Source: an optimization exercise on an open RTL-to-GDS flow (aim: small area, a short achievable clock period and few clock cycles per item). Production flows keep margins and buffers that such runs may drop.
Where RTL was checked, it was by simulation tests only, not by an equivalence proof against the original.
The series may have gaps, and a smaller design here may also do less where the tests do not look.
Only the layout flow was run in runs 13 and 14; the RTL was not checked for function there.

[config.mk]
export PLATFORM = sky130hd
export DESIGN_NAME = func
export DESIGN_NICKNAME = func
export VERILOG_FILES = /design/flow/design.v
export SDC_FILE = /design/flow/constraint.sdc
export NUM_CORES = 4
export LEC_CHECK = 0
export ABC_AREA = 1
export CAP_MARGIN = 20
export CORE_AREA = 2.5 2.5 57.5 57.5
export DIE_AREA = 0 0 60 60
export SLEW_MARGIN = 20
[constraint.sdc]
create_clock -name core_clock -period 5.0 [get_ports {clk_i}]
set_input_delay 1.0000 -clock core_clock [delete_from_list [all_inputs] [get_ports {clk_i}]]
set_output_delay 1.0000 -clock core_clock [all_outputs]
set_load 0.01 [all_outputs]
[design.v]
`timescale 1ns / 1ps
`timescale 1ns / 1ps
`timescale 1ns / 1ps
`timescale 1ns / 1ps
`timescale 1ns / 1ps
`timescale 1ns / 1ps
module func (
        input clk_i,
        input rst_i,
        input [ 7 : 0 ] a_bi,
        input [ 7 : 0 ] b_bi,
        input start_i,
        output [ 1 : 0 ] busy_o,
        output reg [ 4 : 0 ] y_bo
    );
    wire [2:0] c;
    wire [4:0] r;
    cb u_cb (.b7(b_bi[7]), .b6(b_bi[6]), .b5(b_bi[5]), .b4(b_bi[4]),
             .b3(b_bi[3]), .b2(b_bi[2]), .b1(b_bi[1]), .b0(b_bi[0]),
             .c2(c[2]), .c1(c[1]), .c0(c[0]));
    ac u_ac (.c2(c[2]), .c1(c[1]), .c0(c[0]),
             .a7(a_bi[7]), .a6(a_bi[6]), .a5(a_bi[5]), .a4(a_bi[4]),
             .a3(a_bi[3]), .a2(a_bi[2]), .a1(a_bi[1]), .a0(a_bi[0]),
             .y4(r[4]), .y3(r[3]), .y2(r[2]), .y1(r[1]), .y0(r[0]));
    assign busy_o = 2'b00;
    always @(posedge clk_i) begin
        if (rst_i)
            y_bo <= 5'd0;
        else if (start_i)
            y_bo <= r;
    end
endmodule
module cb ( 
    b7, b6, b5, b4, b3, b2, b1, b0,
    c2, c1, c0  );
  input  b7, b6, b5, b4, b3, b2, b1, b0;
  output c2, c1, c0;
  wire new_n13, new_n14, new_n15, new_n16, new_n17, new_n18, new_n19,
    new_n21, new_n22, new_n23, new_n24, new_n25, new_n26, new_n27, new_n28,
    new_n29, new_n30, new_n31, new_n32, new_n33, new_n34, new_n35;
  assign c2 = b7 | b6;
  assign new_n13 = b7 & b6;
  assign new_n14 = c2 & ~new_n13;
  assign new_n15 = ~b4 & ~b3;
  assign new_n16 = ~b7 & ~new_n15;
  assign new_n17 = b4 & b3;
  assign new_n18 = ~b5 & ~new_n17;
  assign new_n19 = ~new_n16 & new_n18;
  assign c1 = ~new_n14 & ~new_n19;
  assign new_n21 = ~b1 & ~b0;
  assign new_n22 = ~b6 & new_n15;
  assign new_n23 = ~new_n15 & ~new_n17;
  assign new_n24 = b2 & ~new_n23;
  assign new_n25 = b5 & new_n16;
  assign new_n26 = new_n24 & new_n25;
  assign new_n27 = ~new_n22 & ~new_n26;
  assign new_n28 = ~new_n21 & ~new_n27;
  assign new_n29 = b7 & ~c1;
  assign new_n30 = b1 & b0;
  assign new_n31 = new_n17 & new_n30;
  assign new_n32 = ~b5 & ~new_n31;
  assign new_n33 = ~new_n24 & new_n32;
  assign new_n34 = ~b6 & ~new_n33;
  assign new_n35 = ~new_n29 & ~new_n34;
  assign c0 = new_n28 | ~new_n35;
endmodule
module ac ( 
    c2, c1, c0, a7, a6, a5, a4, a3, a2, a1, a0,
    y4, y3, y2, y1, y0  );
  input  c2, c1, c0, a7, a6, a5, a4, a3, a2, a1, a0;
  output y4, y3, y2, y1, y0;
  wire new_n17, new_n18, new_n19, new_n20, new_n21, new_n22, new_n23,
    new_n24, new_n25, new_n26, new_n27, new_n28, new_n29, new_n30, new_n31,
    new_n32, new_n34, new_n35, new_n36, new_n38, new_n39, new_n40, new_n41,
    new_n42, new_n43, new_n44, new_n46, new_n47, new_n48, new_n49, new_n50,
    new_n51, new_n52, new_n53, new_n54, new_n55, new_n56, new_n57, new_n58,
    new_n59, new_n60, new_n61, new_n62, new_n64, new_n65, new_n66, new_n67,
    new_n68, new_n69, new_n70, new_n71, new_n72, new_n73, new_n74, new_n75,
    new_n76, new_n77, new_n78, new_n79, new_n80, new_n81, new_n82, new_n83,
    new_n84, new_n85, new_n86, new_n87, new_n88, new_n89, new_n90, new_n91,
    new_n92, new_n93, new_n94, new_n95, new_n96, new_n97, new_n98, new_n99;
  assign new_n17 = c2 & c1;
  assign new_n18 = c0 & new_n17;
  assign new_n19 = a5 & a4;
  assign new_n20 = c2 & a2;
  assign new_n21 = c1 & a1;
  assign new_n22 = ~c1 & ~a1;
  assign new_n23 = c0 & a0;
  assign new_n24 = ~new_n22 & new_n23;
  assign new_n25 = ~new_n21 & ~new_n24;
  assign new_n26 = ~new_n20 & new_n25;
  assign new_n27 = ~c2 & ~a2;
  assign new_n28 = a3 & ~new_n27;
  assign new_n29 = ~new_n26 & new_n28;
  assign new_n30 = new_n19 & new_n29;
  assign new_n31 = a7 & a6;
  assign new_n32 = new_n30 & new_n31;
  assign y4 = ~new_n18 & new_n32;
  assign new_n34 = ~new_n18 & ~new_n32;
  assign new_n35 = ~a7 & ~a6;
  assign new_n36 = ~new_n30 & new_n35;
  assign y3 = new_n34 & ~new_n36;
  assign new_n38 = new_n30 & new_n35;
  assign new_n39 = new_n34 & ~new_n38;
  assign new_n40 = ~a6 & ~a4;
  assign new_n41 = ~a5 & new_n40;
  assign new_n42 = ~new_n29 & new_n41;
  assign new_n43 = ~a7 & a6;
  assign new_n44 = ~new_n42 & ~new_n43;
  assign y2 = new_n39 & new_n44;
  assign new_n46 = ~a7 & ~a5;
  assign new_n47 = a7 & ~a6;
  assign new_n48 = ~new_n46 & ~new_n47;
  assign new_n49 = a4 & new_n46;
  assign new_n50 = ~new_n19 & ~new_n49;
  assign new_n51 = a3 & new_n20;
  assign new_n52 = ~new_n25 & new_n51;
  assign new_n53 = ~new_n50 & new_n52;
  assign new_n54 = ~new_n48 & ~new_n53;
  assign new_n55 = ~new_n42 & new_n54;
  assign new_n56 = new_n25 & new_n27;
  assign new_n57 = a7 & a5;
  assign new_n58 = ~a4 & ~new_n57;
  assign new_n59 = ~a3 & new_n58;
  assign new_n60 = new_n56 & new_n59;
  assign new_n61 = ~new_n47 & new_n60;
  assign new_n62 = ~new_n55 & ~new_n61;
  assign y1 = new_n39 & new_n62;
  assign new_n64 = ~c0 & ~a0;
  assign new_n65 = new_n21 & ~new_n64;
  assign new_n66 = ~new_n20 & ~new_n65;
  assign new_n67 = new_n22 & new_n64;
  assign new_n68 = ~new_n27 & ~new_n67;
  assign new_n69 = ~new_n66 & new_n68;
  assign new_n70 = a3 & new_n69;
  assign new_n71 = new_n40 & ~new_n70;
  assign new_n72 = new_n27 & new_n67;
  assign new_n73 = ~a3 & new_n72;
  assign new_n74 = ~new_n43 & ~new_n73;
  assign new_n75 = ~new_n71 & new_n74;
  assign new_n76 = a5 & new_n75;
  assign new_n77 = ~a3 & ~new_n69;
  assign new_n78 = ~new_n58 & ~new_n72;
  assign new_n79 = ~new_n77 & new_n78;
  assign new_n80 = a7 & a4;
  assign new_n81 = ~new_n60 & ~new_n80;
  assign new_n82 = ~new_n42 & new_n81;
  assign new_n83 = ~new_n79 & new_n82;
  assign new_n84 = ~new_n76 & new_n83;
  assign new_n85 = new_n53 & new_n75;
  assign new_n86 = a7 & ~a4;
  assign new_n87 = ~a5 & ~new_n86;
  assign new_n88 = ~new_n56 & new_n77;
  assign new_n89 = new_n35 & ~new_n72;
  assign new_n90 = ~new_n88 & new_n89;
  assign new_n91 = new_n87 & ~new_n90;
  assign new_n92 = ~new_n85 & ~new_n91;
  assign new_n93 = ~new_n84 & new_n92;
  assign new_n94 = new_n70 & new_n87;
  assign new_n95 = ~new_n49 & ~new_n94;
  assign new_n96 = a6 & ~new_n73;
  assign new_n97 = ~new_n53 & new_n96;
  assign new_n98 = ~new_n95 & new_n97;
  assign new_n99 = ~new_n93 & ~new_n98;
  assign y0 = new_n39 & ~new_n99;
endmodule
[flow/run.sh]
#!/bin/bash
# Standard layout, with the port buffers made from sky130_fd_sc_hd__buf_1
# instead of the cell buffer_ports picks by default (a slow delay buffer).
set -euo pipefail
BUFFER_PORTS_ARGS="-buffer_cell sky130_fd_sc_hd__buf_1" bash standard.sh finish > standard.log 2>&1
[standard.sh]
#!/bin/bash
# synth_recipe.tcl (not shown) runs the flow's synth.tcl, then flattens the netlist and writes it again
# the make line also repeats each setting of config.mk as NAME=value (left out here)
make -C /OpenROAD-flow-scripts/flow DESIGN_CONFIG=/design/flow/config.mk WORK_HOME=/design/flow/orfs CLKGATE_MAP_FILE= SYNTH_SCRIPT=/design/flow/synth_recipe.tcl "${@:-finish}"
run_1/metal_stack.png
Drawn at 10 px/µm.
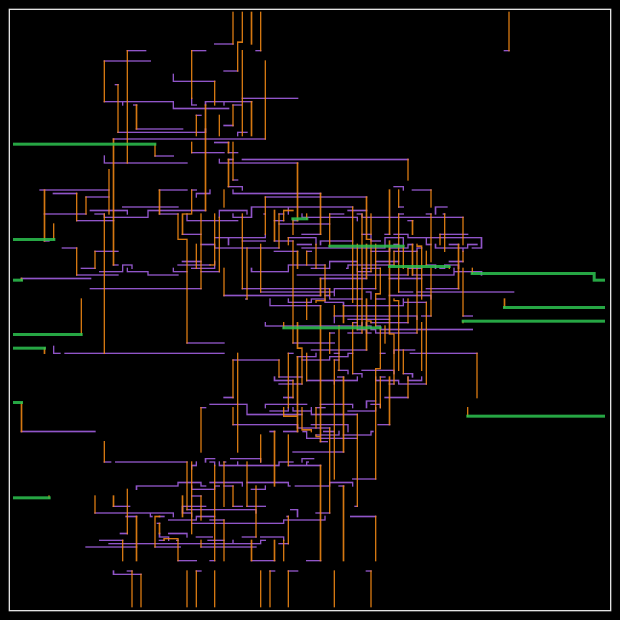
| color | layer | wire length |
|---|---|---|
| green | met3 | 108 µm |
| purple | met1 | 890 µm |
| orange | met2 | 736 µm |

run_1/pins.png
Drawn at 6 px/µm. Pins as bars across the die edge, other pins in gray.
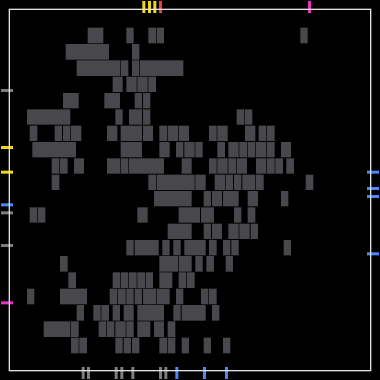
| color | port | pins | direction | edge |
|---|---|---|---|---|
| yellow | `y_bo` | 5 | output | 3 top, 2 left |
| magenta | `busy_o` | 2 | output | 1 left, 1 top |
| red | `rst_i` | 1 | input | top |
| blue | `a_bi` | 8 | input | 4 right, 3 bottom, 1 left |

run_1/met1.png
Drawn at 10 px/µm.
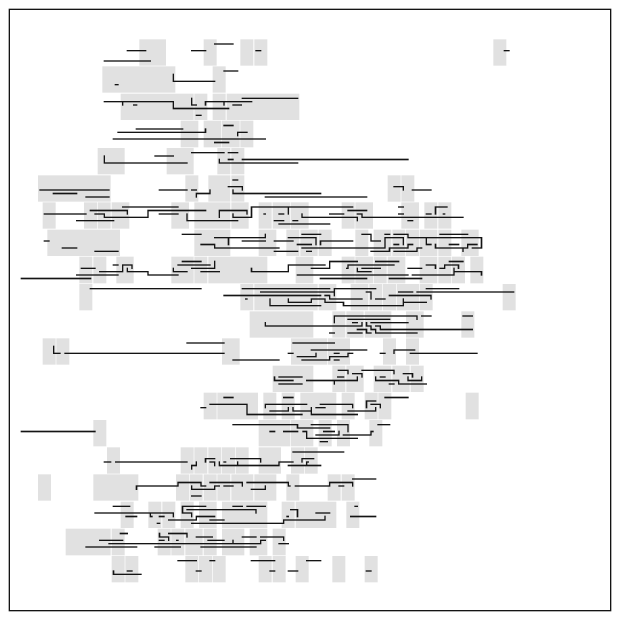
nets with wire on the layer: 157
share of all routed wire: 51%

==> flow_summary.ini, run 1 <==
[clock_network]
clock_sinks = 5
ctsHtreeMaxLevel = 1
cts_root_buf = clkbuf_4
numCtsBuffers = 3

[timing]
final-setup-viol-count = 0
finalCritPeriodShare_pct = 50.8
finalHoldViolCount = 0

[synthesis]
synth_mux_area_share_pct = 0
synth_cells = 135
yosysSeqAreaShare_pct = 12.4
async_flop_share_pct = 0
synth.avg_cell_area_um2 = 5.99

[detailed_routing]
drc = 0
wl_met2_um = 735
top_layer_used = met3
via_per_inst = 4.45
wl_met1_um = 890

[pwr]
top_power_group = combinational logic
switching_share_pct = 38.7
power_frac_clock_pct = 29.0

[layout]
dominant-cell-class = multi-input combinational cells
multi_input_area_um2 = 563
multi_input_area_share_pct = 61.3
reg_top3 = y_bo (5)

[critical_path]
required_ns = 5.12
ff2ff_setup_slack_ns = 4.41
crit_family = simple AND/OR/NAND/NOR gates
reg2regPathDepth = 2
critical_path.max_stage_delay_ns = 0.30
path_class = input pin to register
crit_fanout = 4
reg2reg_to = y_bo[0]$_SDFFE_PP0P_

[hold_path]
min-delay-start = y_bo[1]$_SDFFE_PP0P_

[die]
initial_core_util_pct = 27.1
dieArea_mm2 = 0.00360

[outcome]
status = complete, no violations

[global_routing]
grt_usage_pct = 11.0
Testbench counts for the RTL of run 1, summed over its fixed seeds: cycles 2,400, items 2,400.
run_1/cts_layout.png
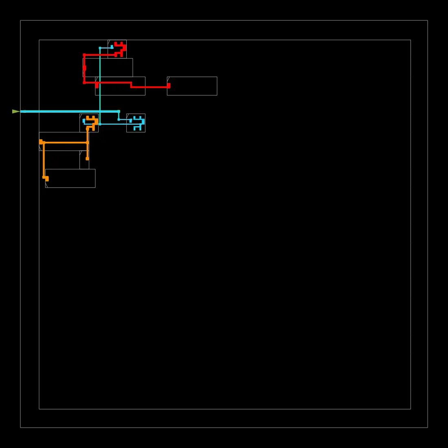

## Run 2: what changed since run 1
--- a/config.mk
+++ b/config.mk
@@ -7,3 +7,3 @@
 export LEC_CHECK = 0
-export ABC_AREA = 1
+export ABC_AREA = 0
 export CAP_MARGIN = 20
run_2/cts_layout.png
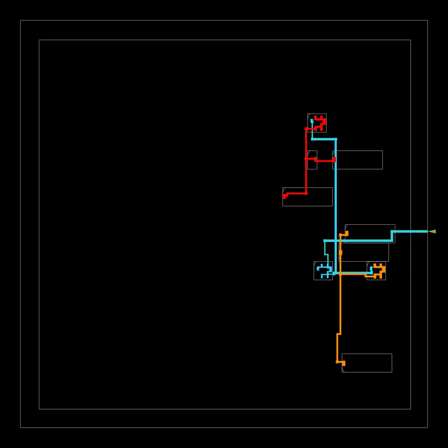
CTS Root Cell: clkbuf_4
Clock Sinks: 5
FF+latch count: 5

run_2/met1.png
Drawn at 10 px/µm.
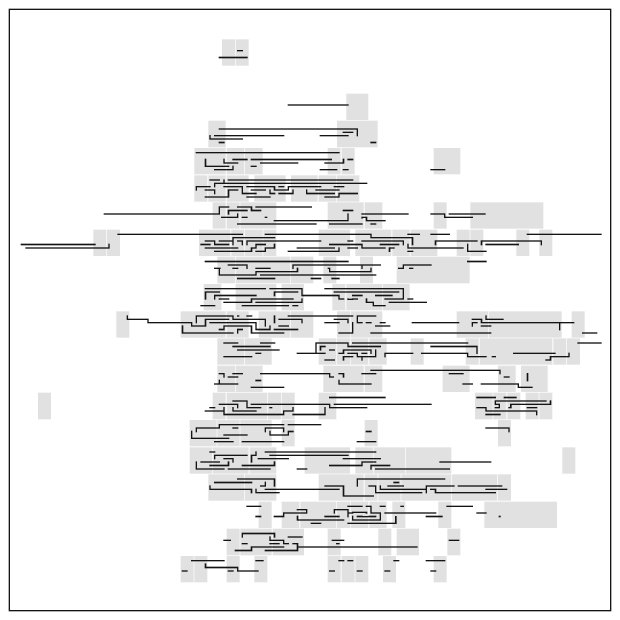
main direction: horizontal
share of all routed wire: 46%
longest straight run: 15.2 µm
nets with wire on the layer: 144

run_2/port_nets.png
Drawn at 12 px/µm.
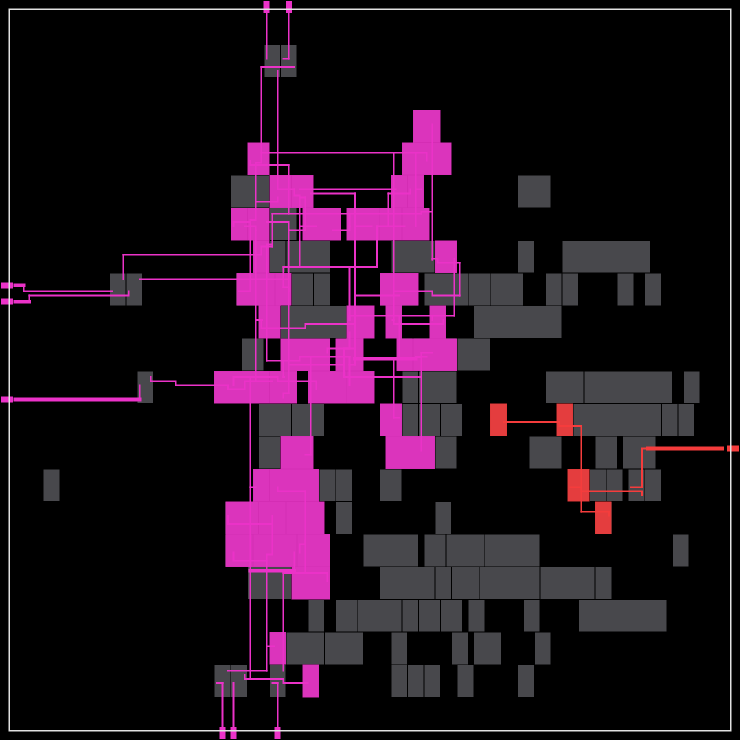
| color | port | direction | edge | end cells | buffers | wire |
|---|---|---|---|---|---|---|
| magenta | `a_bi` | input | 3 bottom, 3 left, 2 top | 44 | 8 | 507 µm |
| red | `rst_i` | input | right | 4 | 1 | 34.0 µm |

==> flow_summary.ini, run 2 <==
[outcome]
status = complete, no violations

[layout]
dominant-cell-class = multi-input combinational cells
largest_register_ff_count = 5
seq_area_um2 = 100
design_area_um2 = 932
multi_input_area_share_pct = 67.9
reg_top3 = y_bo (5)
final_cell_mix = buf_1, inv_1, nor2_1, o21ai_0, nand2_1
multi_input_area_um2 = 633
layout.nets = 160
nFillCells = 324
final_common_cell = buf_1
fin_util_pct = 31.3
n_all_inverters = 12

[pwr]
p_clk_mw = 0.0478
switching_share_pct = 38.1
top_power_group = combinational logic
comb_power_share_pct = 43.4
power_frac_clock_pct = 29.3
p_seq_share_pct = 27.3

[critical_path]
reg2regPathDepth = 2
crit_chain = buf_1 > inv_1 > ha_1 > or4b_4 > o22ai_2 > o31ai_1 > nand3_2 > nand2_2 > maj3_2 > or4b_1 > nand3_1
reg2reg_to = y_bo[4]$_SDFFE_PP0P_
critical_path.max_stage_delay_ns = 0.52
required_ns = 5.19
crit_family = simple AND/OR/NAND/NOR gates
crit_fanout = 5
path_class = input pin to register
endpoint_kind = register
ff2ff_setup_slack_ns = 4.39

[die]
row_count = 20
initial_core_util_pct = 27.5
dieArea_mm2 = 0.00360
chipWidth_um = 60

[synthesis]
synth_mux_area_share_pct = 0
synth_cells = 117
async_flop_share_pct = 0
yosysSeqAreaShare_pct = 12.2
synth_compound_gate_area_share_pct = 40.8
synthAdderAreaFrac_pct = 5.95
synth.avg_cell_area_um2 = 7.00

[clock_network]
ctsHtreeMaxLevel = 1
numCtsBuffers = 3

[detailed_routing]
drt.antenna.violating_nets = 0
first_pass_iters = 4
via_per_inst = 5.45
wl_met2_um = 1070
drc = 0
wl_met1_um = 1030
top_layer_used = met4

[timing]
final-setup-viol-count = 0
finalHoldViolCount = 0
rsz0062_at_grt = no
fin_crit_ns = 3.28
finalCritPeriodShare_pct = 65.6

[placement]
placed_area_um2 = 906

[hold_path]
min_path_cells = 2
min-delay-start = y_bo[0]$_SDFFE_PP0P_

[global_routing]
grt_usage_pct = 13.6
run_2/metal_stack.png
Drawn at 10 px/µm.
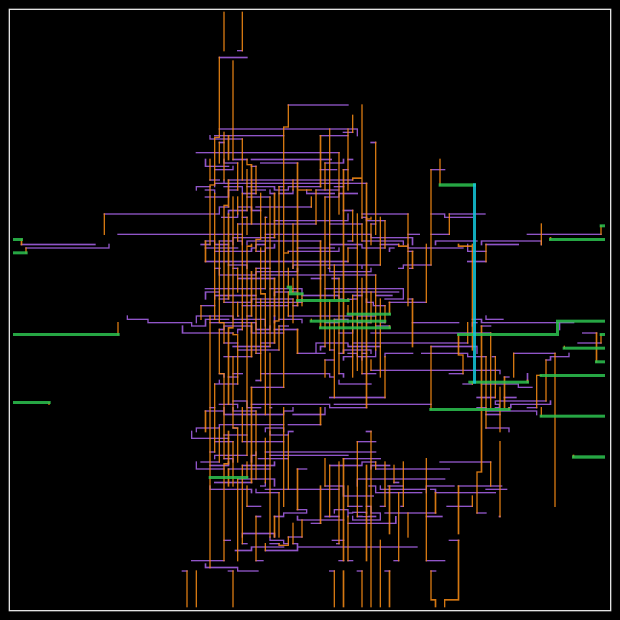

## Run 3: what changed since run 2
--- a/config.mk
+++ b/config.mk
@@ -7,3 +7,3 @@
 export LEC_CHECK = 0
-export ABC_AREA = 0
+export ABC_AREA = 1
 export CAP_MARGIN = 20
@@ -11,2 +11,3 @@
 export DIE_AREA = 0 0 60 60
+export SETUP_SLACK_MARGIN = 2.7
 export SLEW_MARGIN = 20
run_3/metal_stack.png
Drawn at 10 px/µm.
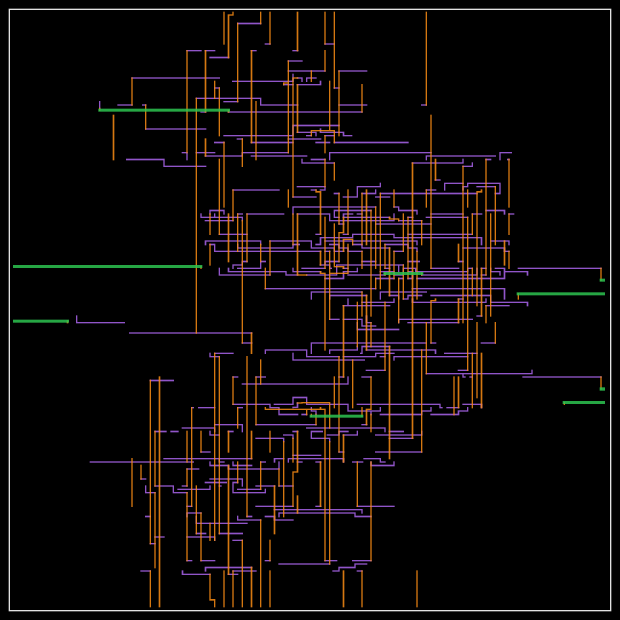
| color | layer | wire length |
|---|---|---|
| green | met3 | 58.4 µm |
| purple | met1 | 939 µm |
| orange | met2 | 949 µm |

run_3/pins.png
Drawn at 6 px/µm. Pins as bars across the die edge, other pins in gray.
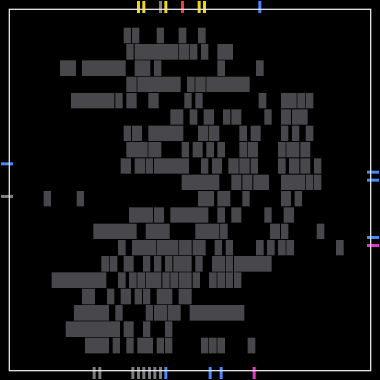
| color | port | pins | direction | edge |
|---|---|---|---|---|
| magenta | `busy_o` | 2 | output | 1 bottom, 1 right |
| yellow | `y_bo` | 5 | output | top |
| blue | `a_bi` | 8 | input | 3 bottom, 3 right, 1 top, 1 left |
| red | `rst_i` | 1 | input | top |
all pins by edge: 12 bottom, 8 top, 4 right, 2 left

run_3/port_nets.png
Drawn at 12 px/µm.
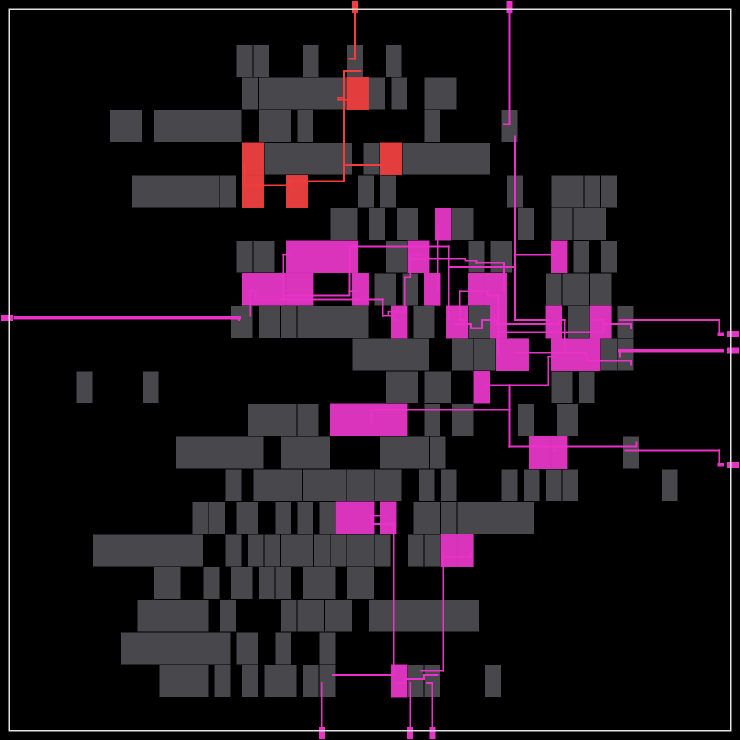
| color | port | direction | edge | end cells | buffers | wire |
|---|---|---|---|---|---|---|
| magenta | `a_bi` | input | 3 bottom, 3 right, 1 top, 1 left | 26 | 8 | 290 µm |
| red | `rst_i` | input | top | 5 | 1 | 29.9 µm |

==> flow_summary.ini, run 3 <==
[detailed_routing]
drc = 0
wl_met2_um = 948
wl_met1_um = 938
first_pass_iters = 4
top_layer_used = met3
drt.antenna.violating_nets = 0
via_per_inst = 4.43

[outcome]
status = complete, no violations

[die]
dieArea_mm2 = 0.00360
row_count = 20
initial_core_util_pct = 27.1

[synthesis]
synth_mux_area_share_pct = 0
synth_cells = 135
synth.avg_cell_area_um2 = 5.99
synthAdderAreaFrac_pct = 4.64
yosysSeqAreaShare_pct = 12.4
synth_compound_gate_area_share_pct = 11.9
async_flop_share_pct = 0

[layout]
largest_register_ff_count = 5
seq_area_um2 = 100
final_common_cell = nand2_1
reg_top3 = y_bo (5)
design_area_mm2 = 0.00107
layout.nets = 188
nFillCells = 347
seq_cell_count = 5
multi_input_area_share_pct = 59.0
fin_util_pct = 36.0

[pwr]
p_seq_share_pct = 25.6
switching_share_pct = 39.5
power_frac_clock_pct = 27.1
p_clk_mw = 0.0466

[critical_path]
reg2reg_to = y_bo[1]$_SDFFE_PP0P_
path_class = input pin to register
ff2ff_setup_slack_ns = 4.42
required_ns = 5.12
crit_fanout = 4
crit_chain = buf_12 > inv_12 > ha_4 > nor2_1 > nand3_1 > nand2_1 > nand2_4 > nand2_4 > nand2_4 > nand3_4 > nand3_4 > nor3_4 > inv_2 > nor3_4 > nor2_2 > nand2_1 > a21oi_1
critical_path.max_stage_delay_ns = 0.22
endpoint_kind = register
crit_family = simple AND/OR/NAND/NOR gates

[hold_path]
min-delay-start = y_bo[2]$_SDFFE_PP0P_
min_path_cells = 2

[placement]
placed_area_um2 = 937

[timing]
fin_crit_ns = 2.42
finalHoldViolCount = 0
final-setup-viol-count = 0
rsz0062_at_grt = yes
finalCritPeriodShare_pct = 48.4

[clock_network]
clock_sinks = 5
ctsHtreeMaxLevel = 1

[global_routing]
grt_usage_pct = 12.0
run_3/cts_layout.png
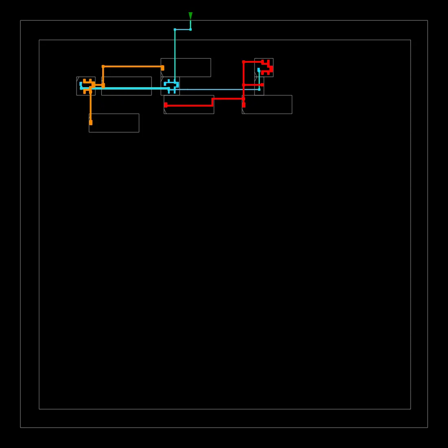

## Run 4: what changed since run 3
==> run.sh (new file) <==
#!/bin/bash
# synth_recipe.tcl (not shown) runs the flow's synth.tcl, then flattens the netlist and writes it again
# the make line also repeats each setting of config.mk as NAME=value (left out here)
make -C /OpenROAD-flow-scripts/flow DESIGN_CONFIG=/design/flow/config.mk WORK_HOME=/design/flow/orfs CLKGATE_MAP_FILE= SYNTH_SCRIPT=/design/flow/synth_recipe.tcl finish
--- a/config.mk
+++ b/config.mk
@@ -11,3 +11,2 @@
 export DIE_AREA = 0 0 60 60
-export SETUP_SLACK_MARGIN = 2.7
 export SLEW_MARGIN = 20
removed: flow/run.sh
removed: standard.sh
run_4/cts_layout.png
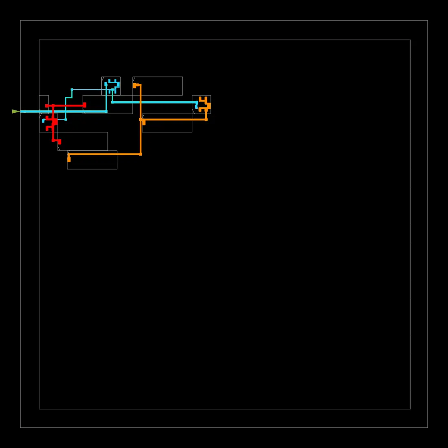
H-Tree Depth: 1
Num CTS Buffers: 3

run_4/metal_stack.png
Drawn at 10 px/µm.
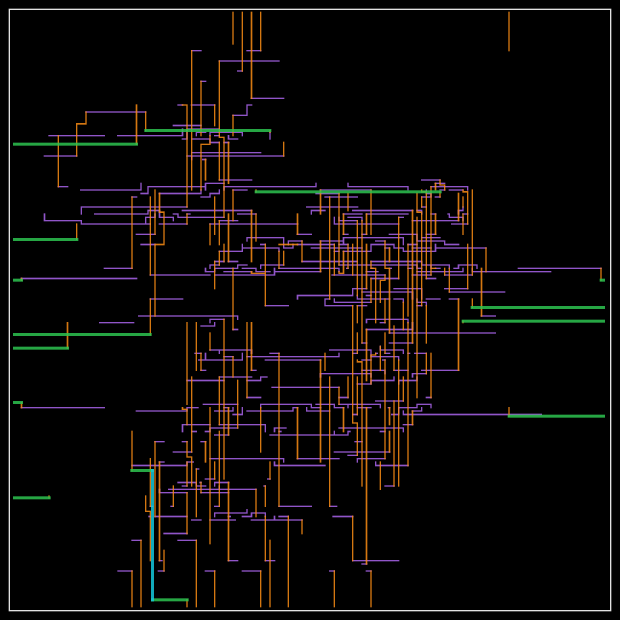
| color | layer | wire length |
|---|---|---|
| green | met3 | 115 µm |
| cyan | met4 | 12.9 µm |
| purple | met1 | 825 µm |
| orange | met2 | 834 µm |

==> flow_summary.ini, run 4 <==
[outcome]
status = complete, no violations

[pwr]
p_seq_share_pct = 25.6
p_clk_mw = 0.0477
top_power_group = combinational logic
power_frac_clock_pct = 27.7
comb_power_share_pct = 46.6
switching_share_pct = 36.7

[critical_path]
crit_family = simple AND/OR/NAND/NOR gates
crit_chain = clkdlybuf4s50_1 > inv_1 > ha_1 > nor2_1 > nand3_1 > nand2_1 > nand2_4 > nand2_4 > nand2_4 > nand3_4 > nand3_4 > nor3_4 > inv_2 > nor3_2 > nor2_2 > nand2_1 > a21oi_1
ff2ff_setup_slack_ns = 4.41
critical_path.max_stage_delay_ns = 0.48
crit_fanout = 4
reg2reg_to = y_bo[3]$_SDFFE_PP0P_
reg2regPathDepth = 2
endpoint_kind = register

[synthesis]
synth.avg_cell_area_um2 = 5.99
synth_mux_area_share_pct = 0
async_flop_share_pct = 0

[layout]
layout.nets = 183
nFillCells = 321
final_common_cell = nand2_1
n_all_inverters = 27
seq_area_um2 = 100
dominant-cell-class = multi-input combinational cells
largest_register_ff_count = 5
multi_input_area_share_pct = 53.0
fin_util_pct = 35.7
design_area_mm2 = 0.00106
seq_cell_count = 5

[timing]
fin_crit_ns = 2.94
final-setup-viol-count = 0
finalCritPeriodShare_pct = 58.8
finalHoldViolCount = 0
rsz0062_at_grt = no

[placement]
placed_area_mm2 = 0.00104
dp_cells = 189

[hold_path]
min_path_cells = 2
min-delay-start = y_bo[2]$_SDFFE_PP0P_

[clock_network]
cts_root_buf = clkbuf_4
clock_sinks = 5

[die]
dieArea_mm2 = 0.00360
chipWidth_um = 60
initial_core_util_pct = 27.1
row_count = 20

[global_routing]
grt_usage_pct = 11.7

[detailed_routing]
wl_met2_um = 834
drc = 0
top_layer_used = met4
drt.antenna.violating_nets = 0
first_pass_iters = 4
via_per_inst = 4.50
wl_met1_um = 825
run_4/port_nets.png
Drawn at 12 px/µm.
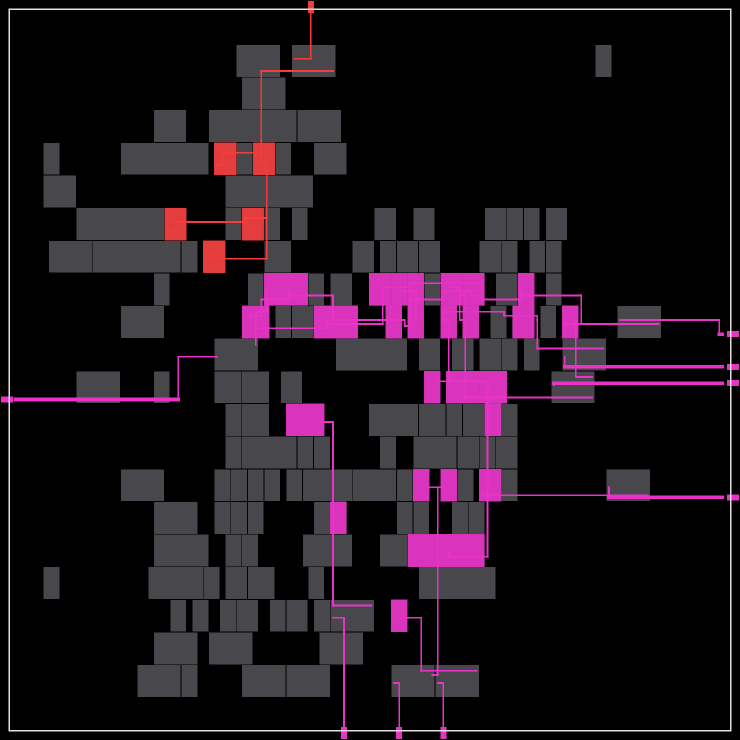
| color | port | direction | edge | end cells | buffers | wire |
|---|---|---|---|---|---|---|
| red | `rst_i` | input | top | 5 | 1 | 47.5 µm |
| magenta | `a_bi` | input | 4 right, 3 bottom, 1 left | 26 | 8 | 304 µm |

run_4/met1.png
Drawn at 10 px/µm.
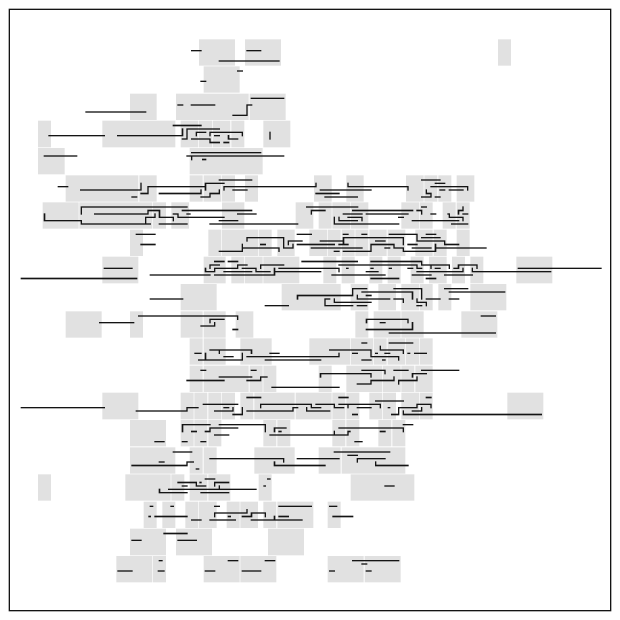

## Run 5: what changed since run 4
--- a/config.mk
+++ b/config.mk
@@ -11,2 +11,3 @@
 export DIE_AREA = 0 0 60 60
+export SETUP_SLACK_MARGIN = 2.5
 export SLEW_MARGIN = 20
run_5/met1.png
Drawn at 10 px/µm.
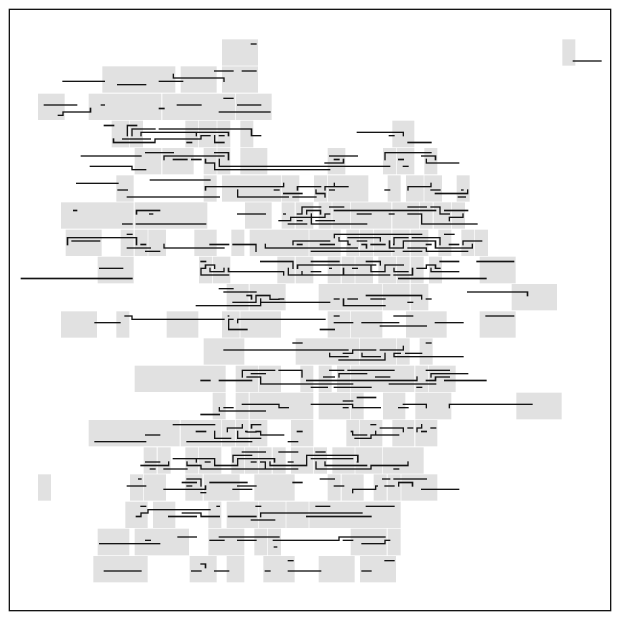
nets with wire on the layer: 175
longest straight run: 17.0 µm

run_5/cts_layout.png
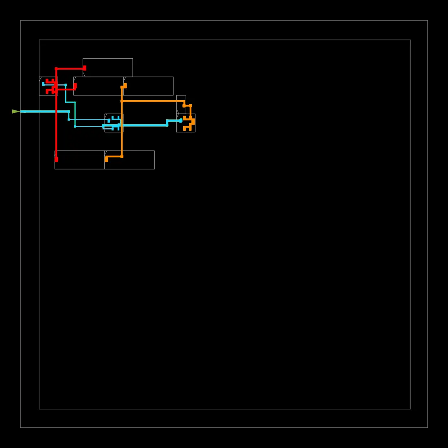

run_5/port_nets.png
Drawn at 12 px/µm.
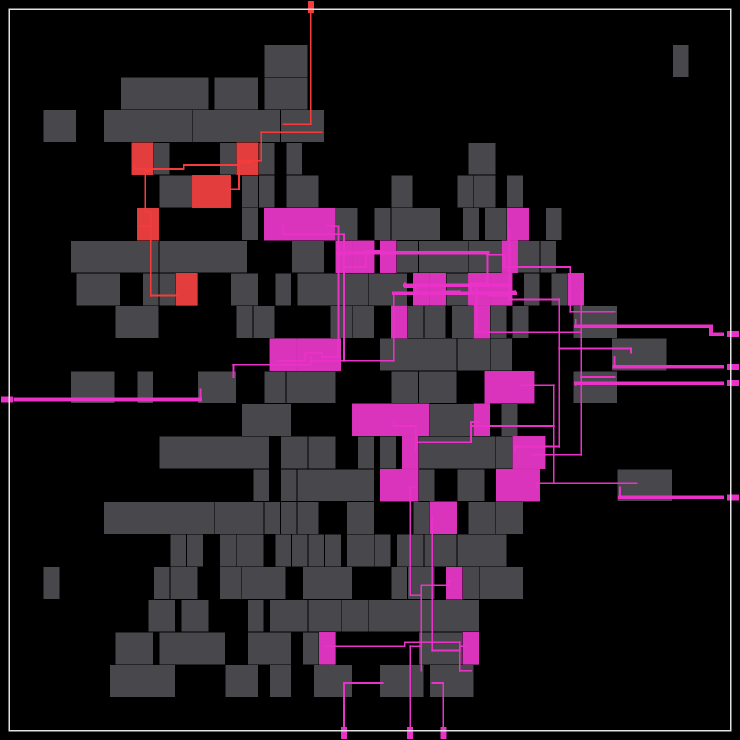
| color | port | direction | edge | end cells | buffers | wire |
|---|---|---|---|---|---|---|
| magenta | `a_bi` | input | 4 right, 3 bottom, 1 left | 26 | 8 | 350 µm |
| red | `rst_i` | input | top | 5 | 1 | 49.5 µm |

==> flow_summary.ini, run 5 <==
[outcome]
status = complete, no violations

[critical_path]
ff2ff_setup_slack_ns = 4.42
path_class = input pin to register
critical_path.max_stage_delay_ns = 0.19
reg2reg_to = y_bo[4]$_SDFFE_PP0P_

[layout]
n_all_inverters = 27
reg_top3 = y_bo (5)
nFillCells = 302
final_cell_mix = nand2_1, inv_1, clkdlybuf4s50_1, inv_2, a21oi_1
multi_input_area_share_pct = 54.7
seq_cell_count = 5
layout.nets = 190
design_area_mm2 = 0.00126

[pwr]
top_power_group = combinational logic
p_clk_mw = 0.0473
comb_power_share_pct = 52.8
p_seq_share_pct = 22.8

[clock_network]
cts_root_buf = clkbuf_4

[die]
initial_core_util_pct = 27.1
dieArea_mm2 = 0.00360
chipWidth_um = 60
row_count = 20

[hold_path]
min-delay-start = y_bo[2]$_SDFFE_PP0P_
min_path_cells = 2

[detailed_routing]
wl_met2_um = 1060
top_layer_used = met3
via_per_inst = 4.66
first_pass_iters = 4

[synthesis]
async_flop_share_pct = 0
synthAdderAreaFrac_pct = 4.64
synth_mux_area_share_pct = 0

[timing]
rsz0062_at_grt = yes

[global_routing]
grt_usage_pct = 13.0
run_5/pins.png
Drawn at 6 px/µm. Pins as bars across the die edge, other pins in gray.
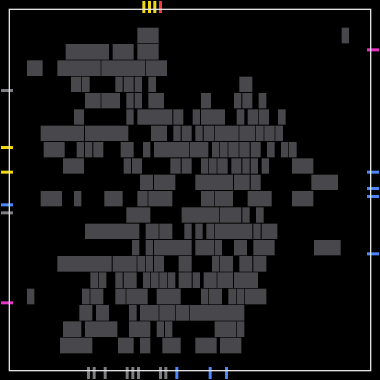

## Run 6: what changed since run 5
==> flow/run.sh (new file) <==
#!/bin/bash
# Standard layout, with the port buffers made from sky130_fd_sc_hd__buf_2
# instead of the cell buffer_ports picks by default (a slow delay buffer).
set -euo pipefail
BUFFER_PORTS_ARGS="-buffer_cell sky130_fd_sc_hd__buf_2" bash standard.sh finish > standard.log 2>&1
==> standard.sh (new file) <==
#!/bin/bash
# synth_recipe.tcl (not shown) runs the flow's synth.tcl, then flattens the netlist and writes it again
# the make line also repeats each setting of config.mk as NAME=value (left out here)
make -C /OpenROAD-flow-scripts/flow DESIGN_CONFIG=/design/flow/config.mk WORK_HOME=/design/flow/orfs CLKGATE_MAP_FILE= SYNTH_SCRIPT=/design/flow/synth_recipe.tcl "${@:-finish}"
--- a/config.mk
+++ b/config.mk
@@ -11,3 +11,2 @@
 export DIE_AREA = 0 0 60 60
-export SETUP_SLACK_MARGIN = 2.5
 export SLEW_MARGIN = 20
removed: run.sh
run_6/pins.png
Drawn at 6 px/µm. Pins as bars across the die edge, other pins in gray.
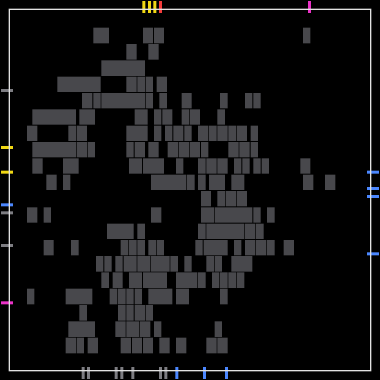
| color | port | pins | direction | edge |
|---|---|---|---|---|
| magenta | `busy_o` | 2 | output | 1 left, 1 top |
| yellow | `y_bo` | 5 | output | 3 top, 2 left |
| red | `rst_i` | 1 | input | top |
| blue | `a_bi` | 8 | input | 4 right, 3 bottom, 1 left |
all pins by edge: 10 bottom, 7 left, 5 top, 4 right

run_6/met1.png
Drawn at 10 px/µm.
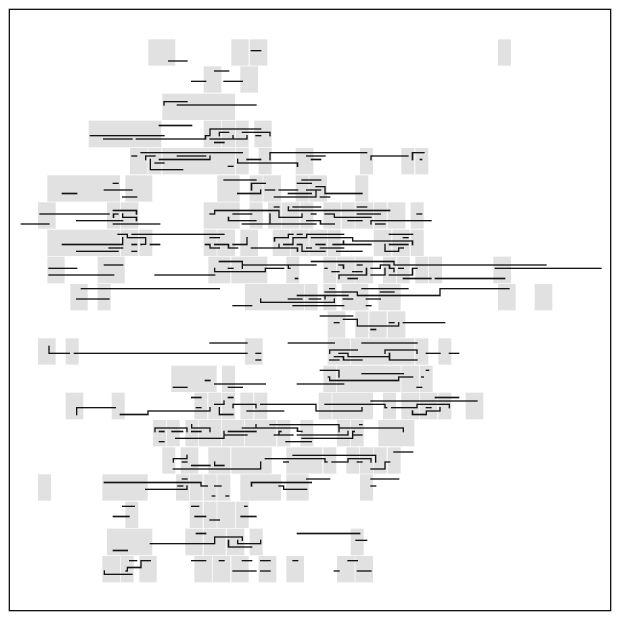
nets with wire on the layer: 149
main direction: horizontal

==> flow_summary.ini, run 6 <==
[outcome]
status = complete, no violations

[layout]
fin_util_pct = 31.8
design_area_um2 = 947
dominant-cell-class = multi-input combinational cells
seq_area_um2 = 100
multi_input_area_share_pct = 59.4
largest_register_ff_count = 5
final_cell_mix = nand2_1, buf_2, inv_1, nand3_1, a21oi_1
layout.nets = 183

[detailed_routing]
wl_met1_um = 822
top_layer_used = met3
wl_met2_um = 840
drt.antenna.violating_nets = 0

[pwr]
power_frac_clock_pct = 28.8
p_seq_share_pct = 27.3

[global_routing]
grt_usage_pct = 11.0

[timing]
finalCritPeriodShare_pct = 49.9
finalHoldViolCount = 0
final-setup-viol-count = 0
rsz0062_at_grt = no

[clock_network]
cts_root_buf = clkbuf_4
numCtsBuffers = 3

[critical_path]
reg2regPathDepth = 2
path_class = input pin to register
crit_family = simple AND/OR/NAND/NOR gates
reg2reg_to = y_bo[1]$_SDFFE_PP0P_
crit_chain = buf_2 > inv_1 > ha_1 > nor2_1 > nand3_1 > nand2_1 > nand2_4 > nand2_4 > nand2_4 > nand3_4 > nand3_4 > nor3_4 > inv_2 > nor3_2 > nor2_2 > nand2_1 > a21oi_1

[placement]
dp_cells = 189
placed_area_um2 = 921

[synthesis]
synth.avg_cell_area_um2 = 5.99
synth_cells = 135
synth_mux_area_share_pct = 0
yosysSeqAreaShare_pct = 12.4

[hold_path]
min-delay-start = y_bo[2]$_SDFFE_PP0P_
run_6/cts_layout.png
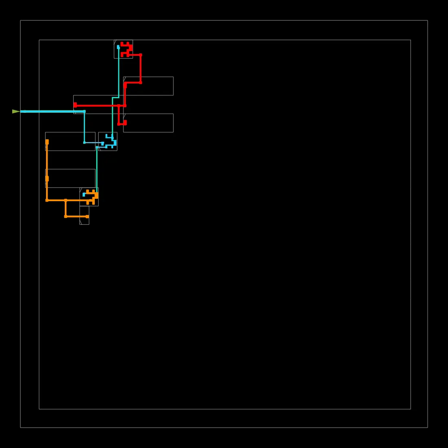

run_6/port_nets.png
Drawn at 12 px/µm.
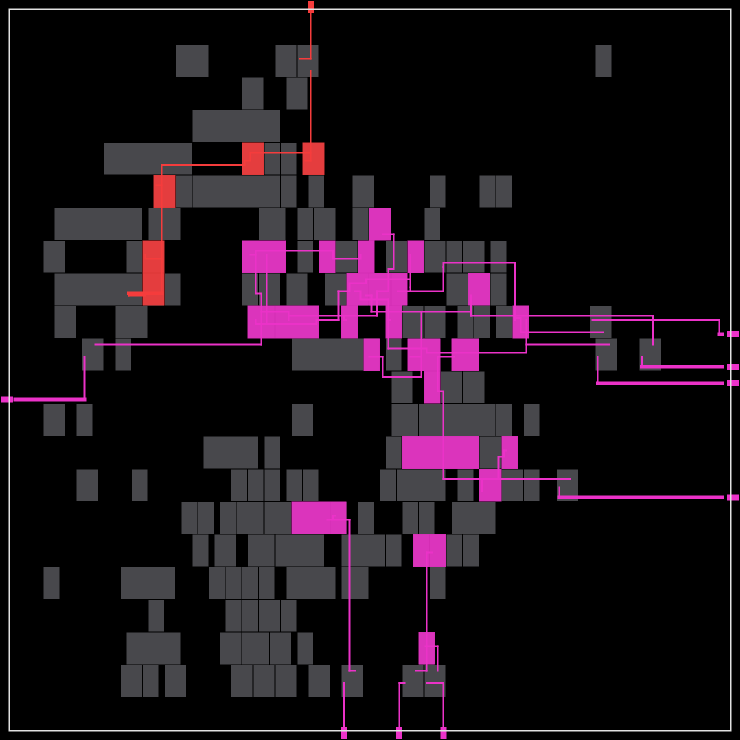

## Run 7: what changed since run 6
==> flow/run.sh (replaced) <==
#!/bin/bash
# Standard layout with two changes: the port buffers are sky130_fd_sc_hd__buf_1
# instead of the cell buffer_ports picks by default (a slow delay buffer), and
# synthesis maps with flow/abc_area.script (ABC_AREA 1) instead of ORFS's.
set -euo pipefail
rm -rf scripts
cp -r "$FLOW_HOME/scripts" scripts
cp flow/abc_area.script scripts/abc_area.script
BUFFER_PORTS_ARGS="-buffer_cell sky130_fd_sc_hd__buf_1" bash standard.sh SCRIPTS_DIR=$PWD/scripts finish > standard.log 2>&1
==> flow/abc_area.script (new file) <==
strash
&get -n
&dch
&nf -R 1000
&put
topo
stime -c
run_7/port_nets.png
Drawn at 12 px/µm.
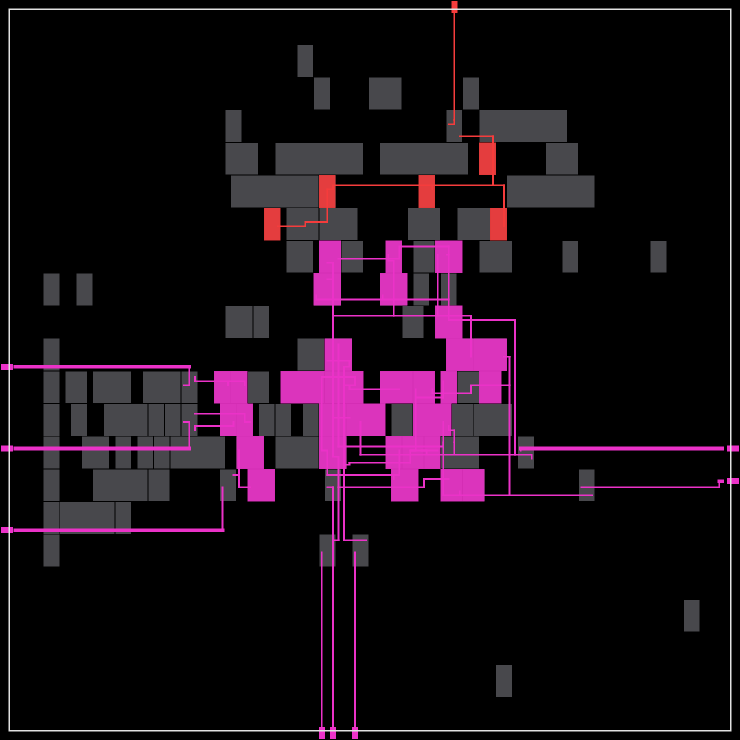
| color | port | direction | edge | end cells | buffers | wire |
|---|---|---|---|---|---|---|
| red | `rst_i` | input | top | 5 | 1 | 42.6 µm |
| magenta | `a_bi` | input | 3 left, 3 bottom, 2 right | 31 | 8 | 399 µm |

run_7/pins.png
Drawn at 6 px/µm. Pins as bars across the die edge, other pins in gray.
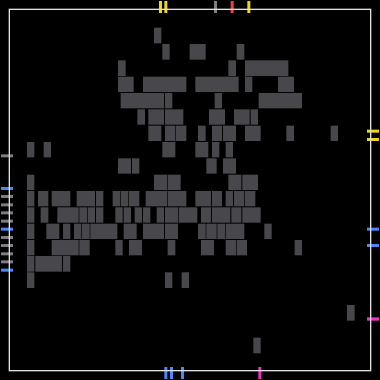
| color | port | pins | direction | edge |
|---|---|---|---|---|
| yellow | `y_bo` | 5 | output | 3 top, 2 right |
| magenta | `busy_o` | 2 | output | 1 bottom, 1 right |
| blue | `a_bi` | 8 | input | 3 left, 3 bottom, 2 right |
| red | `rst_i` | 1 | input | top |

==> flow_summary.ini, run 7 <==
[synthesis]
synth_cells = 84
synth_mux_area_share_pct = 0
async_flop_share_pct = 0
yosysSeqAreaShare_pct = 17.6
synthAdderAreaFrac_pct = 6.61

[critical_path]
reg2reg_to = y_bo[2]$_SDFFE_PP0P_
reg2regPathDepth = 2
ff2ff_setup_slack_ns = 4.35
required_ns = 5.13

[layout]
largest_register_ff_count = 5
layout.nets = 133
seq_area_um2 = 100
reg_top3 = y_bo (5)
dominant-cell-class = multi-input combinational cells
final_common_cell = buf_1
multi_input_area_share_pct = 60.6
nFillCells = 354
seq_cell_count = 5
multi_input_area_um2 = 430
final_cell_mix = buf_1, nor2_1, clkinv_1, o21ai_0

[hold_path]
min_path_cells = 2
min-delay-start = y_bo[3]$_SDFFE_PP0P_

[clock_network]
ctsHtreeMaxLevel = 1
numCtsBuffers = 3
cts_root_buf = clkbuf_4
clock_sinks = 5

[die]
row_count = 20

[detailed_routing]
drt.antenna.violating_nets = 0
first_pass_iters = 4
top_layer_used = met4
drc = 0

[outcome]
status = complete, no violations

[placement]
dp_cells = 139

[timing]
final-setup-viol-count = 0
finalHoldViolCount = 0
run_7/cts_layout.png
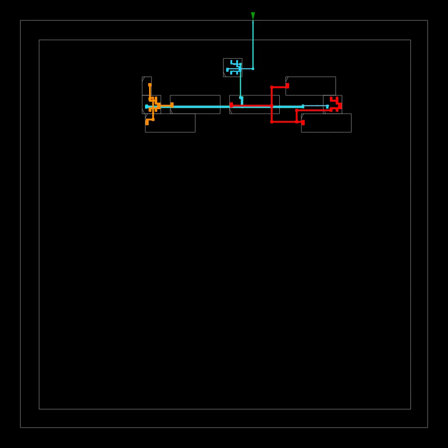

run_7/met1.png
Drawn at 10 px/µm.
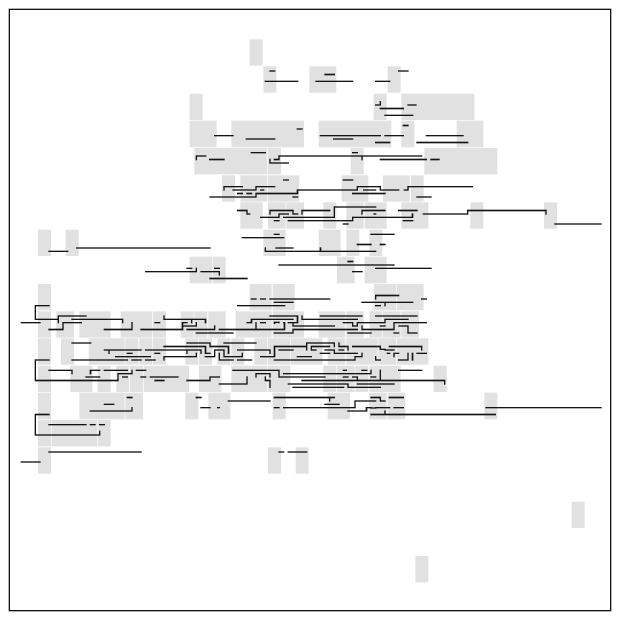

## Run 8: what changed since run 7
==> flow/abc_area.script (replaced) <==
strash
dch
map -B 0.9
topo
stime -c
run_8/met1.png
Drawn at 10 px/µm.
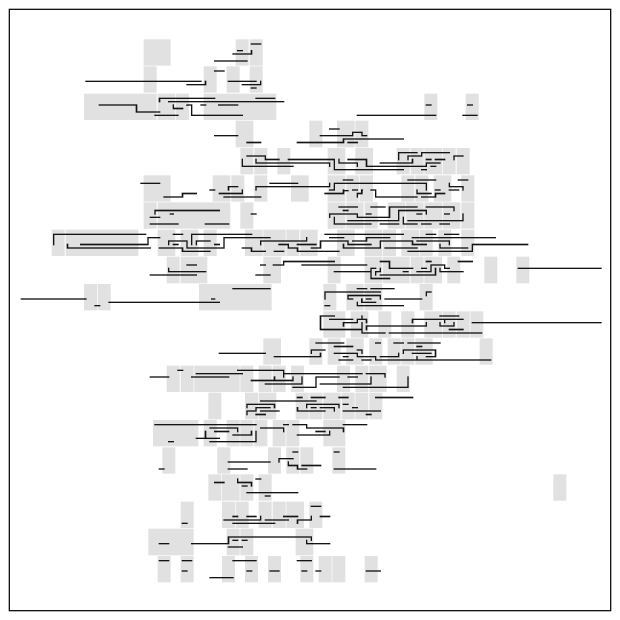
longest straight run: 12.9 µm
wire length on this layer: 826 µm
share of all routed wire: 48%

run_8/pins.png
Drawn at 6 px/µm. Pins as bars across the die edge, other pins in gray.
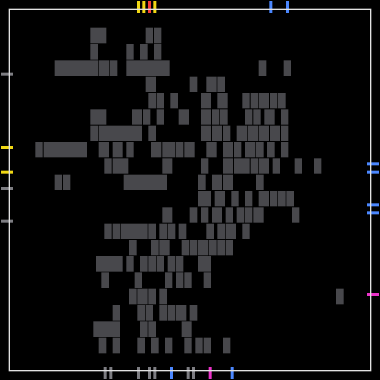
| color | port | pins | direction | edge |
|---|---|---|---|---|
| red | `rst_i` | 1 | input | top |
| magenta | `busy_o` | 2 | output | 1 right, 1 bottom |
| yellow | `y_bo` | 5 | output | 3 top, 2 left |
| blue | `a_bi` | 8 | input | 4 right, 2 bottom, 2 top |
all pins by edge: 10 bottom, 6 top, 5 right, 5 left

run_8/metal_stack.png
Drawn at 10 px/µm.
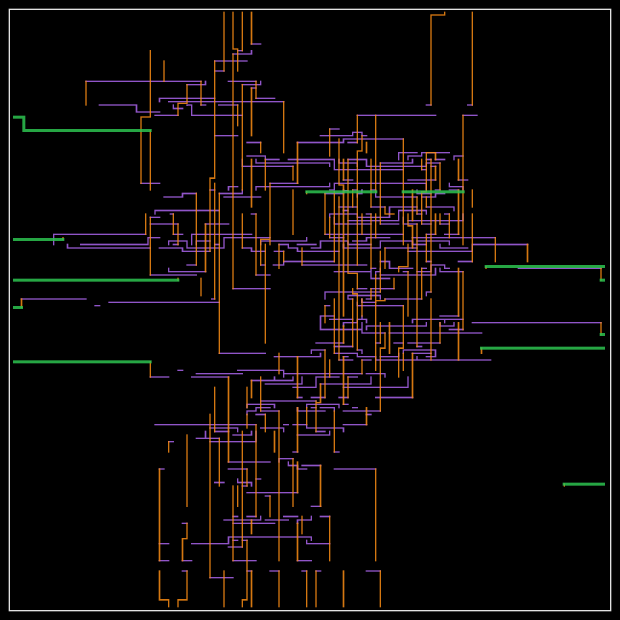
| color | layer | wire length |
|---|---|---|
| green | met3 | 91.5 µm |
| purple | met1 | 826 µm |
| orange | met2 | 792 µm |

==> flow_summary.ini, run 8 <==
[detailed_routing]
via_per_inst = 4.40
drc = 0
wl_met2_um = 791
drt.antenna.violating_nets = 0
wl_met1_um = 825
top_layer_used = met3

[layout]
final_cell_mix = nand2_1, clkinv_1, buf_1, nand3_1, nor2_1
design_area_um2 = 821
nFillCells = 348
fin_util_pct = 27.6
n_all_inverters = 27
seq_area_um2 = 100
largest_register_ff_count = 5
multi_input_area_um2 = 465
final_common_cell = nand2_1

[critical_path]
reg2reg_to = y_bo[2]$_SDFFE_PP0P_
required_ns = 5.12
endpoint_kind = register
critical_path.max_stage_delay_ns = 0.30
crit_family = simple AND/OR/NAND/NOR gates
crit_chain = buf_1 > clkinv_1 > ha_1 > clkinv_1 > nand2_1 > nand2_1 > nand2_1 > clkinv_1 > nand2_1 > nand2_1 > nand3_1 > nand3_1 > nor3_1 > clkinv_1 > nor3_1 > nor2_1 > nand2_1 > a21oi_1
crit_fanout = 4
ff2ff_setup_slack_ns = 4.39

[synthesis]
yosysSeqAreaShare_pct = 14.8
async_flop_share_pct = 0
synth_mux_area_share_pct = 0
synthAdderAreaFrac_pct = 5.54
synth_compound_gate_area_share_pct = 13.7

[die]
dieArea_mm2 = 0.00360
initial_core_util_pct = 22.8
chipWidth_um = 60

[pwr]
switching_share_pct = 37.2
p_clk_mw = 0.0464
p_seq_share_pct = 29.8
power_frac_clock_pct = 31.4

[timing]
final-setup-viol-count = 0
finalCritPeriodShare_pct = 60.0
fin_crit_ns = 3.00
rsz0062_at_grt = no
finalHoldViolCount = 0

[global_routing]
grt_usage_pct = 10.8

[placement]
dp_cells = 189
placed_area_um2 = 795

[hold_path]
min_path_cells = 2

[outcome]
status = complete, no violations

[clock_network]
ctsHtreeMaxLevel = 1
cts_root_buf = clkbuf_4
clock_sinks = 5
run_8/cts_layout.png
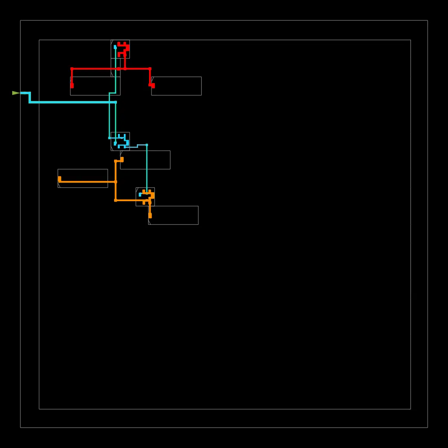

## Run 9: what changed since run 8
==> flow/abc_area.script (replaced) <==
strash
&get -n
&dch
&nf -R 1000
&put
topo
stime -c
--- a/config.mk
+++ b/config.mk
@@ -11,2 +11,3 @@
 export DIE_AREA = 0 0 60 60
+export SETUP_SLACK_MARGIN = 2.7
 export SLEW_MARGIN = 20
run_9/cts_layout.png
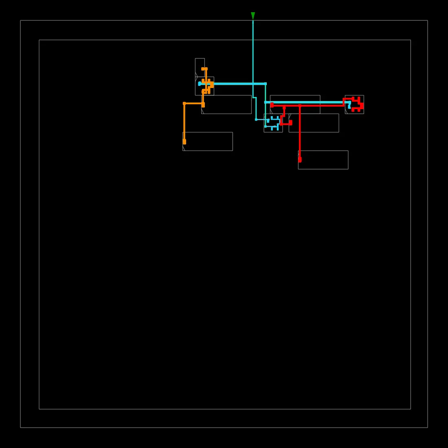

run_9/port_nets.png
Drawn at 12 px/µm.
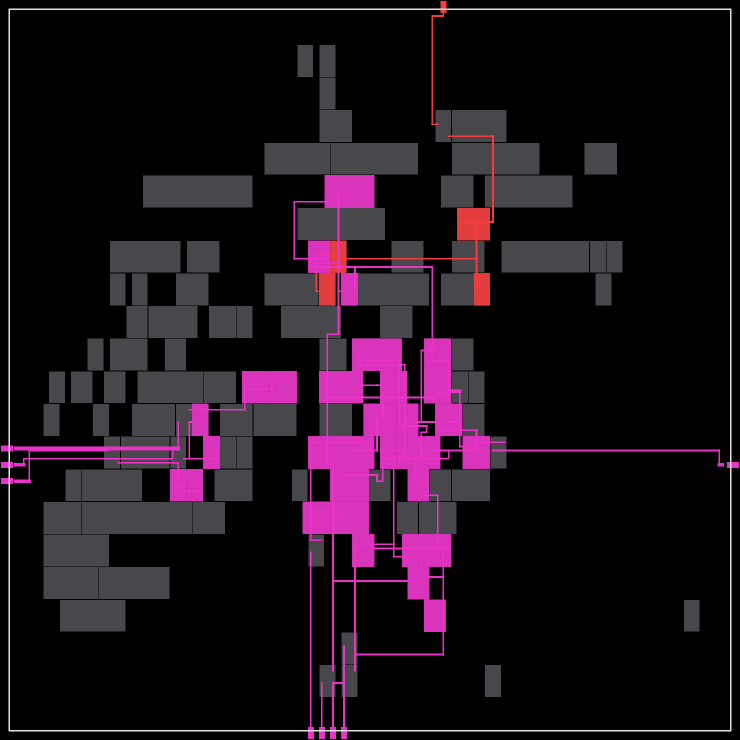
| color | port | direction | edge | end cells | buffers | wire |
|---|---|---|---|---|---|---|
| magenta | `a_bi` | input | 4 bottom, 3 left, 1 right | 31 | 8 | 365 µm |
| red | `rst_i` | input | top | 5 | 1 | 47.5 µm |

run_9/met1.png
Drawn at 10 px/µm.
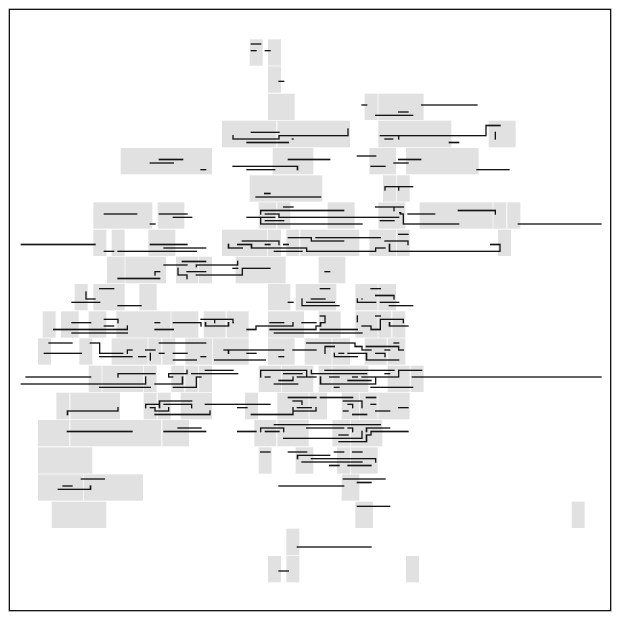
wire length on this layer: 703 µm
nets with wire on the layer: 118
share of all routed wire: 40%
main direction: horizontal
longest straight run: 18.9 µm

==> flow_summary.ini, run 9 <==
[layout]
nFillCells = 332
dominant-cell-class = multi-input combinational cells
reg_top3 = y_bo (5)
multi_input_area_share_pct = 58.9
n_all_inverters = 7
final_common_cell = buf_1
largest_register_ff_count = 5
fin_util_pct = 31.4

[clock_network]
ctsHtreeMaxLevel = 1
clock_sinks = 5
numCtsBuffers = 3

[synthesis]
synth.avg_cell_area_um2 = 6.76
yosysSeqAreaShare_pct = 17.6
synth_cells = 84
synth_compound_gate_area_share_pct = 31.9
synthAdderAreaFrac_pct = 6.61
async_flop_share_pct = 0

[critical_path]
crit_chain = buf_8 > clkinv_8 > ha_4 > nor2b_4 > a32o_1 > o21ai_1 > o221ai_2 > nor2_1 > nor2_1 > o211a_1 > nor2_2 > nor3_1 > a2111oi_1 > o21ai_1 > o221ai_1 > o21ai_1 > a22oi_1 > nor2_1
ff2ff_setup_slack_ns = 4.33
path_class = input pin to register
critical_path.max_stage_delay_ns = 0.36
required_ns = 5.13
crit_fanout = 3
reg2regPathDepth = 2
crit_family = compound AO/OA/AOI/OAI gates

[hold_path]
min-delay-start = y_bo[3]$_SDFFE_PP0P_
min_path_cells = 2

[detailed_routing]
wl_met2_um = 961
first_pass_iters = 4
via_per_inst = 4.93

[pwr]
p_clk_mw = 0.0467
p_seq_share_pct = 26.2
switching_share_pct = 34.3
power_frac_clock_pct = 27.5

[die]
row_count = 20
chipWidth_um = 60
initial_core_util_pct = 19.1

[global_routing]
grt_usage_pct = 10.9

[timing]
finalHoldViolCount = 0

[outcome]
status = complete, no violations

[placement]
placed_area_um2 = 744
run_9/metal_stack.png
Drawn at 10 px/µm.
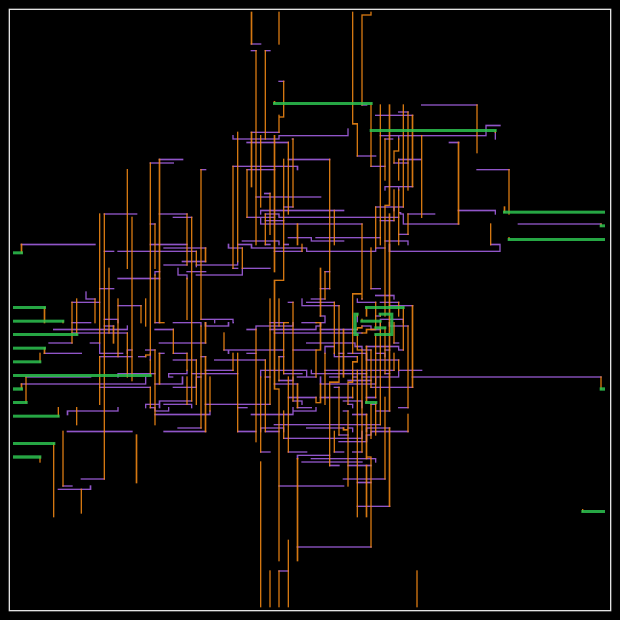

## Run 10: what changed since run 9
==> flow/abc_area.script (replaced) <==
strash
&get -n
&dch
&nf -R 1000
&put
topo
stime -c
buffer -c
upsize -c
dnsize -c
--- a/config.mk
+++ b/config.mk
@@ -11,3 +11,2 @@
 export DIE_AREA = 0 0 60 60
-export SETUP_SLACK_MARGIN = 2.7
 export SLEW_MARGIN = 20
run_10/metal_stack.png
Drawn at 10 px/µm.
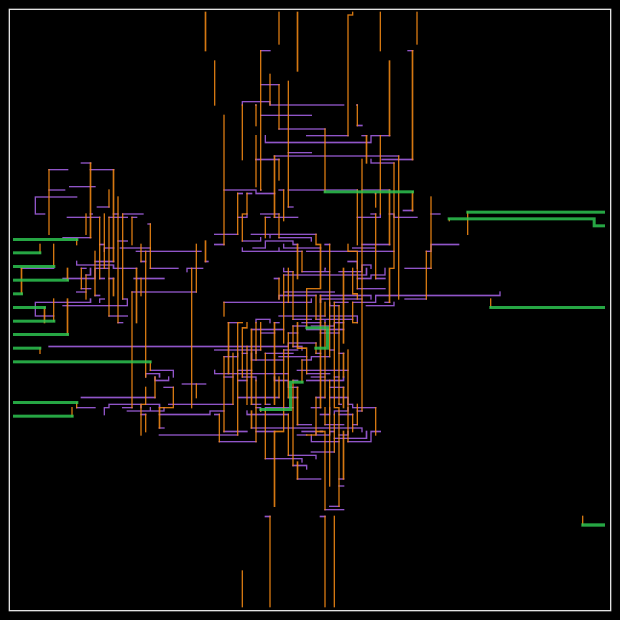
| color | layer | wire length |
|---|---|---|
| orange | met2 | 764 µm |
| green | met3 | 123 µm |
| purple | met1 | 583 µm |

run_10/port_nets.png
Drawn at 12 px/µm.
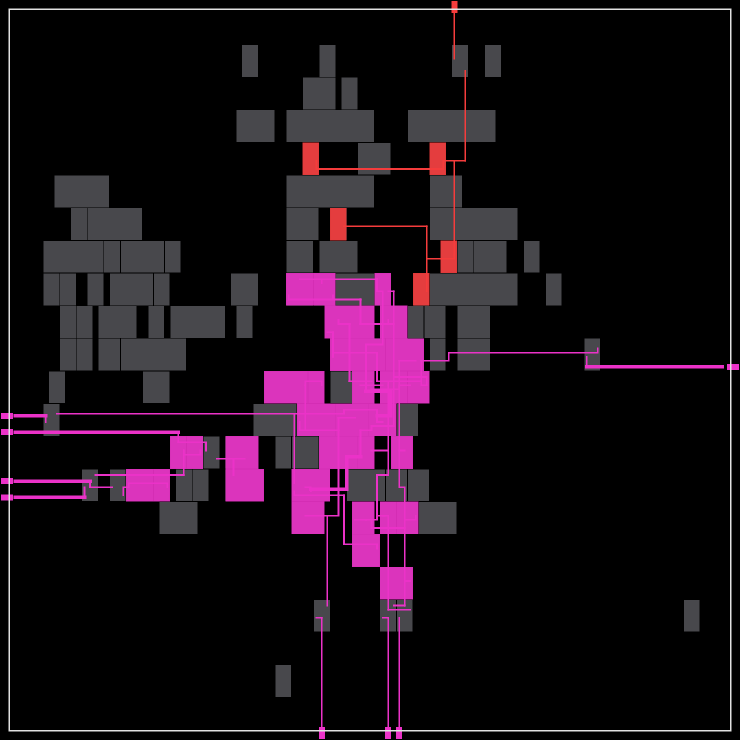
| color | port | direction | edge | end cells | buffers | wire |
|---|---|---|---|---|---|---|
| red | `rst_i` | input | top | 5 | 1 | 47.9 µm |
| magenta | `a_bi` | input | 4 left, 3 bottom, 1 right | 31 | 8 | 334 µm |

run_10/cts_layout.png
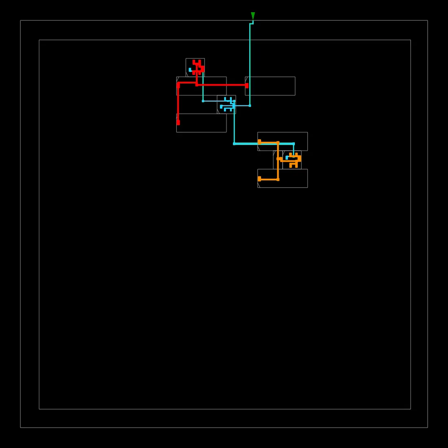

==> flow_summary.ini, run 10 <==
[critical_path]
ff2ff_setup_slack_ns = 4.34
reg2reg_to = y_bo[2]$_SDFFE_PP0P_
crit_fanout = 3
critical_path.max_stage_delay_ns = 0.34
reg2regPathDepth = 2
crit_family = compound AO/OA/AOI/OAI gates
required_ns = 5.12
endpoint_kind = register
crit_path_top_delay_cell = a2111oi_0

[pwr]
top_power_group = combinational logic
power_frac_clock_pct = 31.4
switching_share_pct = 33.9
p_clk_mw = 0.0457
p_seq_share_pct = 30.3
comb_power_share_pct = 38.3

[layout]
seq_cell_count = 5
multi_input_area_um2 = 480
design_area_um2 = 766
reg_top3 = y_bo (5)
largest_register_ff_count = 5
final_common_cell = buf_1
n_all_inverters = 7
seq_area_um2 = 100
multi_input_area_share_pct = 62.7

[die]
dieArea_mm2 = 0.00360
row_count = 20
chipWidth_um = 60

[timing]
finalCritPeriodShare_pct = 65.8
finalHoldViolCount = 0
rsz0062_at_grt = no
fin_crit_ns = 3.29

[detailed_routing]
drt.antenna.violating_nets = 0
via_per_inst = 4.90
top_layer_used = met3
first_pass_iters = 4
drc = 0
wl_met2_um = 764
wl_met1_um = 582

[global_routing]
grt_usage_pct = 8.91
first_global_vias = 672

[synthesis]
synth_cells = 87
async_flop_share_pct = 0
synth.avg_cell_area_um2 = 7.58
synth-warning-count = 1
synth_compound_gate_area_share_pct = 29.6
yosysSeqAreaShare_pct = 15.2

[clock_network]
cts_tree = built
ctsHtreeMaxLevel = 1

[placement]
dp_cells = 139
placed_area_um2 = 739

[hold_path]
min-delay-start = y_bo[3]$_SDFFE_PP0P_
min_path_cells = 2

[outcome]
status = complete, no violations
## Run 11: what changed since run 10
==> flow/abc_area.script (replaced) <==
strash
dch
map -D 1000 -B 0.9
topo
stime -c
buffer -c
upsize -c -D 1000
dnsize -c -D 1000
run_11/port_nets.png
Drawn at 12 px/µm.
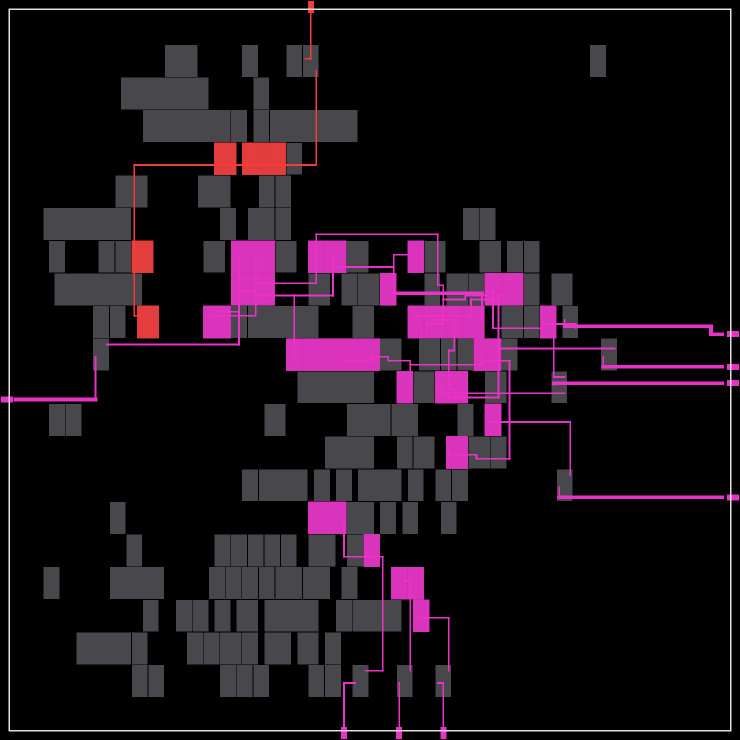
| color | port | direction | edge | end cells | buffers | wire |
|---|---|---|---|---|---|---|
| red | `rst_i` | input | top | 5 | 1 | 40.3 µm |
| magenta | `a_bi` | input | 4 right, 3 bottom, 1 left | 26 | 8 | 319 µm |

==> flow_summary.ini, run 11 <==
[outcome]
status = complete, no violations

[critical_path]
ff2ff_setup_slack_ns = 4.41
path_class = input pin to register
endpoint_kind = register
crit_path_top_delay_cell = ha_1
required_ns = 5.12
crit_chain = buf_1 > inv_1 > ha_1 > nor2_1 > nand3_1 > nand2_1 > nand2_4 > nand2_4 > nand2_4 > nand3_4 > nand3_4 > nor3_4 > inv_2 > nor3_2 > nor2_2 > nand2_1 > a21oi_1
reg2reg_to = y_bo[0]$_SDFFE_PP0P_

[hold_path]
min_path_cells = 2
min-delay-start = y_bo[1]$_SDFFE_PP0P_

[detailed_routing]
top_layer_used = met3
drc = 0
first_pass_iters = 4
drt.antenna.violating_nets = 0
wl_met1_um = 890

[synthesis]
synth_mux_area_share_pct = 0
synth_compound_gate_area_share_pct = 11.9
async_flop_share_pct = 0
synth_cells = 135
synth.avg_cell_area_um2 = 5.99

[timing]
rsz0062_at_grt = no
fin_crit_ns = 2.54
final-setup-viol-count = 0

[layout]
final_common_cell = nand2_1
seq_cell_count = 5
multi_input_area_share_pct = 61.3
seq_area_um2 = 100
multi_input_area_um2 = 563
n_all_inverters = 27
fin_util_pct = 30.8

[pwr]
p_clk_mw = 0.0455
top_power_group = combinational logic
comb_power_share_pct = 43.0
power_frac_clock_pct = 29.0

[die]
initial_core_util_pct = 27.1
row_count = 20
chipWidth_um = 60

[placement]
dp_cells = 189

[clock_network]
ctsHtreeMaxLevel = 1
cts_root_buf = clkbuf_4
clock_sinks = 5
numCtsBuffers = 3
cts_tree = built
## Run 12: what changed since run 11
==> flow/abc_area.script (replaced) <==
strash
dch
map -D 1300 -B 0.9
topo
stime -c
buffer -c
upsize -c -D 1300
dnsize -c -D 1300
==> flow_summary.ini, run 12 <==
[detailed_routing]
drt.antenna.violating_nets = 0
wl_met1_um = 890
first_pass_iters = 4
via_per_inst = 4.45
wl_met2_um = 735
drc = 0
top_layer_used = met3

[synthesis]
yosysSeqAreaShare_pct = 12.4
async_flop_share_pct = 0
synthAdderAreaFrac_pct = 4.64
synth_cells = 135
synth_compound_gate_area_share_pct = 11.9
synth-warning-count = 1

[global_routing]
grt_usage_pct = 11.0
first_global_vias = 803

[layout]
multi_input_area_um2 = 563
reg_top3 = y_bo (5)
dominant-cell-class = multi-input combinational cells
multi_input_area_share_pct = 61.3
nFillCells = 344
n_all_inverters = 27
layout.nets = 183
design_area_um2 = 918
largest_register_ff_count = 5
seq_area_um2 = 100
seq_cell_count = 5
fin_util_pct = 30.8

[critical_path]
required_ns = 5.12
crit_fanout = 4
reg2regPathDepth = 2
ff2ff_setup_slack_ns = 4.41
crit_chain = buf_1 > inv_1 > ha_1 > nor2_1 > nand3_1 > nand2_1 > nand2_4 > nand2_4 > nand2_4 > nand3_4 > nand3_4 > nor3_4 > inv_2 > nor3_2 > nor2_2 > nand2_1 > a21oi_1
crit_family = simple AND/OR/NAND/NOR gates
path_class = input pin to register
endpoint_kind = register
reg2reg_to = y_bo[0]$_SDFFE_PP0P_
crit_path_top_delay_cell = ha_1

[outcome]
status = complete, no violations

[die]
chipWidth_um = 60
dieArea_mm2 = 0.00360
initial_core_util_pct = 27.1

[clock_network]
clock_sinks = 5
ctsHtreeMaxLevel = 1
cts_root_buf = clkbuf_4
numCtsBuffers = 3
cts_tree = built

[placement]
dp_hpwl_um = 1490
placed_area_um2 = 892
dp_cells = 189

[pwr]
power.switching_mw = 0.0607
switching_share_pct = 38.7
p_clk_mw = 0.0455
p_seq_share_pct = 28.0
comb_power_share_pct = 43.0

[hold_path]
min-delay-start = y_bo[1]$_SDFFE_PP0P_
min_path_cells = 2

[timing]
fin_crit_ns = 2.54
final.setup.tns_ns = 0
rsz0062_at_grt = no
--- run 13 (changed files replaced; the others as in run 12) ---
==> design.v <==
`timescale 1ns / 1ps
`timescale 1ns / 1ps
`timescale 1ns / 1ps
`timescale 1ns / 1ps
`timescale 1ns / 1ps
`timescale 1ns / 1ps
module func (
        input clk_i,
        input rst_i,
        input [ 7 : 0 ] a_bi,
        input [ 7 : 0 ] b_bi,
        input start_i,
        output [ 1 : 0 ] busy_o,
        output reg [ 4 : 0 ] y_bo
    );
    wire [4:0] r;
    full u_full (.a7(a_bi[7]), .a6(a_bi[6]), .a5(a_bi[5]), .a4(a_bi[4]),
             .a3(a_bi[3]), .a2(a_bi[2]), .a1(a_bi[1]), .a0(a_bi[0]),
             .b7(b_bi[7]), .b6(b_bi[6]), .b5(b_bi[5]), .b4(b_bi[4]),
             .b3(b_bi[3]), .b2(b_bi[2]), .b1(b_bi[1]), .b0(b_bi[0]),
             .y4(r[4]), .y3(r[3]), .y2(r[2]), .y1(r[1]), .y0(r[0]));
    assign busy_o = 2'b00;
    always @(posedge clk_i) begin
        if (rst_i)
            y_bo <= 5'd0;
        else if (start_i)
            y_bo <= r;
    end
endmodule
module full ( 
    a7, a6, a5, a4, a3, a2, a1, a0, b7, b6, b5, b4, b3, b2, b1, b0,
    y4, y3, y2, y1, y0  );
  input  a7, a6, a5, a4, a3, a2, a1, a0, b7, b6, b5, b4, b3, b2, b1, b0;
  output y4, y3, y2, y1, y0;
  wire new_n22, new_n23, new_n24, new_n25, new_n26, new_n27, new_n28,
    new_n29, new_n30, new_n31, new_n32, new_n33, new_n34, new_n35, new_n36,
    new_n37, new_n38, new_n39, new_n40, new_n41, new_n42, new_n43, new_n44,
    new_n45, new_n46, new_n47, new_n48, new_n49, new_n50, new_n51, new_n52,
    new_n53, new_n54, new_n55, new_n56, new_n57, new_n58, new_n59, new_n60,
    new_n61, new_n62, new_n63, new_n65, new_n66, new_n68, new_n69, new_n70,
    new_n72, new_n73, new_n74, new_n75, new_n76, new_n77, new_n78, new_n79,
    new_n80, new_n81, new_n82, new_n83, new_n84, new_n85, new_n86, new_n87,
    new_n88, new_n89, new_n90, new_n91, new_n92, new_n93, new_n94, new_n95,
    new_n96, new_n97, new_n98, new_n99, new_n100, new_n101, new_n102,
    new_n103, new_n104, new_n105, new_n106, new_n107, new_n109, new_n110,
    new_n111, new_n112, new_n113, new_n114, new_n115, new_n116, new_n117,
    new_n118, new_n119, new_n120, new_n121, new_n122, new_n123, new_n124,
    new_n125, new_n126, new_n127, new_n128, new_n129, new_n130;
  assign new_n22 = ~b6 & ~b5;
  assign new_n23 = b4 & b3;
  assign new_n24 = b1 & b0;
  assign new_n25 = ~b2 & ~new_n24;
  assign new_n26 = new_n23 & ~new_n25;
  assign new_n27 = new_n22 & ~new_n26;
  assign new_n28 = ~a1 & new_n27;
  assign new_n29 = ~a1 & ~b6;
  assign new_n30 = ~b4 & ~b3;
  assign new_n31 = new_n22 & new_n30;
  assign new_n32 = ~new_n29 & ~new_n31;
  assign new_n33 = ~a0 & ~new_n32;
  assign new_n34 = ~new_n28 & ~new_n33;
  assign new_n35 = ~b7 & ~new_n34;
  assign new_n36 = ~b1 & ~b0;
  assign new_n37 = ~b7 & ~b2;
  assign new_n38 = new_n36 & new_n37;
  assign new_n39 = new_n31 & new_n38;
  assign new_n40 = ~new_n35 & ~new_n39;
  assign new_n41 = a3 & a2;
  assign new_n42 = new_n40 & new_n41;
  assign new_n43 = b6 & b5;
  assign new_n44 = b2 & new_n43;
  assign new_n45 = new_n23 & ~new_n36;
  assign new_n46 = new_n44 & new_n45;
  assign new_n47 = a0 & new_n46;
  assign new_n48 = ~b7 & ~new_n47;
  assign new_n49 = ~b5 & ~new_n23;
  assign new_n50 = b6 & ~new_n49;
  assign new_n51 = ~a0 & ~new_n50;
  assign new_n52 = a3 & a1;
  assign new_n53 = ~new_n51 & new_n52;
  assign new_n54 = ~new_n48 & new_n53;
  assign new_n55 = ~new_n42 & ~new_n54;
  assign new_n56 = ~a7 & ~a5;
  assign new_n57 = a7 & ~a6;
  assign new_n58 = ~new_n56 & ~new_n57;
  assign new_n59 = a5 & a4;
  assign new_n60 = ~a7 & a6;
  assign new_n61 = new_n59 & ~new_n60;
  assign new_n62 = new_n58 & new_n61;
  assign new_n63 = ~new_n55 & new_n62;
  assign y4 = a7 & new_n63;
  assign new_n65 = ~new_n60 & ~new_n63;
  assign new_n66 = ~a7 & new_n65;
  assign y3 = ~y4 & ~new_n66;
  assign new_n68 = ~a6 & ~a4;
  assign new_n69 = ~a5 & new_n68;
  assign new_n70 = new_n55 & new_n69;
  assign y2 = new_n65 & ~new_n70;
  assign new_n72 = ~new_n62 & ~new_n69;
  assign new_n73 = ~a4 & new_n40;
  assign new_n74 = ~a4 & ~a3;
  assign new_n75 = ~a2 & new_n74;
  assign new_n76 = ~new_n42 & ~new_n75;
  assign new_n77 = ~new_n73 & ~new_n76;
  assign new_n78 = ~new_n58 & new_n77;
  assign new_n79 = new_n72 & ~new_n78;
  assign new_n80 = new_n54 & ~new_n79;
  assign new_n81 = ~new_n58 & ~new_n70;
  assign new_n82 = ~new_n80 & new_n81;
  assign new_n83 = ~new_n77 & ~new_n80;
  assign new_n84 = a7 & a5;
  assign new_n85 = ~a7 & a4;
  assign new_n86 = ~new_n84 & ~new_n85;
  assign new_n87 = ~new_n69 & new_n86;
  assign new_n88 = ~a4 & ~new_n56;
  assign new_n89 = ~new_n84 & new_n88;
  assign new_n90 = a6 & ~new_n59;
  assign new_n91 = ~a3 & ~new_n61;
  assign new_n92 = ~new_n90 & new_n91;
  assign new_n93 = ~new_n89 & new_n92;
  assign new_n94 = ~new_n87 & ~new_n93;
  assign new_n95 = a1 & a0;
  assign new_n96 = new_n50 & new_n95;
  assign new_n97 = ~a2 & ~new_n96;
  assign new_n98 = ~new_n94 & new_n97;
  assign new_n99 = new_n41 & ~new_n72;
  assign new_n100 = a6 & ~new_n88;
  assign new_n101 = ~new_n68 & ~new_n100;
  assign new_n102 = a3 & ~new_n101;
  assign new_n103 = new_n87 & ~new_n102;
  assign new_n104 = ~new_n99 & ~new_n103;
  assign new_n105 = ~new_n98 & new_n104;
  assign new_n106 = new_n77 & new_n105;
  assign new_n107 = ~new_n83 & ~new_n106;
  assign y1 = ~new_n82 & ~new_n107;
  assign new_n109 = ~new_n82 & new_n107;
  assign new_n110 = a1 & ~new_n27;
  assign new_n111 = ~a0 & ~new_n46;
  assign new_n112 = ~new_n110 & new_n111;
  assign new_n113 = a2 & new_n32;
  assign new_n114 = ~new_n112 & new_n113;
  assign new_n115 = ~b7 & ~new_n94;
  assign new_n116 = ~new_n114 & new_n115;
  assign new_n117 = ~new_n109 & new_n116;
  assign new_n118 = new_n40 & ~new_n105;
  assign new_n119 = ~a6 & new_n59;
  assign new_n120 = ~new_n90 & ~new_n119;
  assign new_n121 = a3 & ~new_n120;
  assign new_n122 = a7 & a4;
  assign new_n123 = ~a2 & ~a1;
  assign new_n124 = ~a0 & new_n123;
  assign new_n125 = ~new_n122 & new_n124;
  assign new_n126 = new_n39 & new_n125;
  assign new_n127 = ~new_n89 & new_n126;
  assign new_n128 = ~new_n121 & new_n127;
  assign new_n129 = ~new_n118 & ~new_n128;
  assign new_n130 = ~new_n80 & new_n129;
  assign y0 = ~new_n117 & new_n130;
endmodule
run_13/metal_stack.png
Drawn at 10 px/µm.
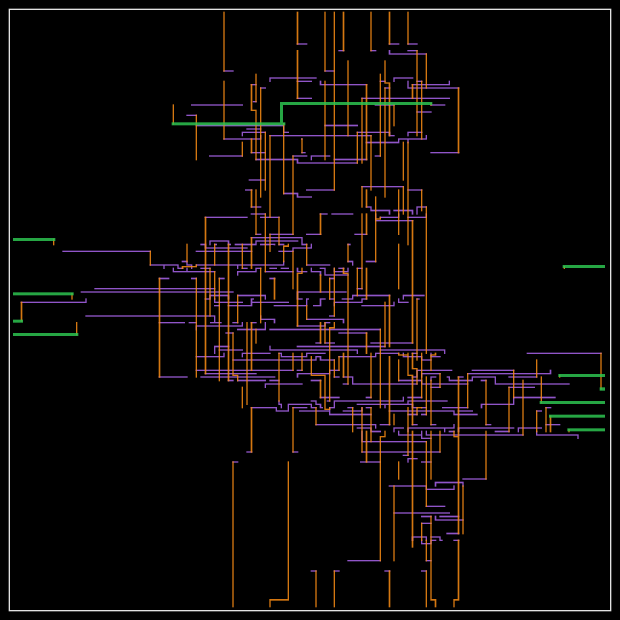
| color | layer | wire length |
|---|---|---|
| green | met3 | 68.0 µm |
| purple | met1 | 740 µm |
| orange | met2 | 768 µm |

run_13/port_nets.png
Drawn at 12 px/µm.
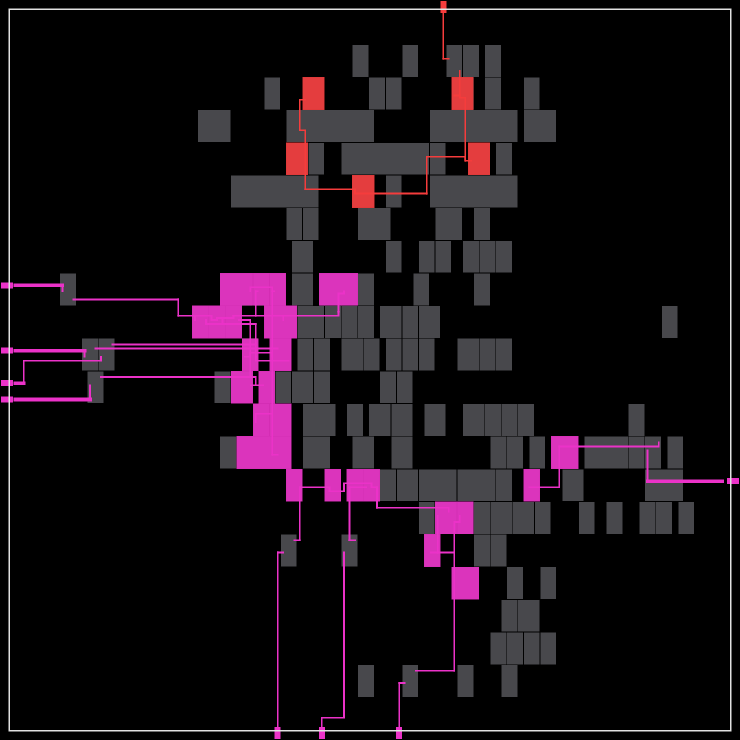
| color | port | direction | edge | end cells | buffers | wire |
|---|---|---|---|---|---|---|
| magenta | `a_bi` | input | 4 left, 3 bottom, 1 right | 25 | 8 | 244 µm |
| red | `rst_i` | input | top | 5 | 1 | 38.6 µm |

==> flow_summary.ini, run 13 <==
[outcome]
status = complete, no violations

[synthesis]
synth-warning-count = 1
syn-cell-area_um2 = 643
async_flop_share_pct = 0
synth.avg_cell_area_um2 = 5.23
synth_cells = 123
yosysSeqAreaShare_pct = 15.6

[die]
row_count = 20
chipWidth_um = 60
initial_core_util_pct = 21.6
dieArea_mm2 = 0.00360

[layout]
reg_top3 = y_bo (5)
multi_input_area_share_pct = 57.6
layout.nets = 170
seq_cell_count = 5
largest_register_ff_count = 5
seq_area_um2 = 100
nFillCells = 345
n_all_inverters = 21
design_area_um2 = 786
multi_input_area_um2 = 453
final_cell_mix = nand2_1, buf_1, inv_1, nand3_1, nor2_1

[pwr]
switching_share_pct = 35.9
comb_power_share_pct = 34.7
p_clk_mw = 0.0487
power_frac_clock_pct = 34.2
p_seq_share_pct = 31.1
top_power_group = combinational logic

[critical_path]
reg2regPathDepth = 2
crit_chain = buf_1 > or2_4 > nor3_2 > nand3_1 > nand3_1 > nand2_1 > nand3_1 > nand2_1 > nand2_1 > nand2_1 > nand2_1 > nand2_1 > nand2_1 > a21oi_1
ff2ff_setup_slack_ns = 4.40
path_class = input pin to register
critical_path.max_stage_delay_ns = 0.26
required_ns = 5.13
crit_fanout = 4
crit_path_top_delay_cell = or2_4
crit_family = simple AND/OR/NAND/NOR gates

[timing]
final.setup.tns_ns = 0
finalCritPeriodShare_pct = 44.5
fin_crit_ns = 2.22
rsz0062_at_grt = no

[hold_path]
min_path_cells = 2
min-delay-start = y_bo[2]$_SDFFE_PP0P_

[placement]
dp_hpwl_um = 1350
dp_cells = 178

[detailed_routing]
drt.antenna.violating_nets = 0
wl_met2_um = 767
top_layer_used = met3
wl_met1_um = 740
via_per_inst = 4.41
first_pass_iters = 4

[global_routing]
first_global_vias = 714
grt_usage_pct = 9.93

[clock_network]
cts_root_buf = clkbuf_4
ctsHtreeMaxLevel = 1
numCtsBuffers = 3
cts_tree = built
run_13/met1.png
Drawn at 10 px/µm.
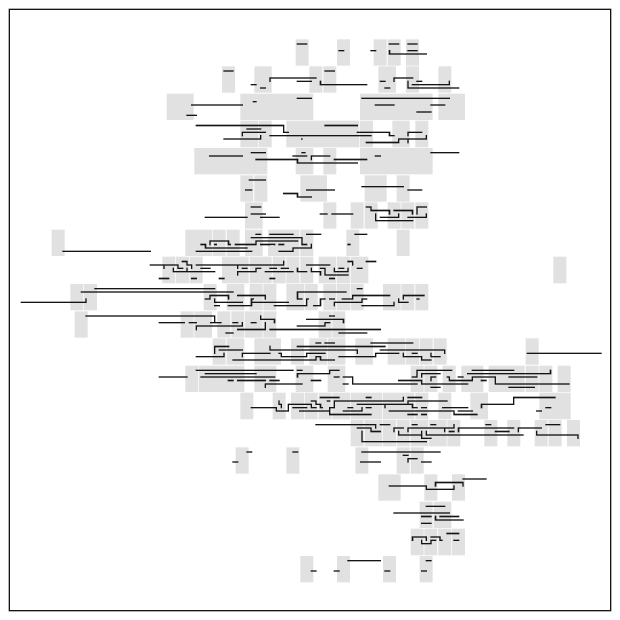
nets with wire on the layer: 151
main direction: horizontal

run_13/pins.png
Drawn at 6 px/µm. Pins as bars across the die edge, other pins in gray.
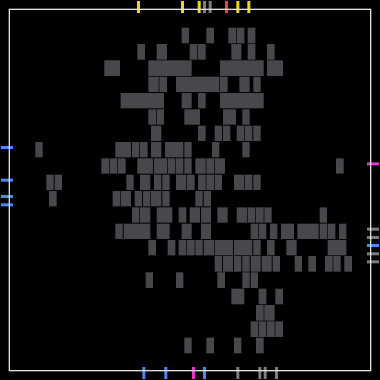

## Run 14: what changed since run 13
==> flow/run.sh (replaced) <==
#!/bin/bash
# Standard layout, with the port buffers made from sky130_fd_sc_hd__buf_1
# instead of the cell buffer_ports picks by default (a slow delay buffer).
set -euo pipefail
BUFFER_PORTS_ARGS="-buffer_cell sky130_fd_sc_hd__buf_1" bash standard.sh finish > standard.log 2>&1
removed: flow/abc_area.script
run_14/pins.png
Drawn at 6 px/µm. Pins as bars across the die edge, other pins in gray.
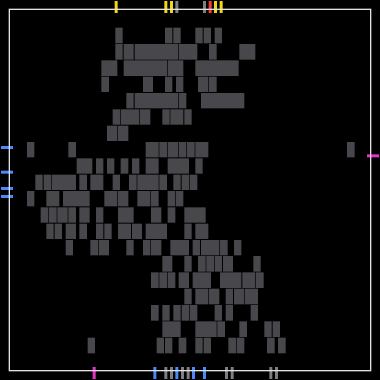
| color | port | pins | direction | edge |
|---|---|---|---|---|
| red | `rst_i` | 1 | input | top |
| blue | `a_bi` | 8 | input | 4 bottom, 4 left |
| magenta | `busy_o` | 2 | output | 1 right, 1 bottom |
| yellow | `y_bo` | 5 | output | top |

run_14/metal_stack.png
Drawn at 10 px/µm.
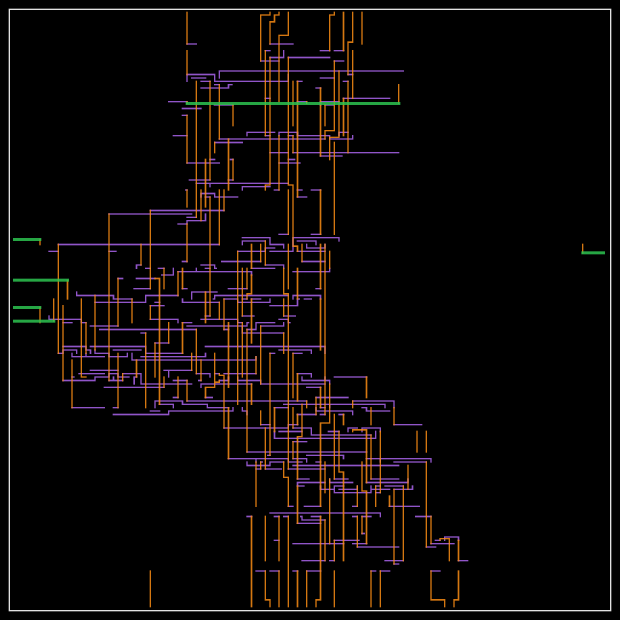
| color | layer | wire length |
|---|---|---|
| purple | met1 | 736 µm |
| orange | met2 | 803 µm |
| green | met3 | 37.5 µm |

==> flow_summary.ini, run 14 <==
[outcome]
status = complete, no violations

[critical_path]
reg2reg_to = y_bo[0]$_SDFFE_PP0P_
crit_chain = buf_1 > nand2_1 > inv_1 > o21ai_1 > nand2_1 > nand3_1 > a21oi_2 > inv_1 > nand3_1 > nand2_1 > inv_1 > nand2_1 > nand2_1 > nand2_1 > nand2_1 > a21oi_2
ff2ff_setup_slack_ns = 4.40
path_class = input pin to register
endpoint_kind = register
reg2regPathDepth = 2
crit_path_top_delay_cell = a21oi_2

[layout]
final_cell_mix = nand2_1, buf_1, inv_1, nand3_1, nor2_1
nFillCells = 342
dominant-cell-class = multi-input combinational cells
fin_util_pct = 28.3
layout.nets = 170
seq_area_um2 = 100
n_all_inverters = 21
design_area_um2 = 842
final_common_cell = nand2_1
multi_input_area_share_pct = 60.5

[synthesis]
yosysSeqAreaShare_pct = 14.3
synth_compound_gate_area_share_pct = 15.9
synthAdderAreaFrac_pct = 1.79
synth.avg_cell_area_um2 = 5.69

[clock_network]
ctsHtreeMaxLevel = 1
numCtsBuffers = 3

[pwr]
switching_share_pct = 36.5
power_frac_clock_pct = 32.4
p_seq_share_pct = 30.2
comb_power_share_pct = 37.4

[timing]
final.setup.tns_ns = 0
finalCritPeriodShare_pct = 43.4
fin_crit_ns = 2.17

[detailed_routing]
drc = 0
wl_met1_um = 735

[die]
chipWidth_um = 60

[placement]
dp_hpwl_um = 1380

[global_routing]
grt_usage_pct = 9.76

[hold_path]
min_path_cells = 2
run_14/cts_layout.png
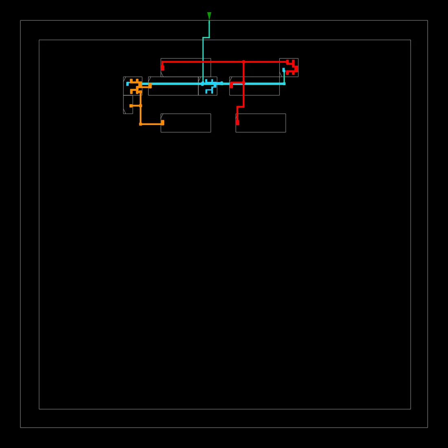

run_14/met1.png
Drawn at 10 px/µm.
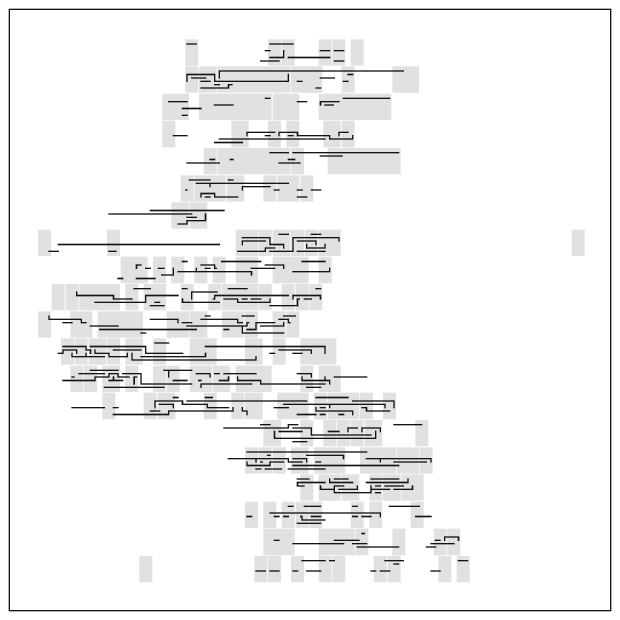

==> run 15: a larger rewrite; changed files in full <==
==> design.v <==
`timescale 1ns / 1ps
`timescale 1ns / 1ps
`timescale 1ns / 1ps
`timescale 1ns / 1ps
`timescale 1ns / 1ps
`timescale 1ns / 1ps
module func (
        input clk_i,
        input rst_i,
        input [ 7 : 0 ] a_bi,
        input [ 7 : 0 ] b_bi,
        input start_i,
        output [ 1 : 0 ] busy_o,
        output reg [ 4 : 0 ] y_bo
    );
    wire [4:0] r;
    full u_full (.a7(a_bi[7]), .a6(a_bi[6]), .a5(a_bi[5]), .a4(a_bi[4]),
             .a3(a_bi[3]), .a2(a_bi[2]), .a1(a_bi[1]), .a0(a_bi[0]),
             .b7(b_bi[7]), .b6(b_bi[6]), .b5(b_bi[5]), .b4(b_bi[4]),
             .b3(b_bi[3]), .b2(b_bi[2]), .b1(b_bi[1]), .b0(b_bi[0]),
             .y4(r[4]), .y3(r[3]), .y2(r[2]), .y1(r[1]), .y0(r[0]));
    assign busy_o = 2'b00;
    always @(posedge clk_i) begin
        if (rst_i)
            y_bo <= 5'd0;
        else if (start_i)
            y_bo <= r;
    end
endmodule
module full ( 
    a7, a6, a5, a4, a3, a2, a1, a0, b7, b6, b5, b4, b3, b2, b1, b0,
    y4, y3, y2, y1, y0  );
  input  a7, a6, a5, a4, a3, a2, a1, a0, b7, b6, b5, b4, b3, b2, b1, b0;
  output y4, y3, y2, y1, y0;
  wire new_n22, new_n23, new_n24, new_n25, new_n26, new_n27, new_n28,
    new_n29, new_n30, new_n31, new_n32, new_n33, new_n34, new_n35, new_n36,
    new_n37, new_n38, new_n39, new_n40, new_n41, new_n42, new_n43, new_n44,
    new_n45, new_n46, new_n47, new_n48, new_n49, new_n50, new_n51, new_n52,
    new_n53, new_n54, new_n55, new_n56, new_n57, new_n58, new_n59, new_n60,
    new_n62, new_n63, new_n64, new_n66, new_n67, new_n68, new_n70, new_n71,
    new_n72, new_n73, new_n74, new_n75, new_n76, new_n77, new_n78, new_n79,
    new_n80, new_n81, new_n82, new_n83, new_n84, new_n85, new_n86, new_n87,
    new_n88, new_n89, new_n90, new_n91, new_n92, new_n93, new_n94, new_n95,
    new_n96, new_n97, new_n98, new_n99, new_n100, new_n101, new_n102,
    new_n103, new_n104, new_n105, new_n106, new_n108, new_n109, new_n110,
    new_n111, new_n112, new_n113, new_n114, new_n115, new_n116, new_n117,
    new_n118, new_n119, new_n120, new_n121, new_n122, new_n123;
  assign new_n22 = b4 & b3;
  assign new_n23 = ~b5 & ~new_n22;
  assign new_n24 = b1 & b0;
  assign new_n25 = ~b5 & ~b2;
  assign new_n26 = ~new_n24 & new_n25;
  assign new_n27 = ~new_n23 & ~new_n26;
  assign new_n28 = ~a1 & ~new_n27;
  assign new_n29 = a0 & ~new_n28;
  assign new_n30 = ~b7 & ~b6;
  assign new_n31 = ~b5 & ~b4;
  assign new_n32 = ~b3 & new_n31;
  assign new_n33 = a1 & ~new_n32;
  assign new_n34 = new_n30 & ~new_n33;
  assign new_n35 = ~new_n29 & new_n34;
  assign new_n36 = ~b1 & ~b0;
  assign new_n37 = ~b2 & new_n30;
  assign new_n38 = new_n36 & new_n37;
  assign new_n39 = new_n32 & new_n38;
  assign new_n40 = ~new_n35 & ~new_n39;
  assign new_n41 = a2 & new_n40;
  assign new_n42 = a1 & b6;
  assign new_n43 = b7 & new_n42;
  assign new_n44 = ~new_n23 & new_n43;
  assign new_n45 = b5 & b2;
  assign new_n46 = new_n22 & new_n45;
  assign new_n47 = ~new_n36 & new_n46;
  assign new_n48 = ~b7 & ~new_n47;
  assign new_n49 = a1 & a0;
  assign new_n50 = ~new_n30 & new_n49;
  assign new_n51 = ~new_n48 & new_n50;
  assign new_n52 = ~new_n44 & ~new_n51;
  assign new_n53 = ~new_n41 & new_n52;
  assign new_n54 = a3 & ~new_n53;
  assign new_n55 = a5 & a4;
  assign new_n56 = a7 & a6;
  assign new_n57 = ~a7 & a5;
  assign new_n58 = ~new_n56 & ~new_n57;
  assign new_n59 = new_n55 & ~new_n58;
  assign new_n60 = new_n54 & new_n59;
  assign y4 = a7 & new_n60;
  assign new_n62 = ~a7 & a6;
  assign new_n63 = ~new_n60 & ~new_n62;
  assign new_n64 = ~a7 & new_n63;
  assign y3 = ~y4 & ~new_n64;
  assign new_n66 = ~a6 & ~a5;
  assign new_n67 = ~a4 & new_n66;
  assign new_n68 = ~new_n54 & new_n67;
  assign y2 = new_n63 & ~new_n68;
  assign new_n70 = new_n59 & ~new_n62;
  assign new_n71 = ~new_n67 & ~new_n70;
  assign new_n72 = new_n54 & ~new_n71;
  assign new_n73 = a7 & ~a5;
  assign new_n74 = ~new_n57 & ~new_n73;
  assign new_n75 = a4 & a3;
  assign new_n76 = a2 & new_n75;
  assign new_n77 = new_n74 & new_n76;
  assign new_n78 = ~new_n52 & new_n77;
  assign new_n79 = new_n58 & ~new_n67;
  assign new_n80 = ~new_n78 & new_n79;
  assign new_n81 = ~a7 & ~a4;
  assign new_n82 = ~new_n73 & ~new_n81;
  assign new_n83 = ~new_n66 & ~new_n82;
  assign new_n84 = ~a4 & ~new_n74;
  assign new_n85 = a7 & a4;
  assign new_n86 = ~new_n84 & ~new_n85;
  assign new_n87 = ~a6 & ~new_n55;
  assign new_n88 = a6 & new_n55;
  assign new_n89 = ~new_n87 & ~new_n88;
  assign new_n90 = ~a3 & ~new_n89;
  assign new_n91 = new_n86 & new_n90;
  assign new_n92 = ~new_n83 & ~new_n91;
  assign new_n93 = a2 & ~new_n34;
  assign new_n94 = a0 & new_n44;
  assign new_n95 = ~new_n93 & ~new_n94;
  assign new_n96 = a1 & new_n27;
  assign new_n97 = ~a0 & ~new_n42;
  assign new_n98 = new_n48 & new_n97;
  assign new_n99 = ~new_n96 & new_n98;
  assign new_n100 = ~new_n95 & ~new_n99;
  assign new_n101 = ~new_n92 & ~new_n100;
  assign new_n102 = ~a4 & ~a3;
  assign new_n103 = ~a2 & new_n102;
  assign new_n104 = ~new_n40 & new_n103;
  assign new_n105 = new_n101 & new_n104;
  assign new_n106 = ~new_n80 & ~new_n105;
  assign y1 = ~new_n72 & new_n106;
  assign new_n108 = ~new_n80 & new_n104;
  assign new_n109 = a6 & new_n84;
  assign new_n110 = ~a3 & new_n83;
  assign new_n111 = ~new_n109 & ~new_n110;
  assign new_n112 = ~new_n78 & new_n111;
  assign new_n113 = ~new_n101 & new_n112;
  assign new_n114 = ~new_n72 & new_n113;
  assign new_n115 = ~new_n108 & ~new_n114;
  assign new_n116 = new_n66 & new_n85;
  assign new_n117 = ~a2 & ~a1;
  assign new_n118 = ~a0 & new_n117;
  assign new_n119 = new_n39 & new_n118;
  assign new_n120 = a3 & new_n89;
  assign new_n121 = new_n86 & ~new_n120;
  assign new_n122 = new_n119 & new_n121;
  assign new_n123 = ~new_n116 & ~new_n122;
  assign y0 = ~new_n115 & new_n123;
endmodule
run_15/met1.png
Drawn at 10 px/µm.
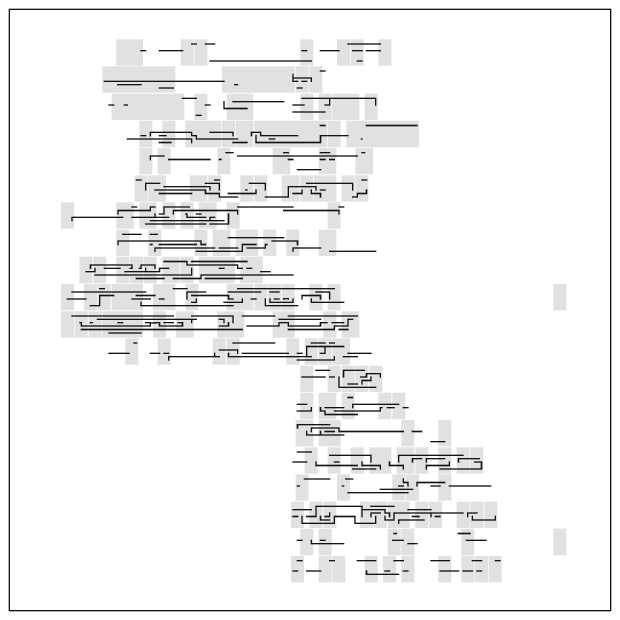
main direction: horizontal
share of all routed wire: 47%
nets with wire on the layer: 160

run_15/pins.png
Drawn at 6 px/µm. Pins as bars across the die edge, other pins in gray.
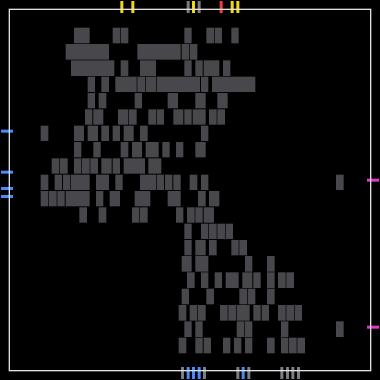
| color | port | pins | direction | edge |
|---|---|---|---|---|
| yellow | `y_bo` | 5 | output | top |
| red | `rst_i` | 1 | input | top |
| magenta | `busy_o` | 2 | output | right |
| blue | `a_bi` | 8 | input | 4 bottom, 4 left |
all pins by edge: 12 bottom, 8 top, 4 left, 2 right

run_15/cts_layout.png
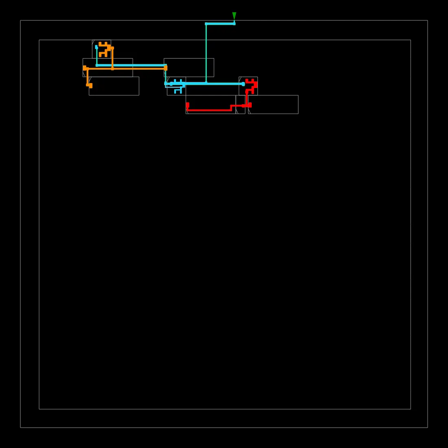

==> flow_summary.ini, run 15 <==
[pwr]
power_frac_clock_pct = 32.8
switching_share_pct = 35.5
top_power_group = combinational logic

[detailed_routing]
via_per_inst = 4.31
wl_met1_um = 749
wl_met2_um = 783
top_layer_used = met3

[die]
row_count = 20
chipWidth_um = 60

[critical_path]
reg2regPathDepth = 4
endpoint_kind = register
critical_path.max_stage_delay_ns = 0.23

[hold_path]
min_path_cells = 2

[layout]
fin_util_pct = 26.5
seq_cell_count = 5
n_all_inverters = 21
reg_top3 = y_bo (5)
final_common_cell = nand2_1
design_area_um2 = 788
seq_area_um2 = 100

[outcome]
status = complete, no violations

[synthesis]
syn-cell-area_um2 = 646
yosysSeqAreaShare_pct = 15.5
synth.avg_cell_area_um2 = 5.04
synth-warning-count = 1

[timing]
fin_crit_ns = 2.02
final.setup.tns_ns = 0

[placement]
dp_cells = 183
Testbench counts for the RTL of run 15, summed over its fixed seeds: cycles 2,400, items 2,400.
run_15/port_nets.png
Drawn at 12 px/µm.
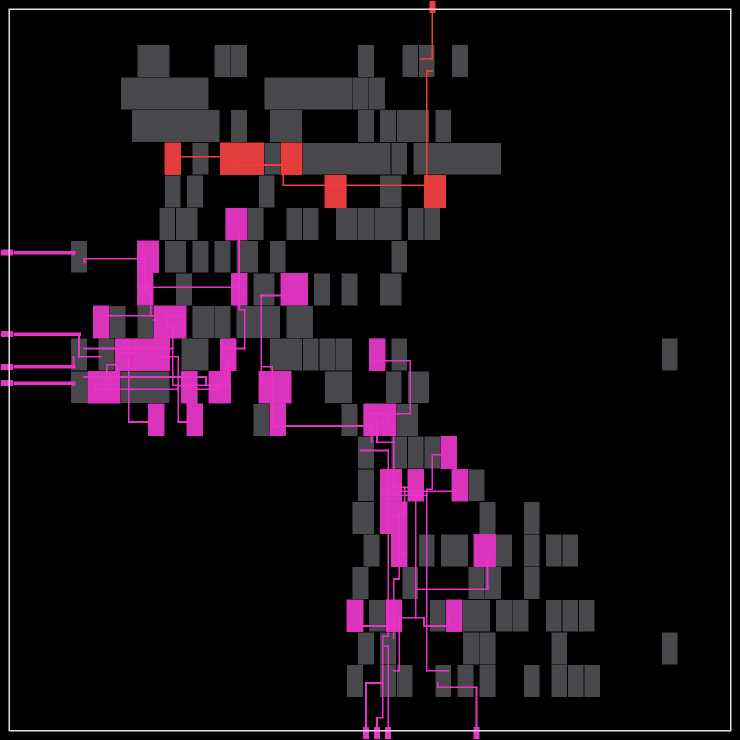

## Run 16: what changed since run 15
==> flow/run.sh (replaced) <==
#!/bin/bash
# Standard layout with two changes: the port buffers are sky130_fd_sc_hd__buf_1
# instead of the cell buffer_ports picks by default (a slow delay buffer), and
# synthesis maps with flow/abc_area.script (ABC_AREA 1) instead of ORFS's.
set -euo pipefail
rm -rf scripts
cp -r "$FLOW_HOME/scripts" scripts
cp flow/abc_area.script scripts/abc_area.script
BUFFER_PORTS_ARGS="-buffer_cell sky130_fd_sc_hd__buf_1" bash standard.sh SCRIPTS_DIR=$PWD/scripts finish > standard.log 2>&1
==> flow/abc_area.script (new file) <==
strash
dch
map -D 1300 -B 0.9
topo
stime -c
buffer -c
upsize -c -D 1300
dnsize -c -D 1300
run_16/port_nets.png
Drawn at 12 px/µm.
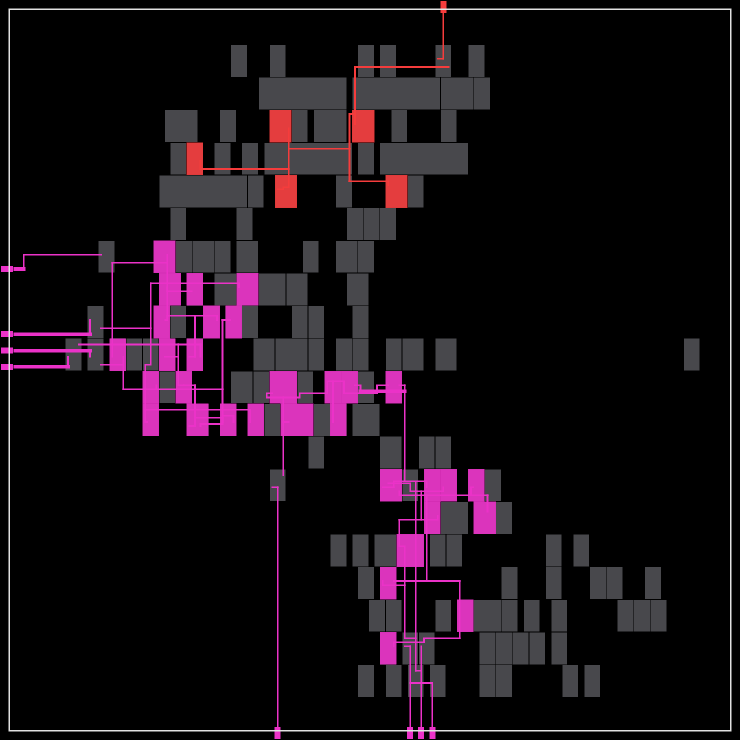
| color | port | direction | edge | end cells | buffers | wire |
|---|---|---|---|---|---|---|
| magenta | `a_bi` | input | 4 bottom, 4 left | 32 | 8 | 296 µm |
| red | `rst_i` | input | top | 5 | 1 | 45.6 µm |

run_16/met1.png
Drawn at 10 px/µm.
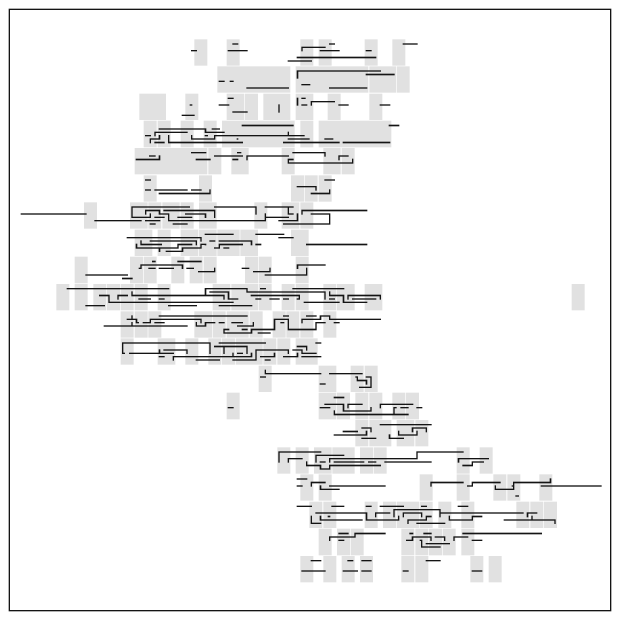
longest straight run: 12.4 µm
main direction: horizontal
wire length on this layer: 730 µm
share of all routed wire: 48%

==> flow_summary.ini, run 16 <==
[critical_path]
endpoint_kind = register
crit_fanout = 7
crit_chain = buf_1 > inv_1 > nand2_1 > o21ai_0 > or2_2 > o21ai_0 > nand2_1 > nand2_1 > nand2_1 > nand2_1 > a21oi_1
path_class = input pin to register
reg2regPathDepth = 4
reg2reg_to = y_bo[2]$_SDFFE_PP0P_
required_ns = 5.12
ff2ff_setup_slack_ns = 4.36

[pwr]
power.switching_mw = 0.0489
comb_power_share_pct = 34.0
power_frac_clock_pct = 34.0
p_seq_share_pct = 32.0
p_clk_mw = 0.0471

[layout]
final_cell_mix = nand2_1, buf_1, nor2_1, inv_1, nand3_1
nFillCells = 357
multi_input_area_um2 = 429
seq_cell_count = 5
reg_top3 = y_bo (5)
largest_register_ff_count = 5
final_common_cell = nand2_1
seq_area_um2 = 100
fin_util_pct = 25.6
multi_input_area_share_pct = 56.3

[synthesis]
synth_mux_area_share_pct = 0
syn-cell-area_um2 = 619
synthAdderAreaFrac_pct = 0
yosysSeqAreaShare_pct = 16.2
synth_compound_gate_area_share_pct = 12.1
synth_cells = 128

[detailed_routing]
wl_met1_um = 730
first_pass_iters = 4
drt.antenna.violating_nets = 0
via_per_inst = 4.28

[outcome]
status = complete, no violations

[clock_network]
ctsHtreeMaxLevel = 1
cts_root_buf = clkbuf_4
cts_tree = built
clock_sinks = 5

[placement]
placed_area_um2 = 736
dp_hpwl_um = 1320

[hold_path]
min_path_cells = 2

[timing]
fin_crit_ns = 2.13

[die]
chipWidth_um = 60
run_16/pins.png
Drawn at 6 px/µm. Pins as bars across the die edge, other pins in gray.
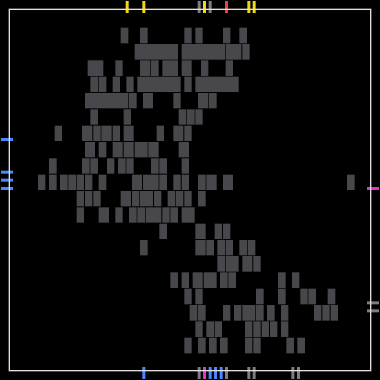
| color | port | pins | direction | edge |
|---|---|---|---|---|
| yellow | `y_bo` | 5 | output | top |
| magenta | `busy_o` | 2 | output | 1 right, 1 bottom |
| red | `rst_i` | 1 | input | top |
| blue | `a_bi` | 8 | input | 4 bottom, 4 left |
all pins by edge: 11 bottom, 8 top, 4 left, 3 right

run_16/cts_layout.png
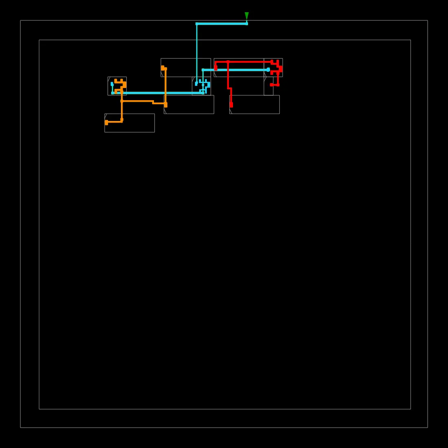

## Run 17: what changed since run 16
==> flow/abc_area.script (replaced) <==
strash
dch
map -B 0.5
topo
stime -c
buffer -c
upsize -c
dnsize -c
run_17/cts_layout.png
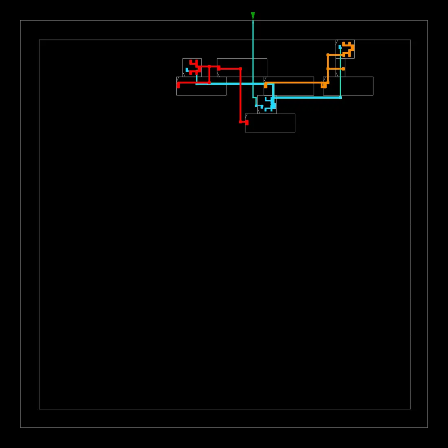

run_17/met1.png
Drawn at 10 px/µm.
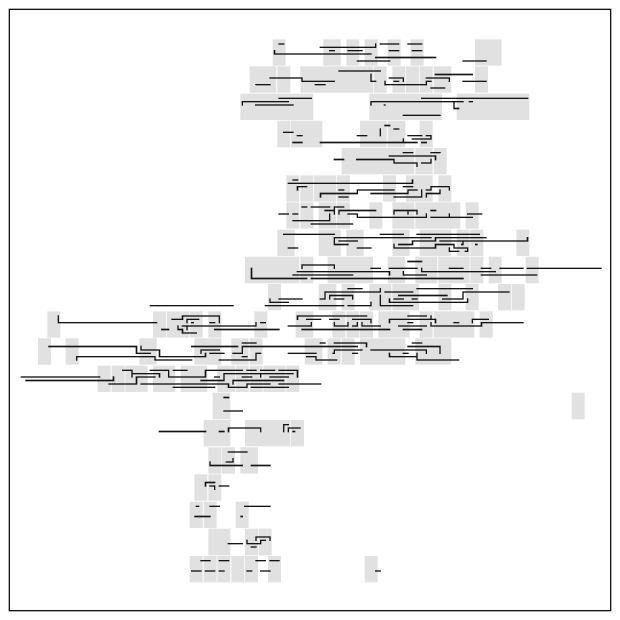
share of all routed wire: 49%
wire length on this layer: 730 µm
longest straight run: 15.2 µm
nets with wire on the layer: 128

==> flow_summary.ini, run 17 <==
[detailed_routing]
first_pass_iters = 4
drc = 0
wl_met1_um = 730
top_layer_used = met3
drt.antenna.violating_nets = 0

[die]
initial_core_util_pct = 20.5
row_count = 20
dieArea_mm2 = 0.00360
chipWidth_um = 60

[layout]
final_common_cell = nand2_1
layout.nets = 146
multi_input_area_um2 = 449
seq_cell_count = 5
largest_register_ff_count = 5
fin_util_pct = 25.3
multi_input_area_share_pct = 59.7
seq_area_um2 = 100
n_all_inverters = 13
reg_top3 = y_bo (5)

[clock_network]
cts_root_buf = clkbuf_4
numCtsBuffers = 3
ctsHtreeMaxLevel = 1
cts_tree = built

[critical_path]
reg2regPathDepth = 2
crit_chain = buf_1 > nand2_1 > nand3_2 > o21ai_2 > o31ai_2 > nand2_1 > nand3_1 > nand2_1 > nand2_1 > a21oi_2
required_ns = 5.13
critical_path.max_stage_delay_ns = 0.23
crit_path_top_delay_cell = o31ai_2
ff2ff_setup_slack_ns = 4.41
path_class = input pin to register

[global_routing]
grt_usage_pct = 9.27

[timing]
fin_crit_ns = 1.98
finalCritPeriodShare_pct = 39.6
final.setup.tns_ns = 0

[pwr]
switching_share_pct = 35.9
top_power_group = combinational logic
p_seq_share_pct = 31.2

[synthesis]
yosysSeqAreaShare_pct = 16.4
synth_cells = 100
synth_compound_gate_area_share_pct = 26.7
synth_mux_area_share_pct = 0
async_flop_share_pct = 0
synth-warning-count = 1

[placement]
dp_cells = 155
placed_area_um2 = 726
dp_hpwl_um = 1260

[outcome]
status = complete, no violations

[hold_path]
min-delay-start = y_bo[2]$_SDFFE_PP0P_
min_path_cells = 2
run_17/pins.png
Drawn at 6 px/µm. Pins as bars across the die edge, other pins in gray.
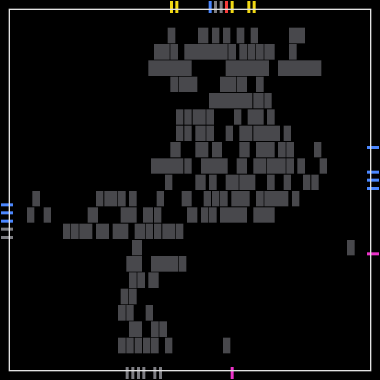
| color | port | pins | direction | edge |
|---|---|---|---|---|
| red | `rst_i` | 1 | input | top |
| yellow | `y_bo` | 5 | output | top |
| blue | `a_bi` | 8 | input | 4 right, 3 left, 1 top |
| magenta | `busy_o` | 2 | output | 1 right, 1 bottom |
all pins by edge: 9 top, 7 bottom, 5 left, 5 right


==> layout pictures side by side <==
Pin placement.
Drawn at 6 px/µm. Pins as bars across the die edge, other pins in gray.
panel A
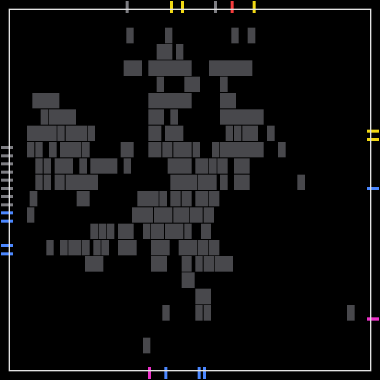
panel B
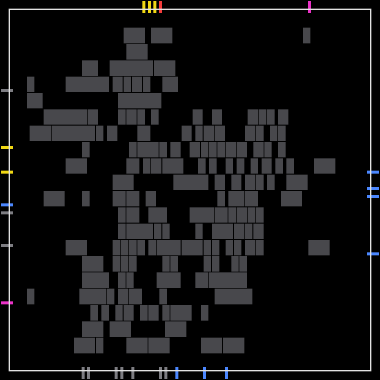
panel C
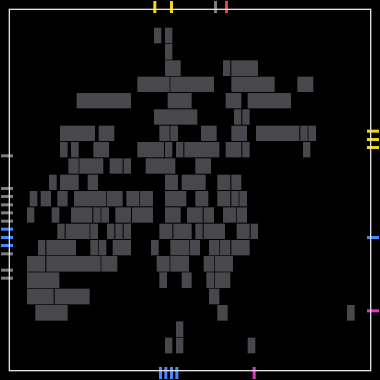
panel D
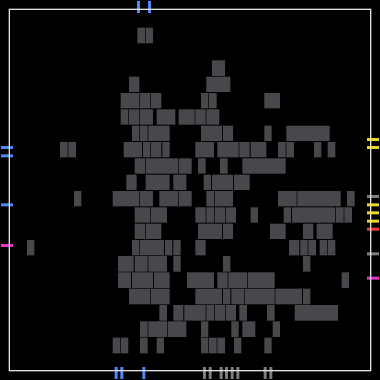
run 2 -> panel D
run 9 -> panel C
run 4 -> panel B
run 10 -> panel A

Key to panel D:
| color | port | pins | direction | edge |
|---|---|---|---|---|
| magenta | `busy_o` | 2 | output | 1 left, 1 right |
| blue | `a_bi` | 8 | input | 3 bottom, 3 left, 2 top |
| red | `rst_i` | 1 | input | right |
| yellow | `y_bo` | 5 | output | right |


## Gallery

Nets reached from selected ports.
Drawn at 12 px/µm.
Plate I
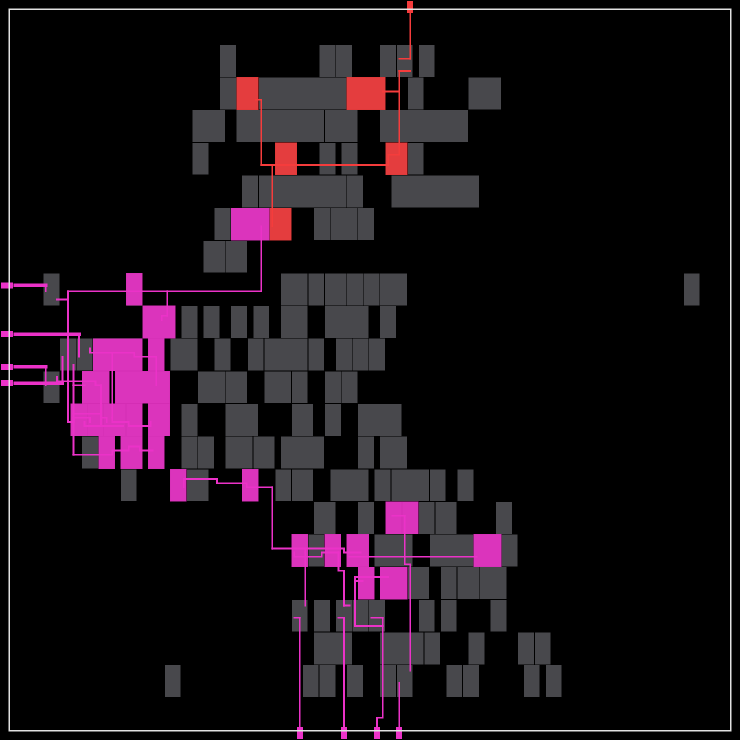
Plate II
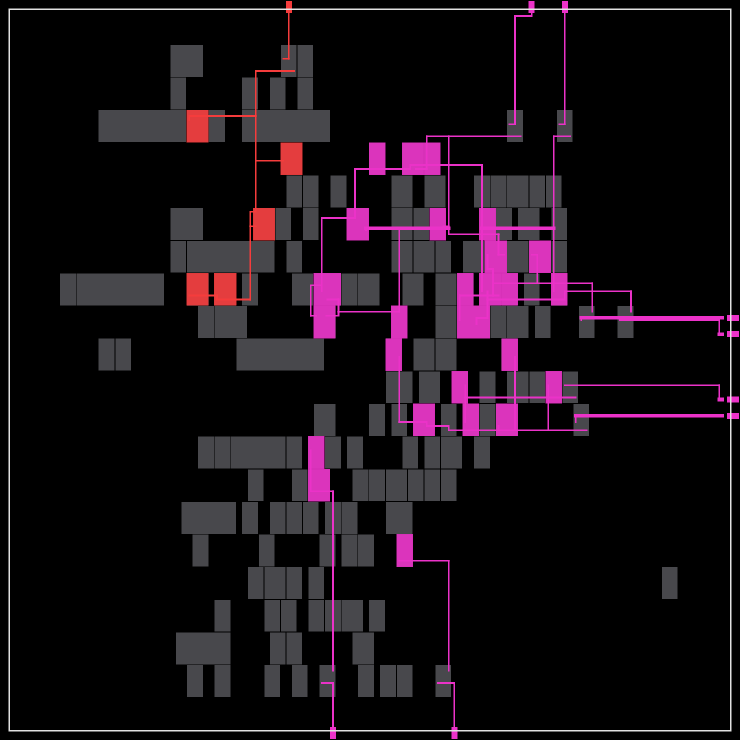
Plate III
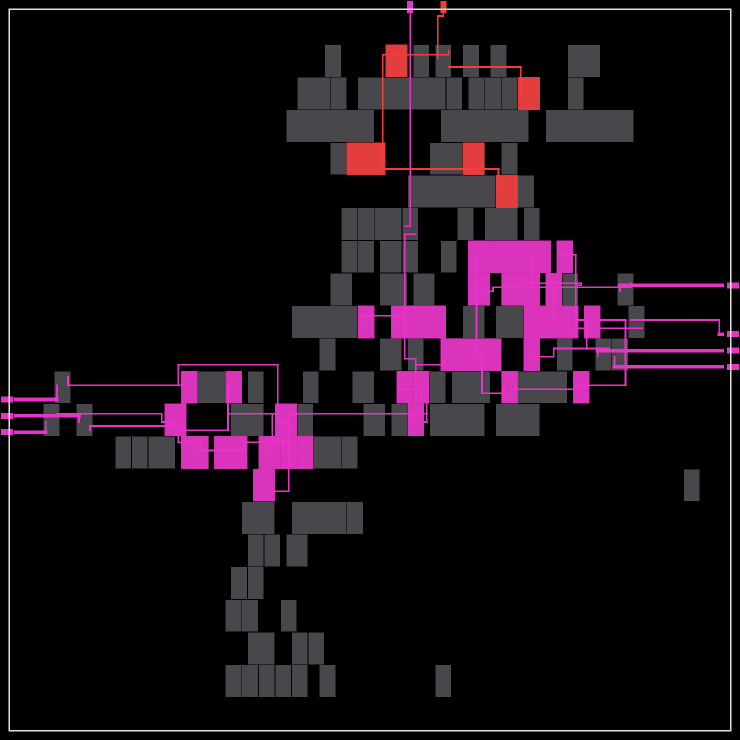
- run 14 = Plate I
- run 17 = Plate III
- run 8 = Plate II

Key to Plate I:
| color | port | direction | edge | end cells | buffers | wire |
|---|---|---|---|---|---|---|
| red | `rst_i` | input | top | 5 | 1 | 37.4 µm |
| magenta | `a_bi` | input | 4 bottom, 4 left | 25 | 8 | 212 µm |

==> re-timing with driven ports <==
No port has a modelled driver above. Below, the same layouts with a new extraction and two added sets of constraints. Step 1: set_driving_cell puts a clkbuf_16 on clk_i and a buf_2 on each other input, an assumption about the parent block. Step 2 times the ports against the registers' clock, not the clock port: input delays grow and output delays shrink by t, the midpoint of the rising clock arrivals with the driver on. Three values: ideal, step 1, step 2; two values: the first two.
run | t (ns) | slack for setup (ns) | worst setup path at the end | worst data-port slew with drivers (ns)
run 1 | 0.250 | 2.459 / 2.451 / 2.201 | input to register | 0.03
run 2 | 0.261 | 1.718 / 1.711 / 1.450 | input to register | 0.03
run 3 | 0.254 | 2.581 / 2.523 / 2.269 | input to register | 0.07
run 4 | 0.257 | 2.062 / 2.053 / 1.796 | input to register | 0.04
run 5 | 0.256 | 2.528 / 2.500 / 2.244 | input to register | 0.05
run 6 | 0.252 | 2.507 / 2.503 / 2.251 | input to register | 0.03
run 7 | 0.255 | 1.641 / 1.632 / 1.378 | input to register | 0.04
run 8 | 0.253 | 2.001 / 1.995 / 1.742 | input to register | 0.03
run 9 | 0.256 | 1.861 / 1.823 / 1.567 | input to register | 0.05
run 10 | 0.253 | 1.710 / 1.701 / 1.449 | input to register | 0.03
run 11 | 0.250 | 2.459 / 2.451 / 2.201 | input to register | 0.03
run 12 | 0.250 | 2.459 / 2.451 / 2.201 | input to register | 0.03
run 13 | 0.263 | 2.776 / 2.769 / 2.507 | input to register | 0.03
run 14 | 0.255 | 2.829 / 2.820 / 2.566 | input to register | 0.03
run 15 | 0.255 | 2.976 / 2.970 / 2.715 | input to register | 0.04
run 16 | 0.257 | 2.866 / 2.857 / 2.600 | input to register | 0.03
run 17 | 0.259 | 3.022 / 3.012 / 2.753 | input to register | 0.03
After both steps every run listed still meets setup and hold. For run 3, which loses most, drivers alone change the setup slack by -0.058 ns; drivers and shift together by -0.312 ns.
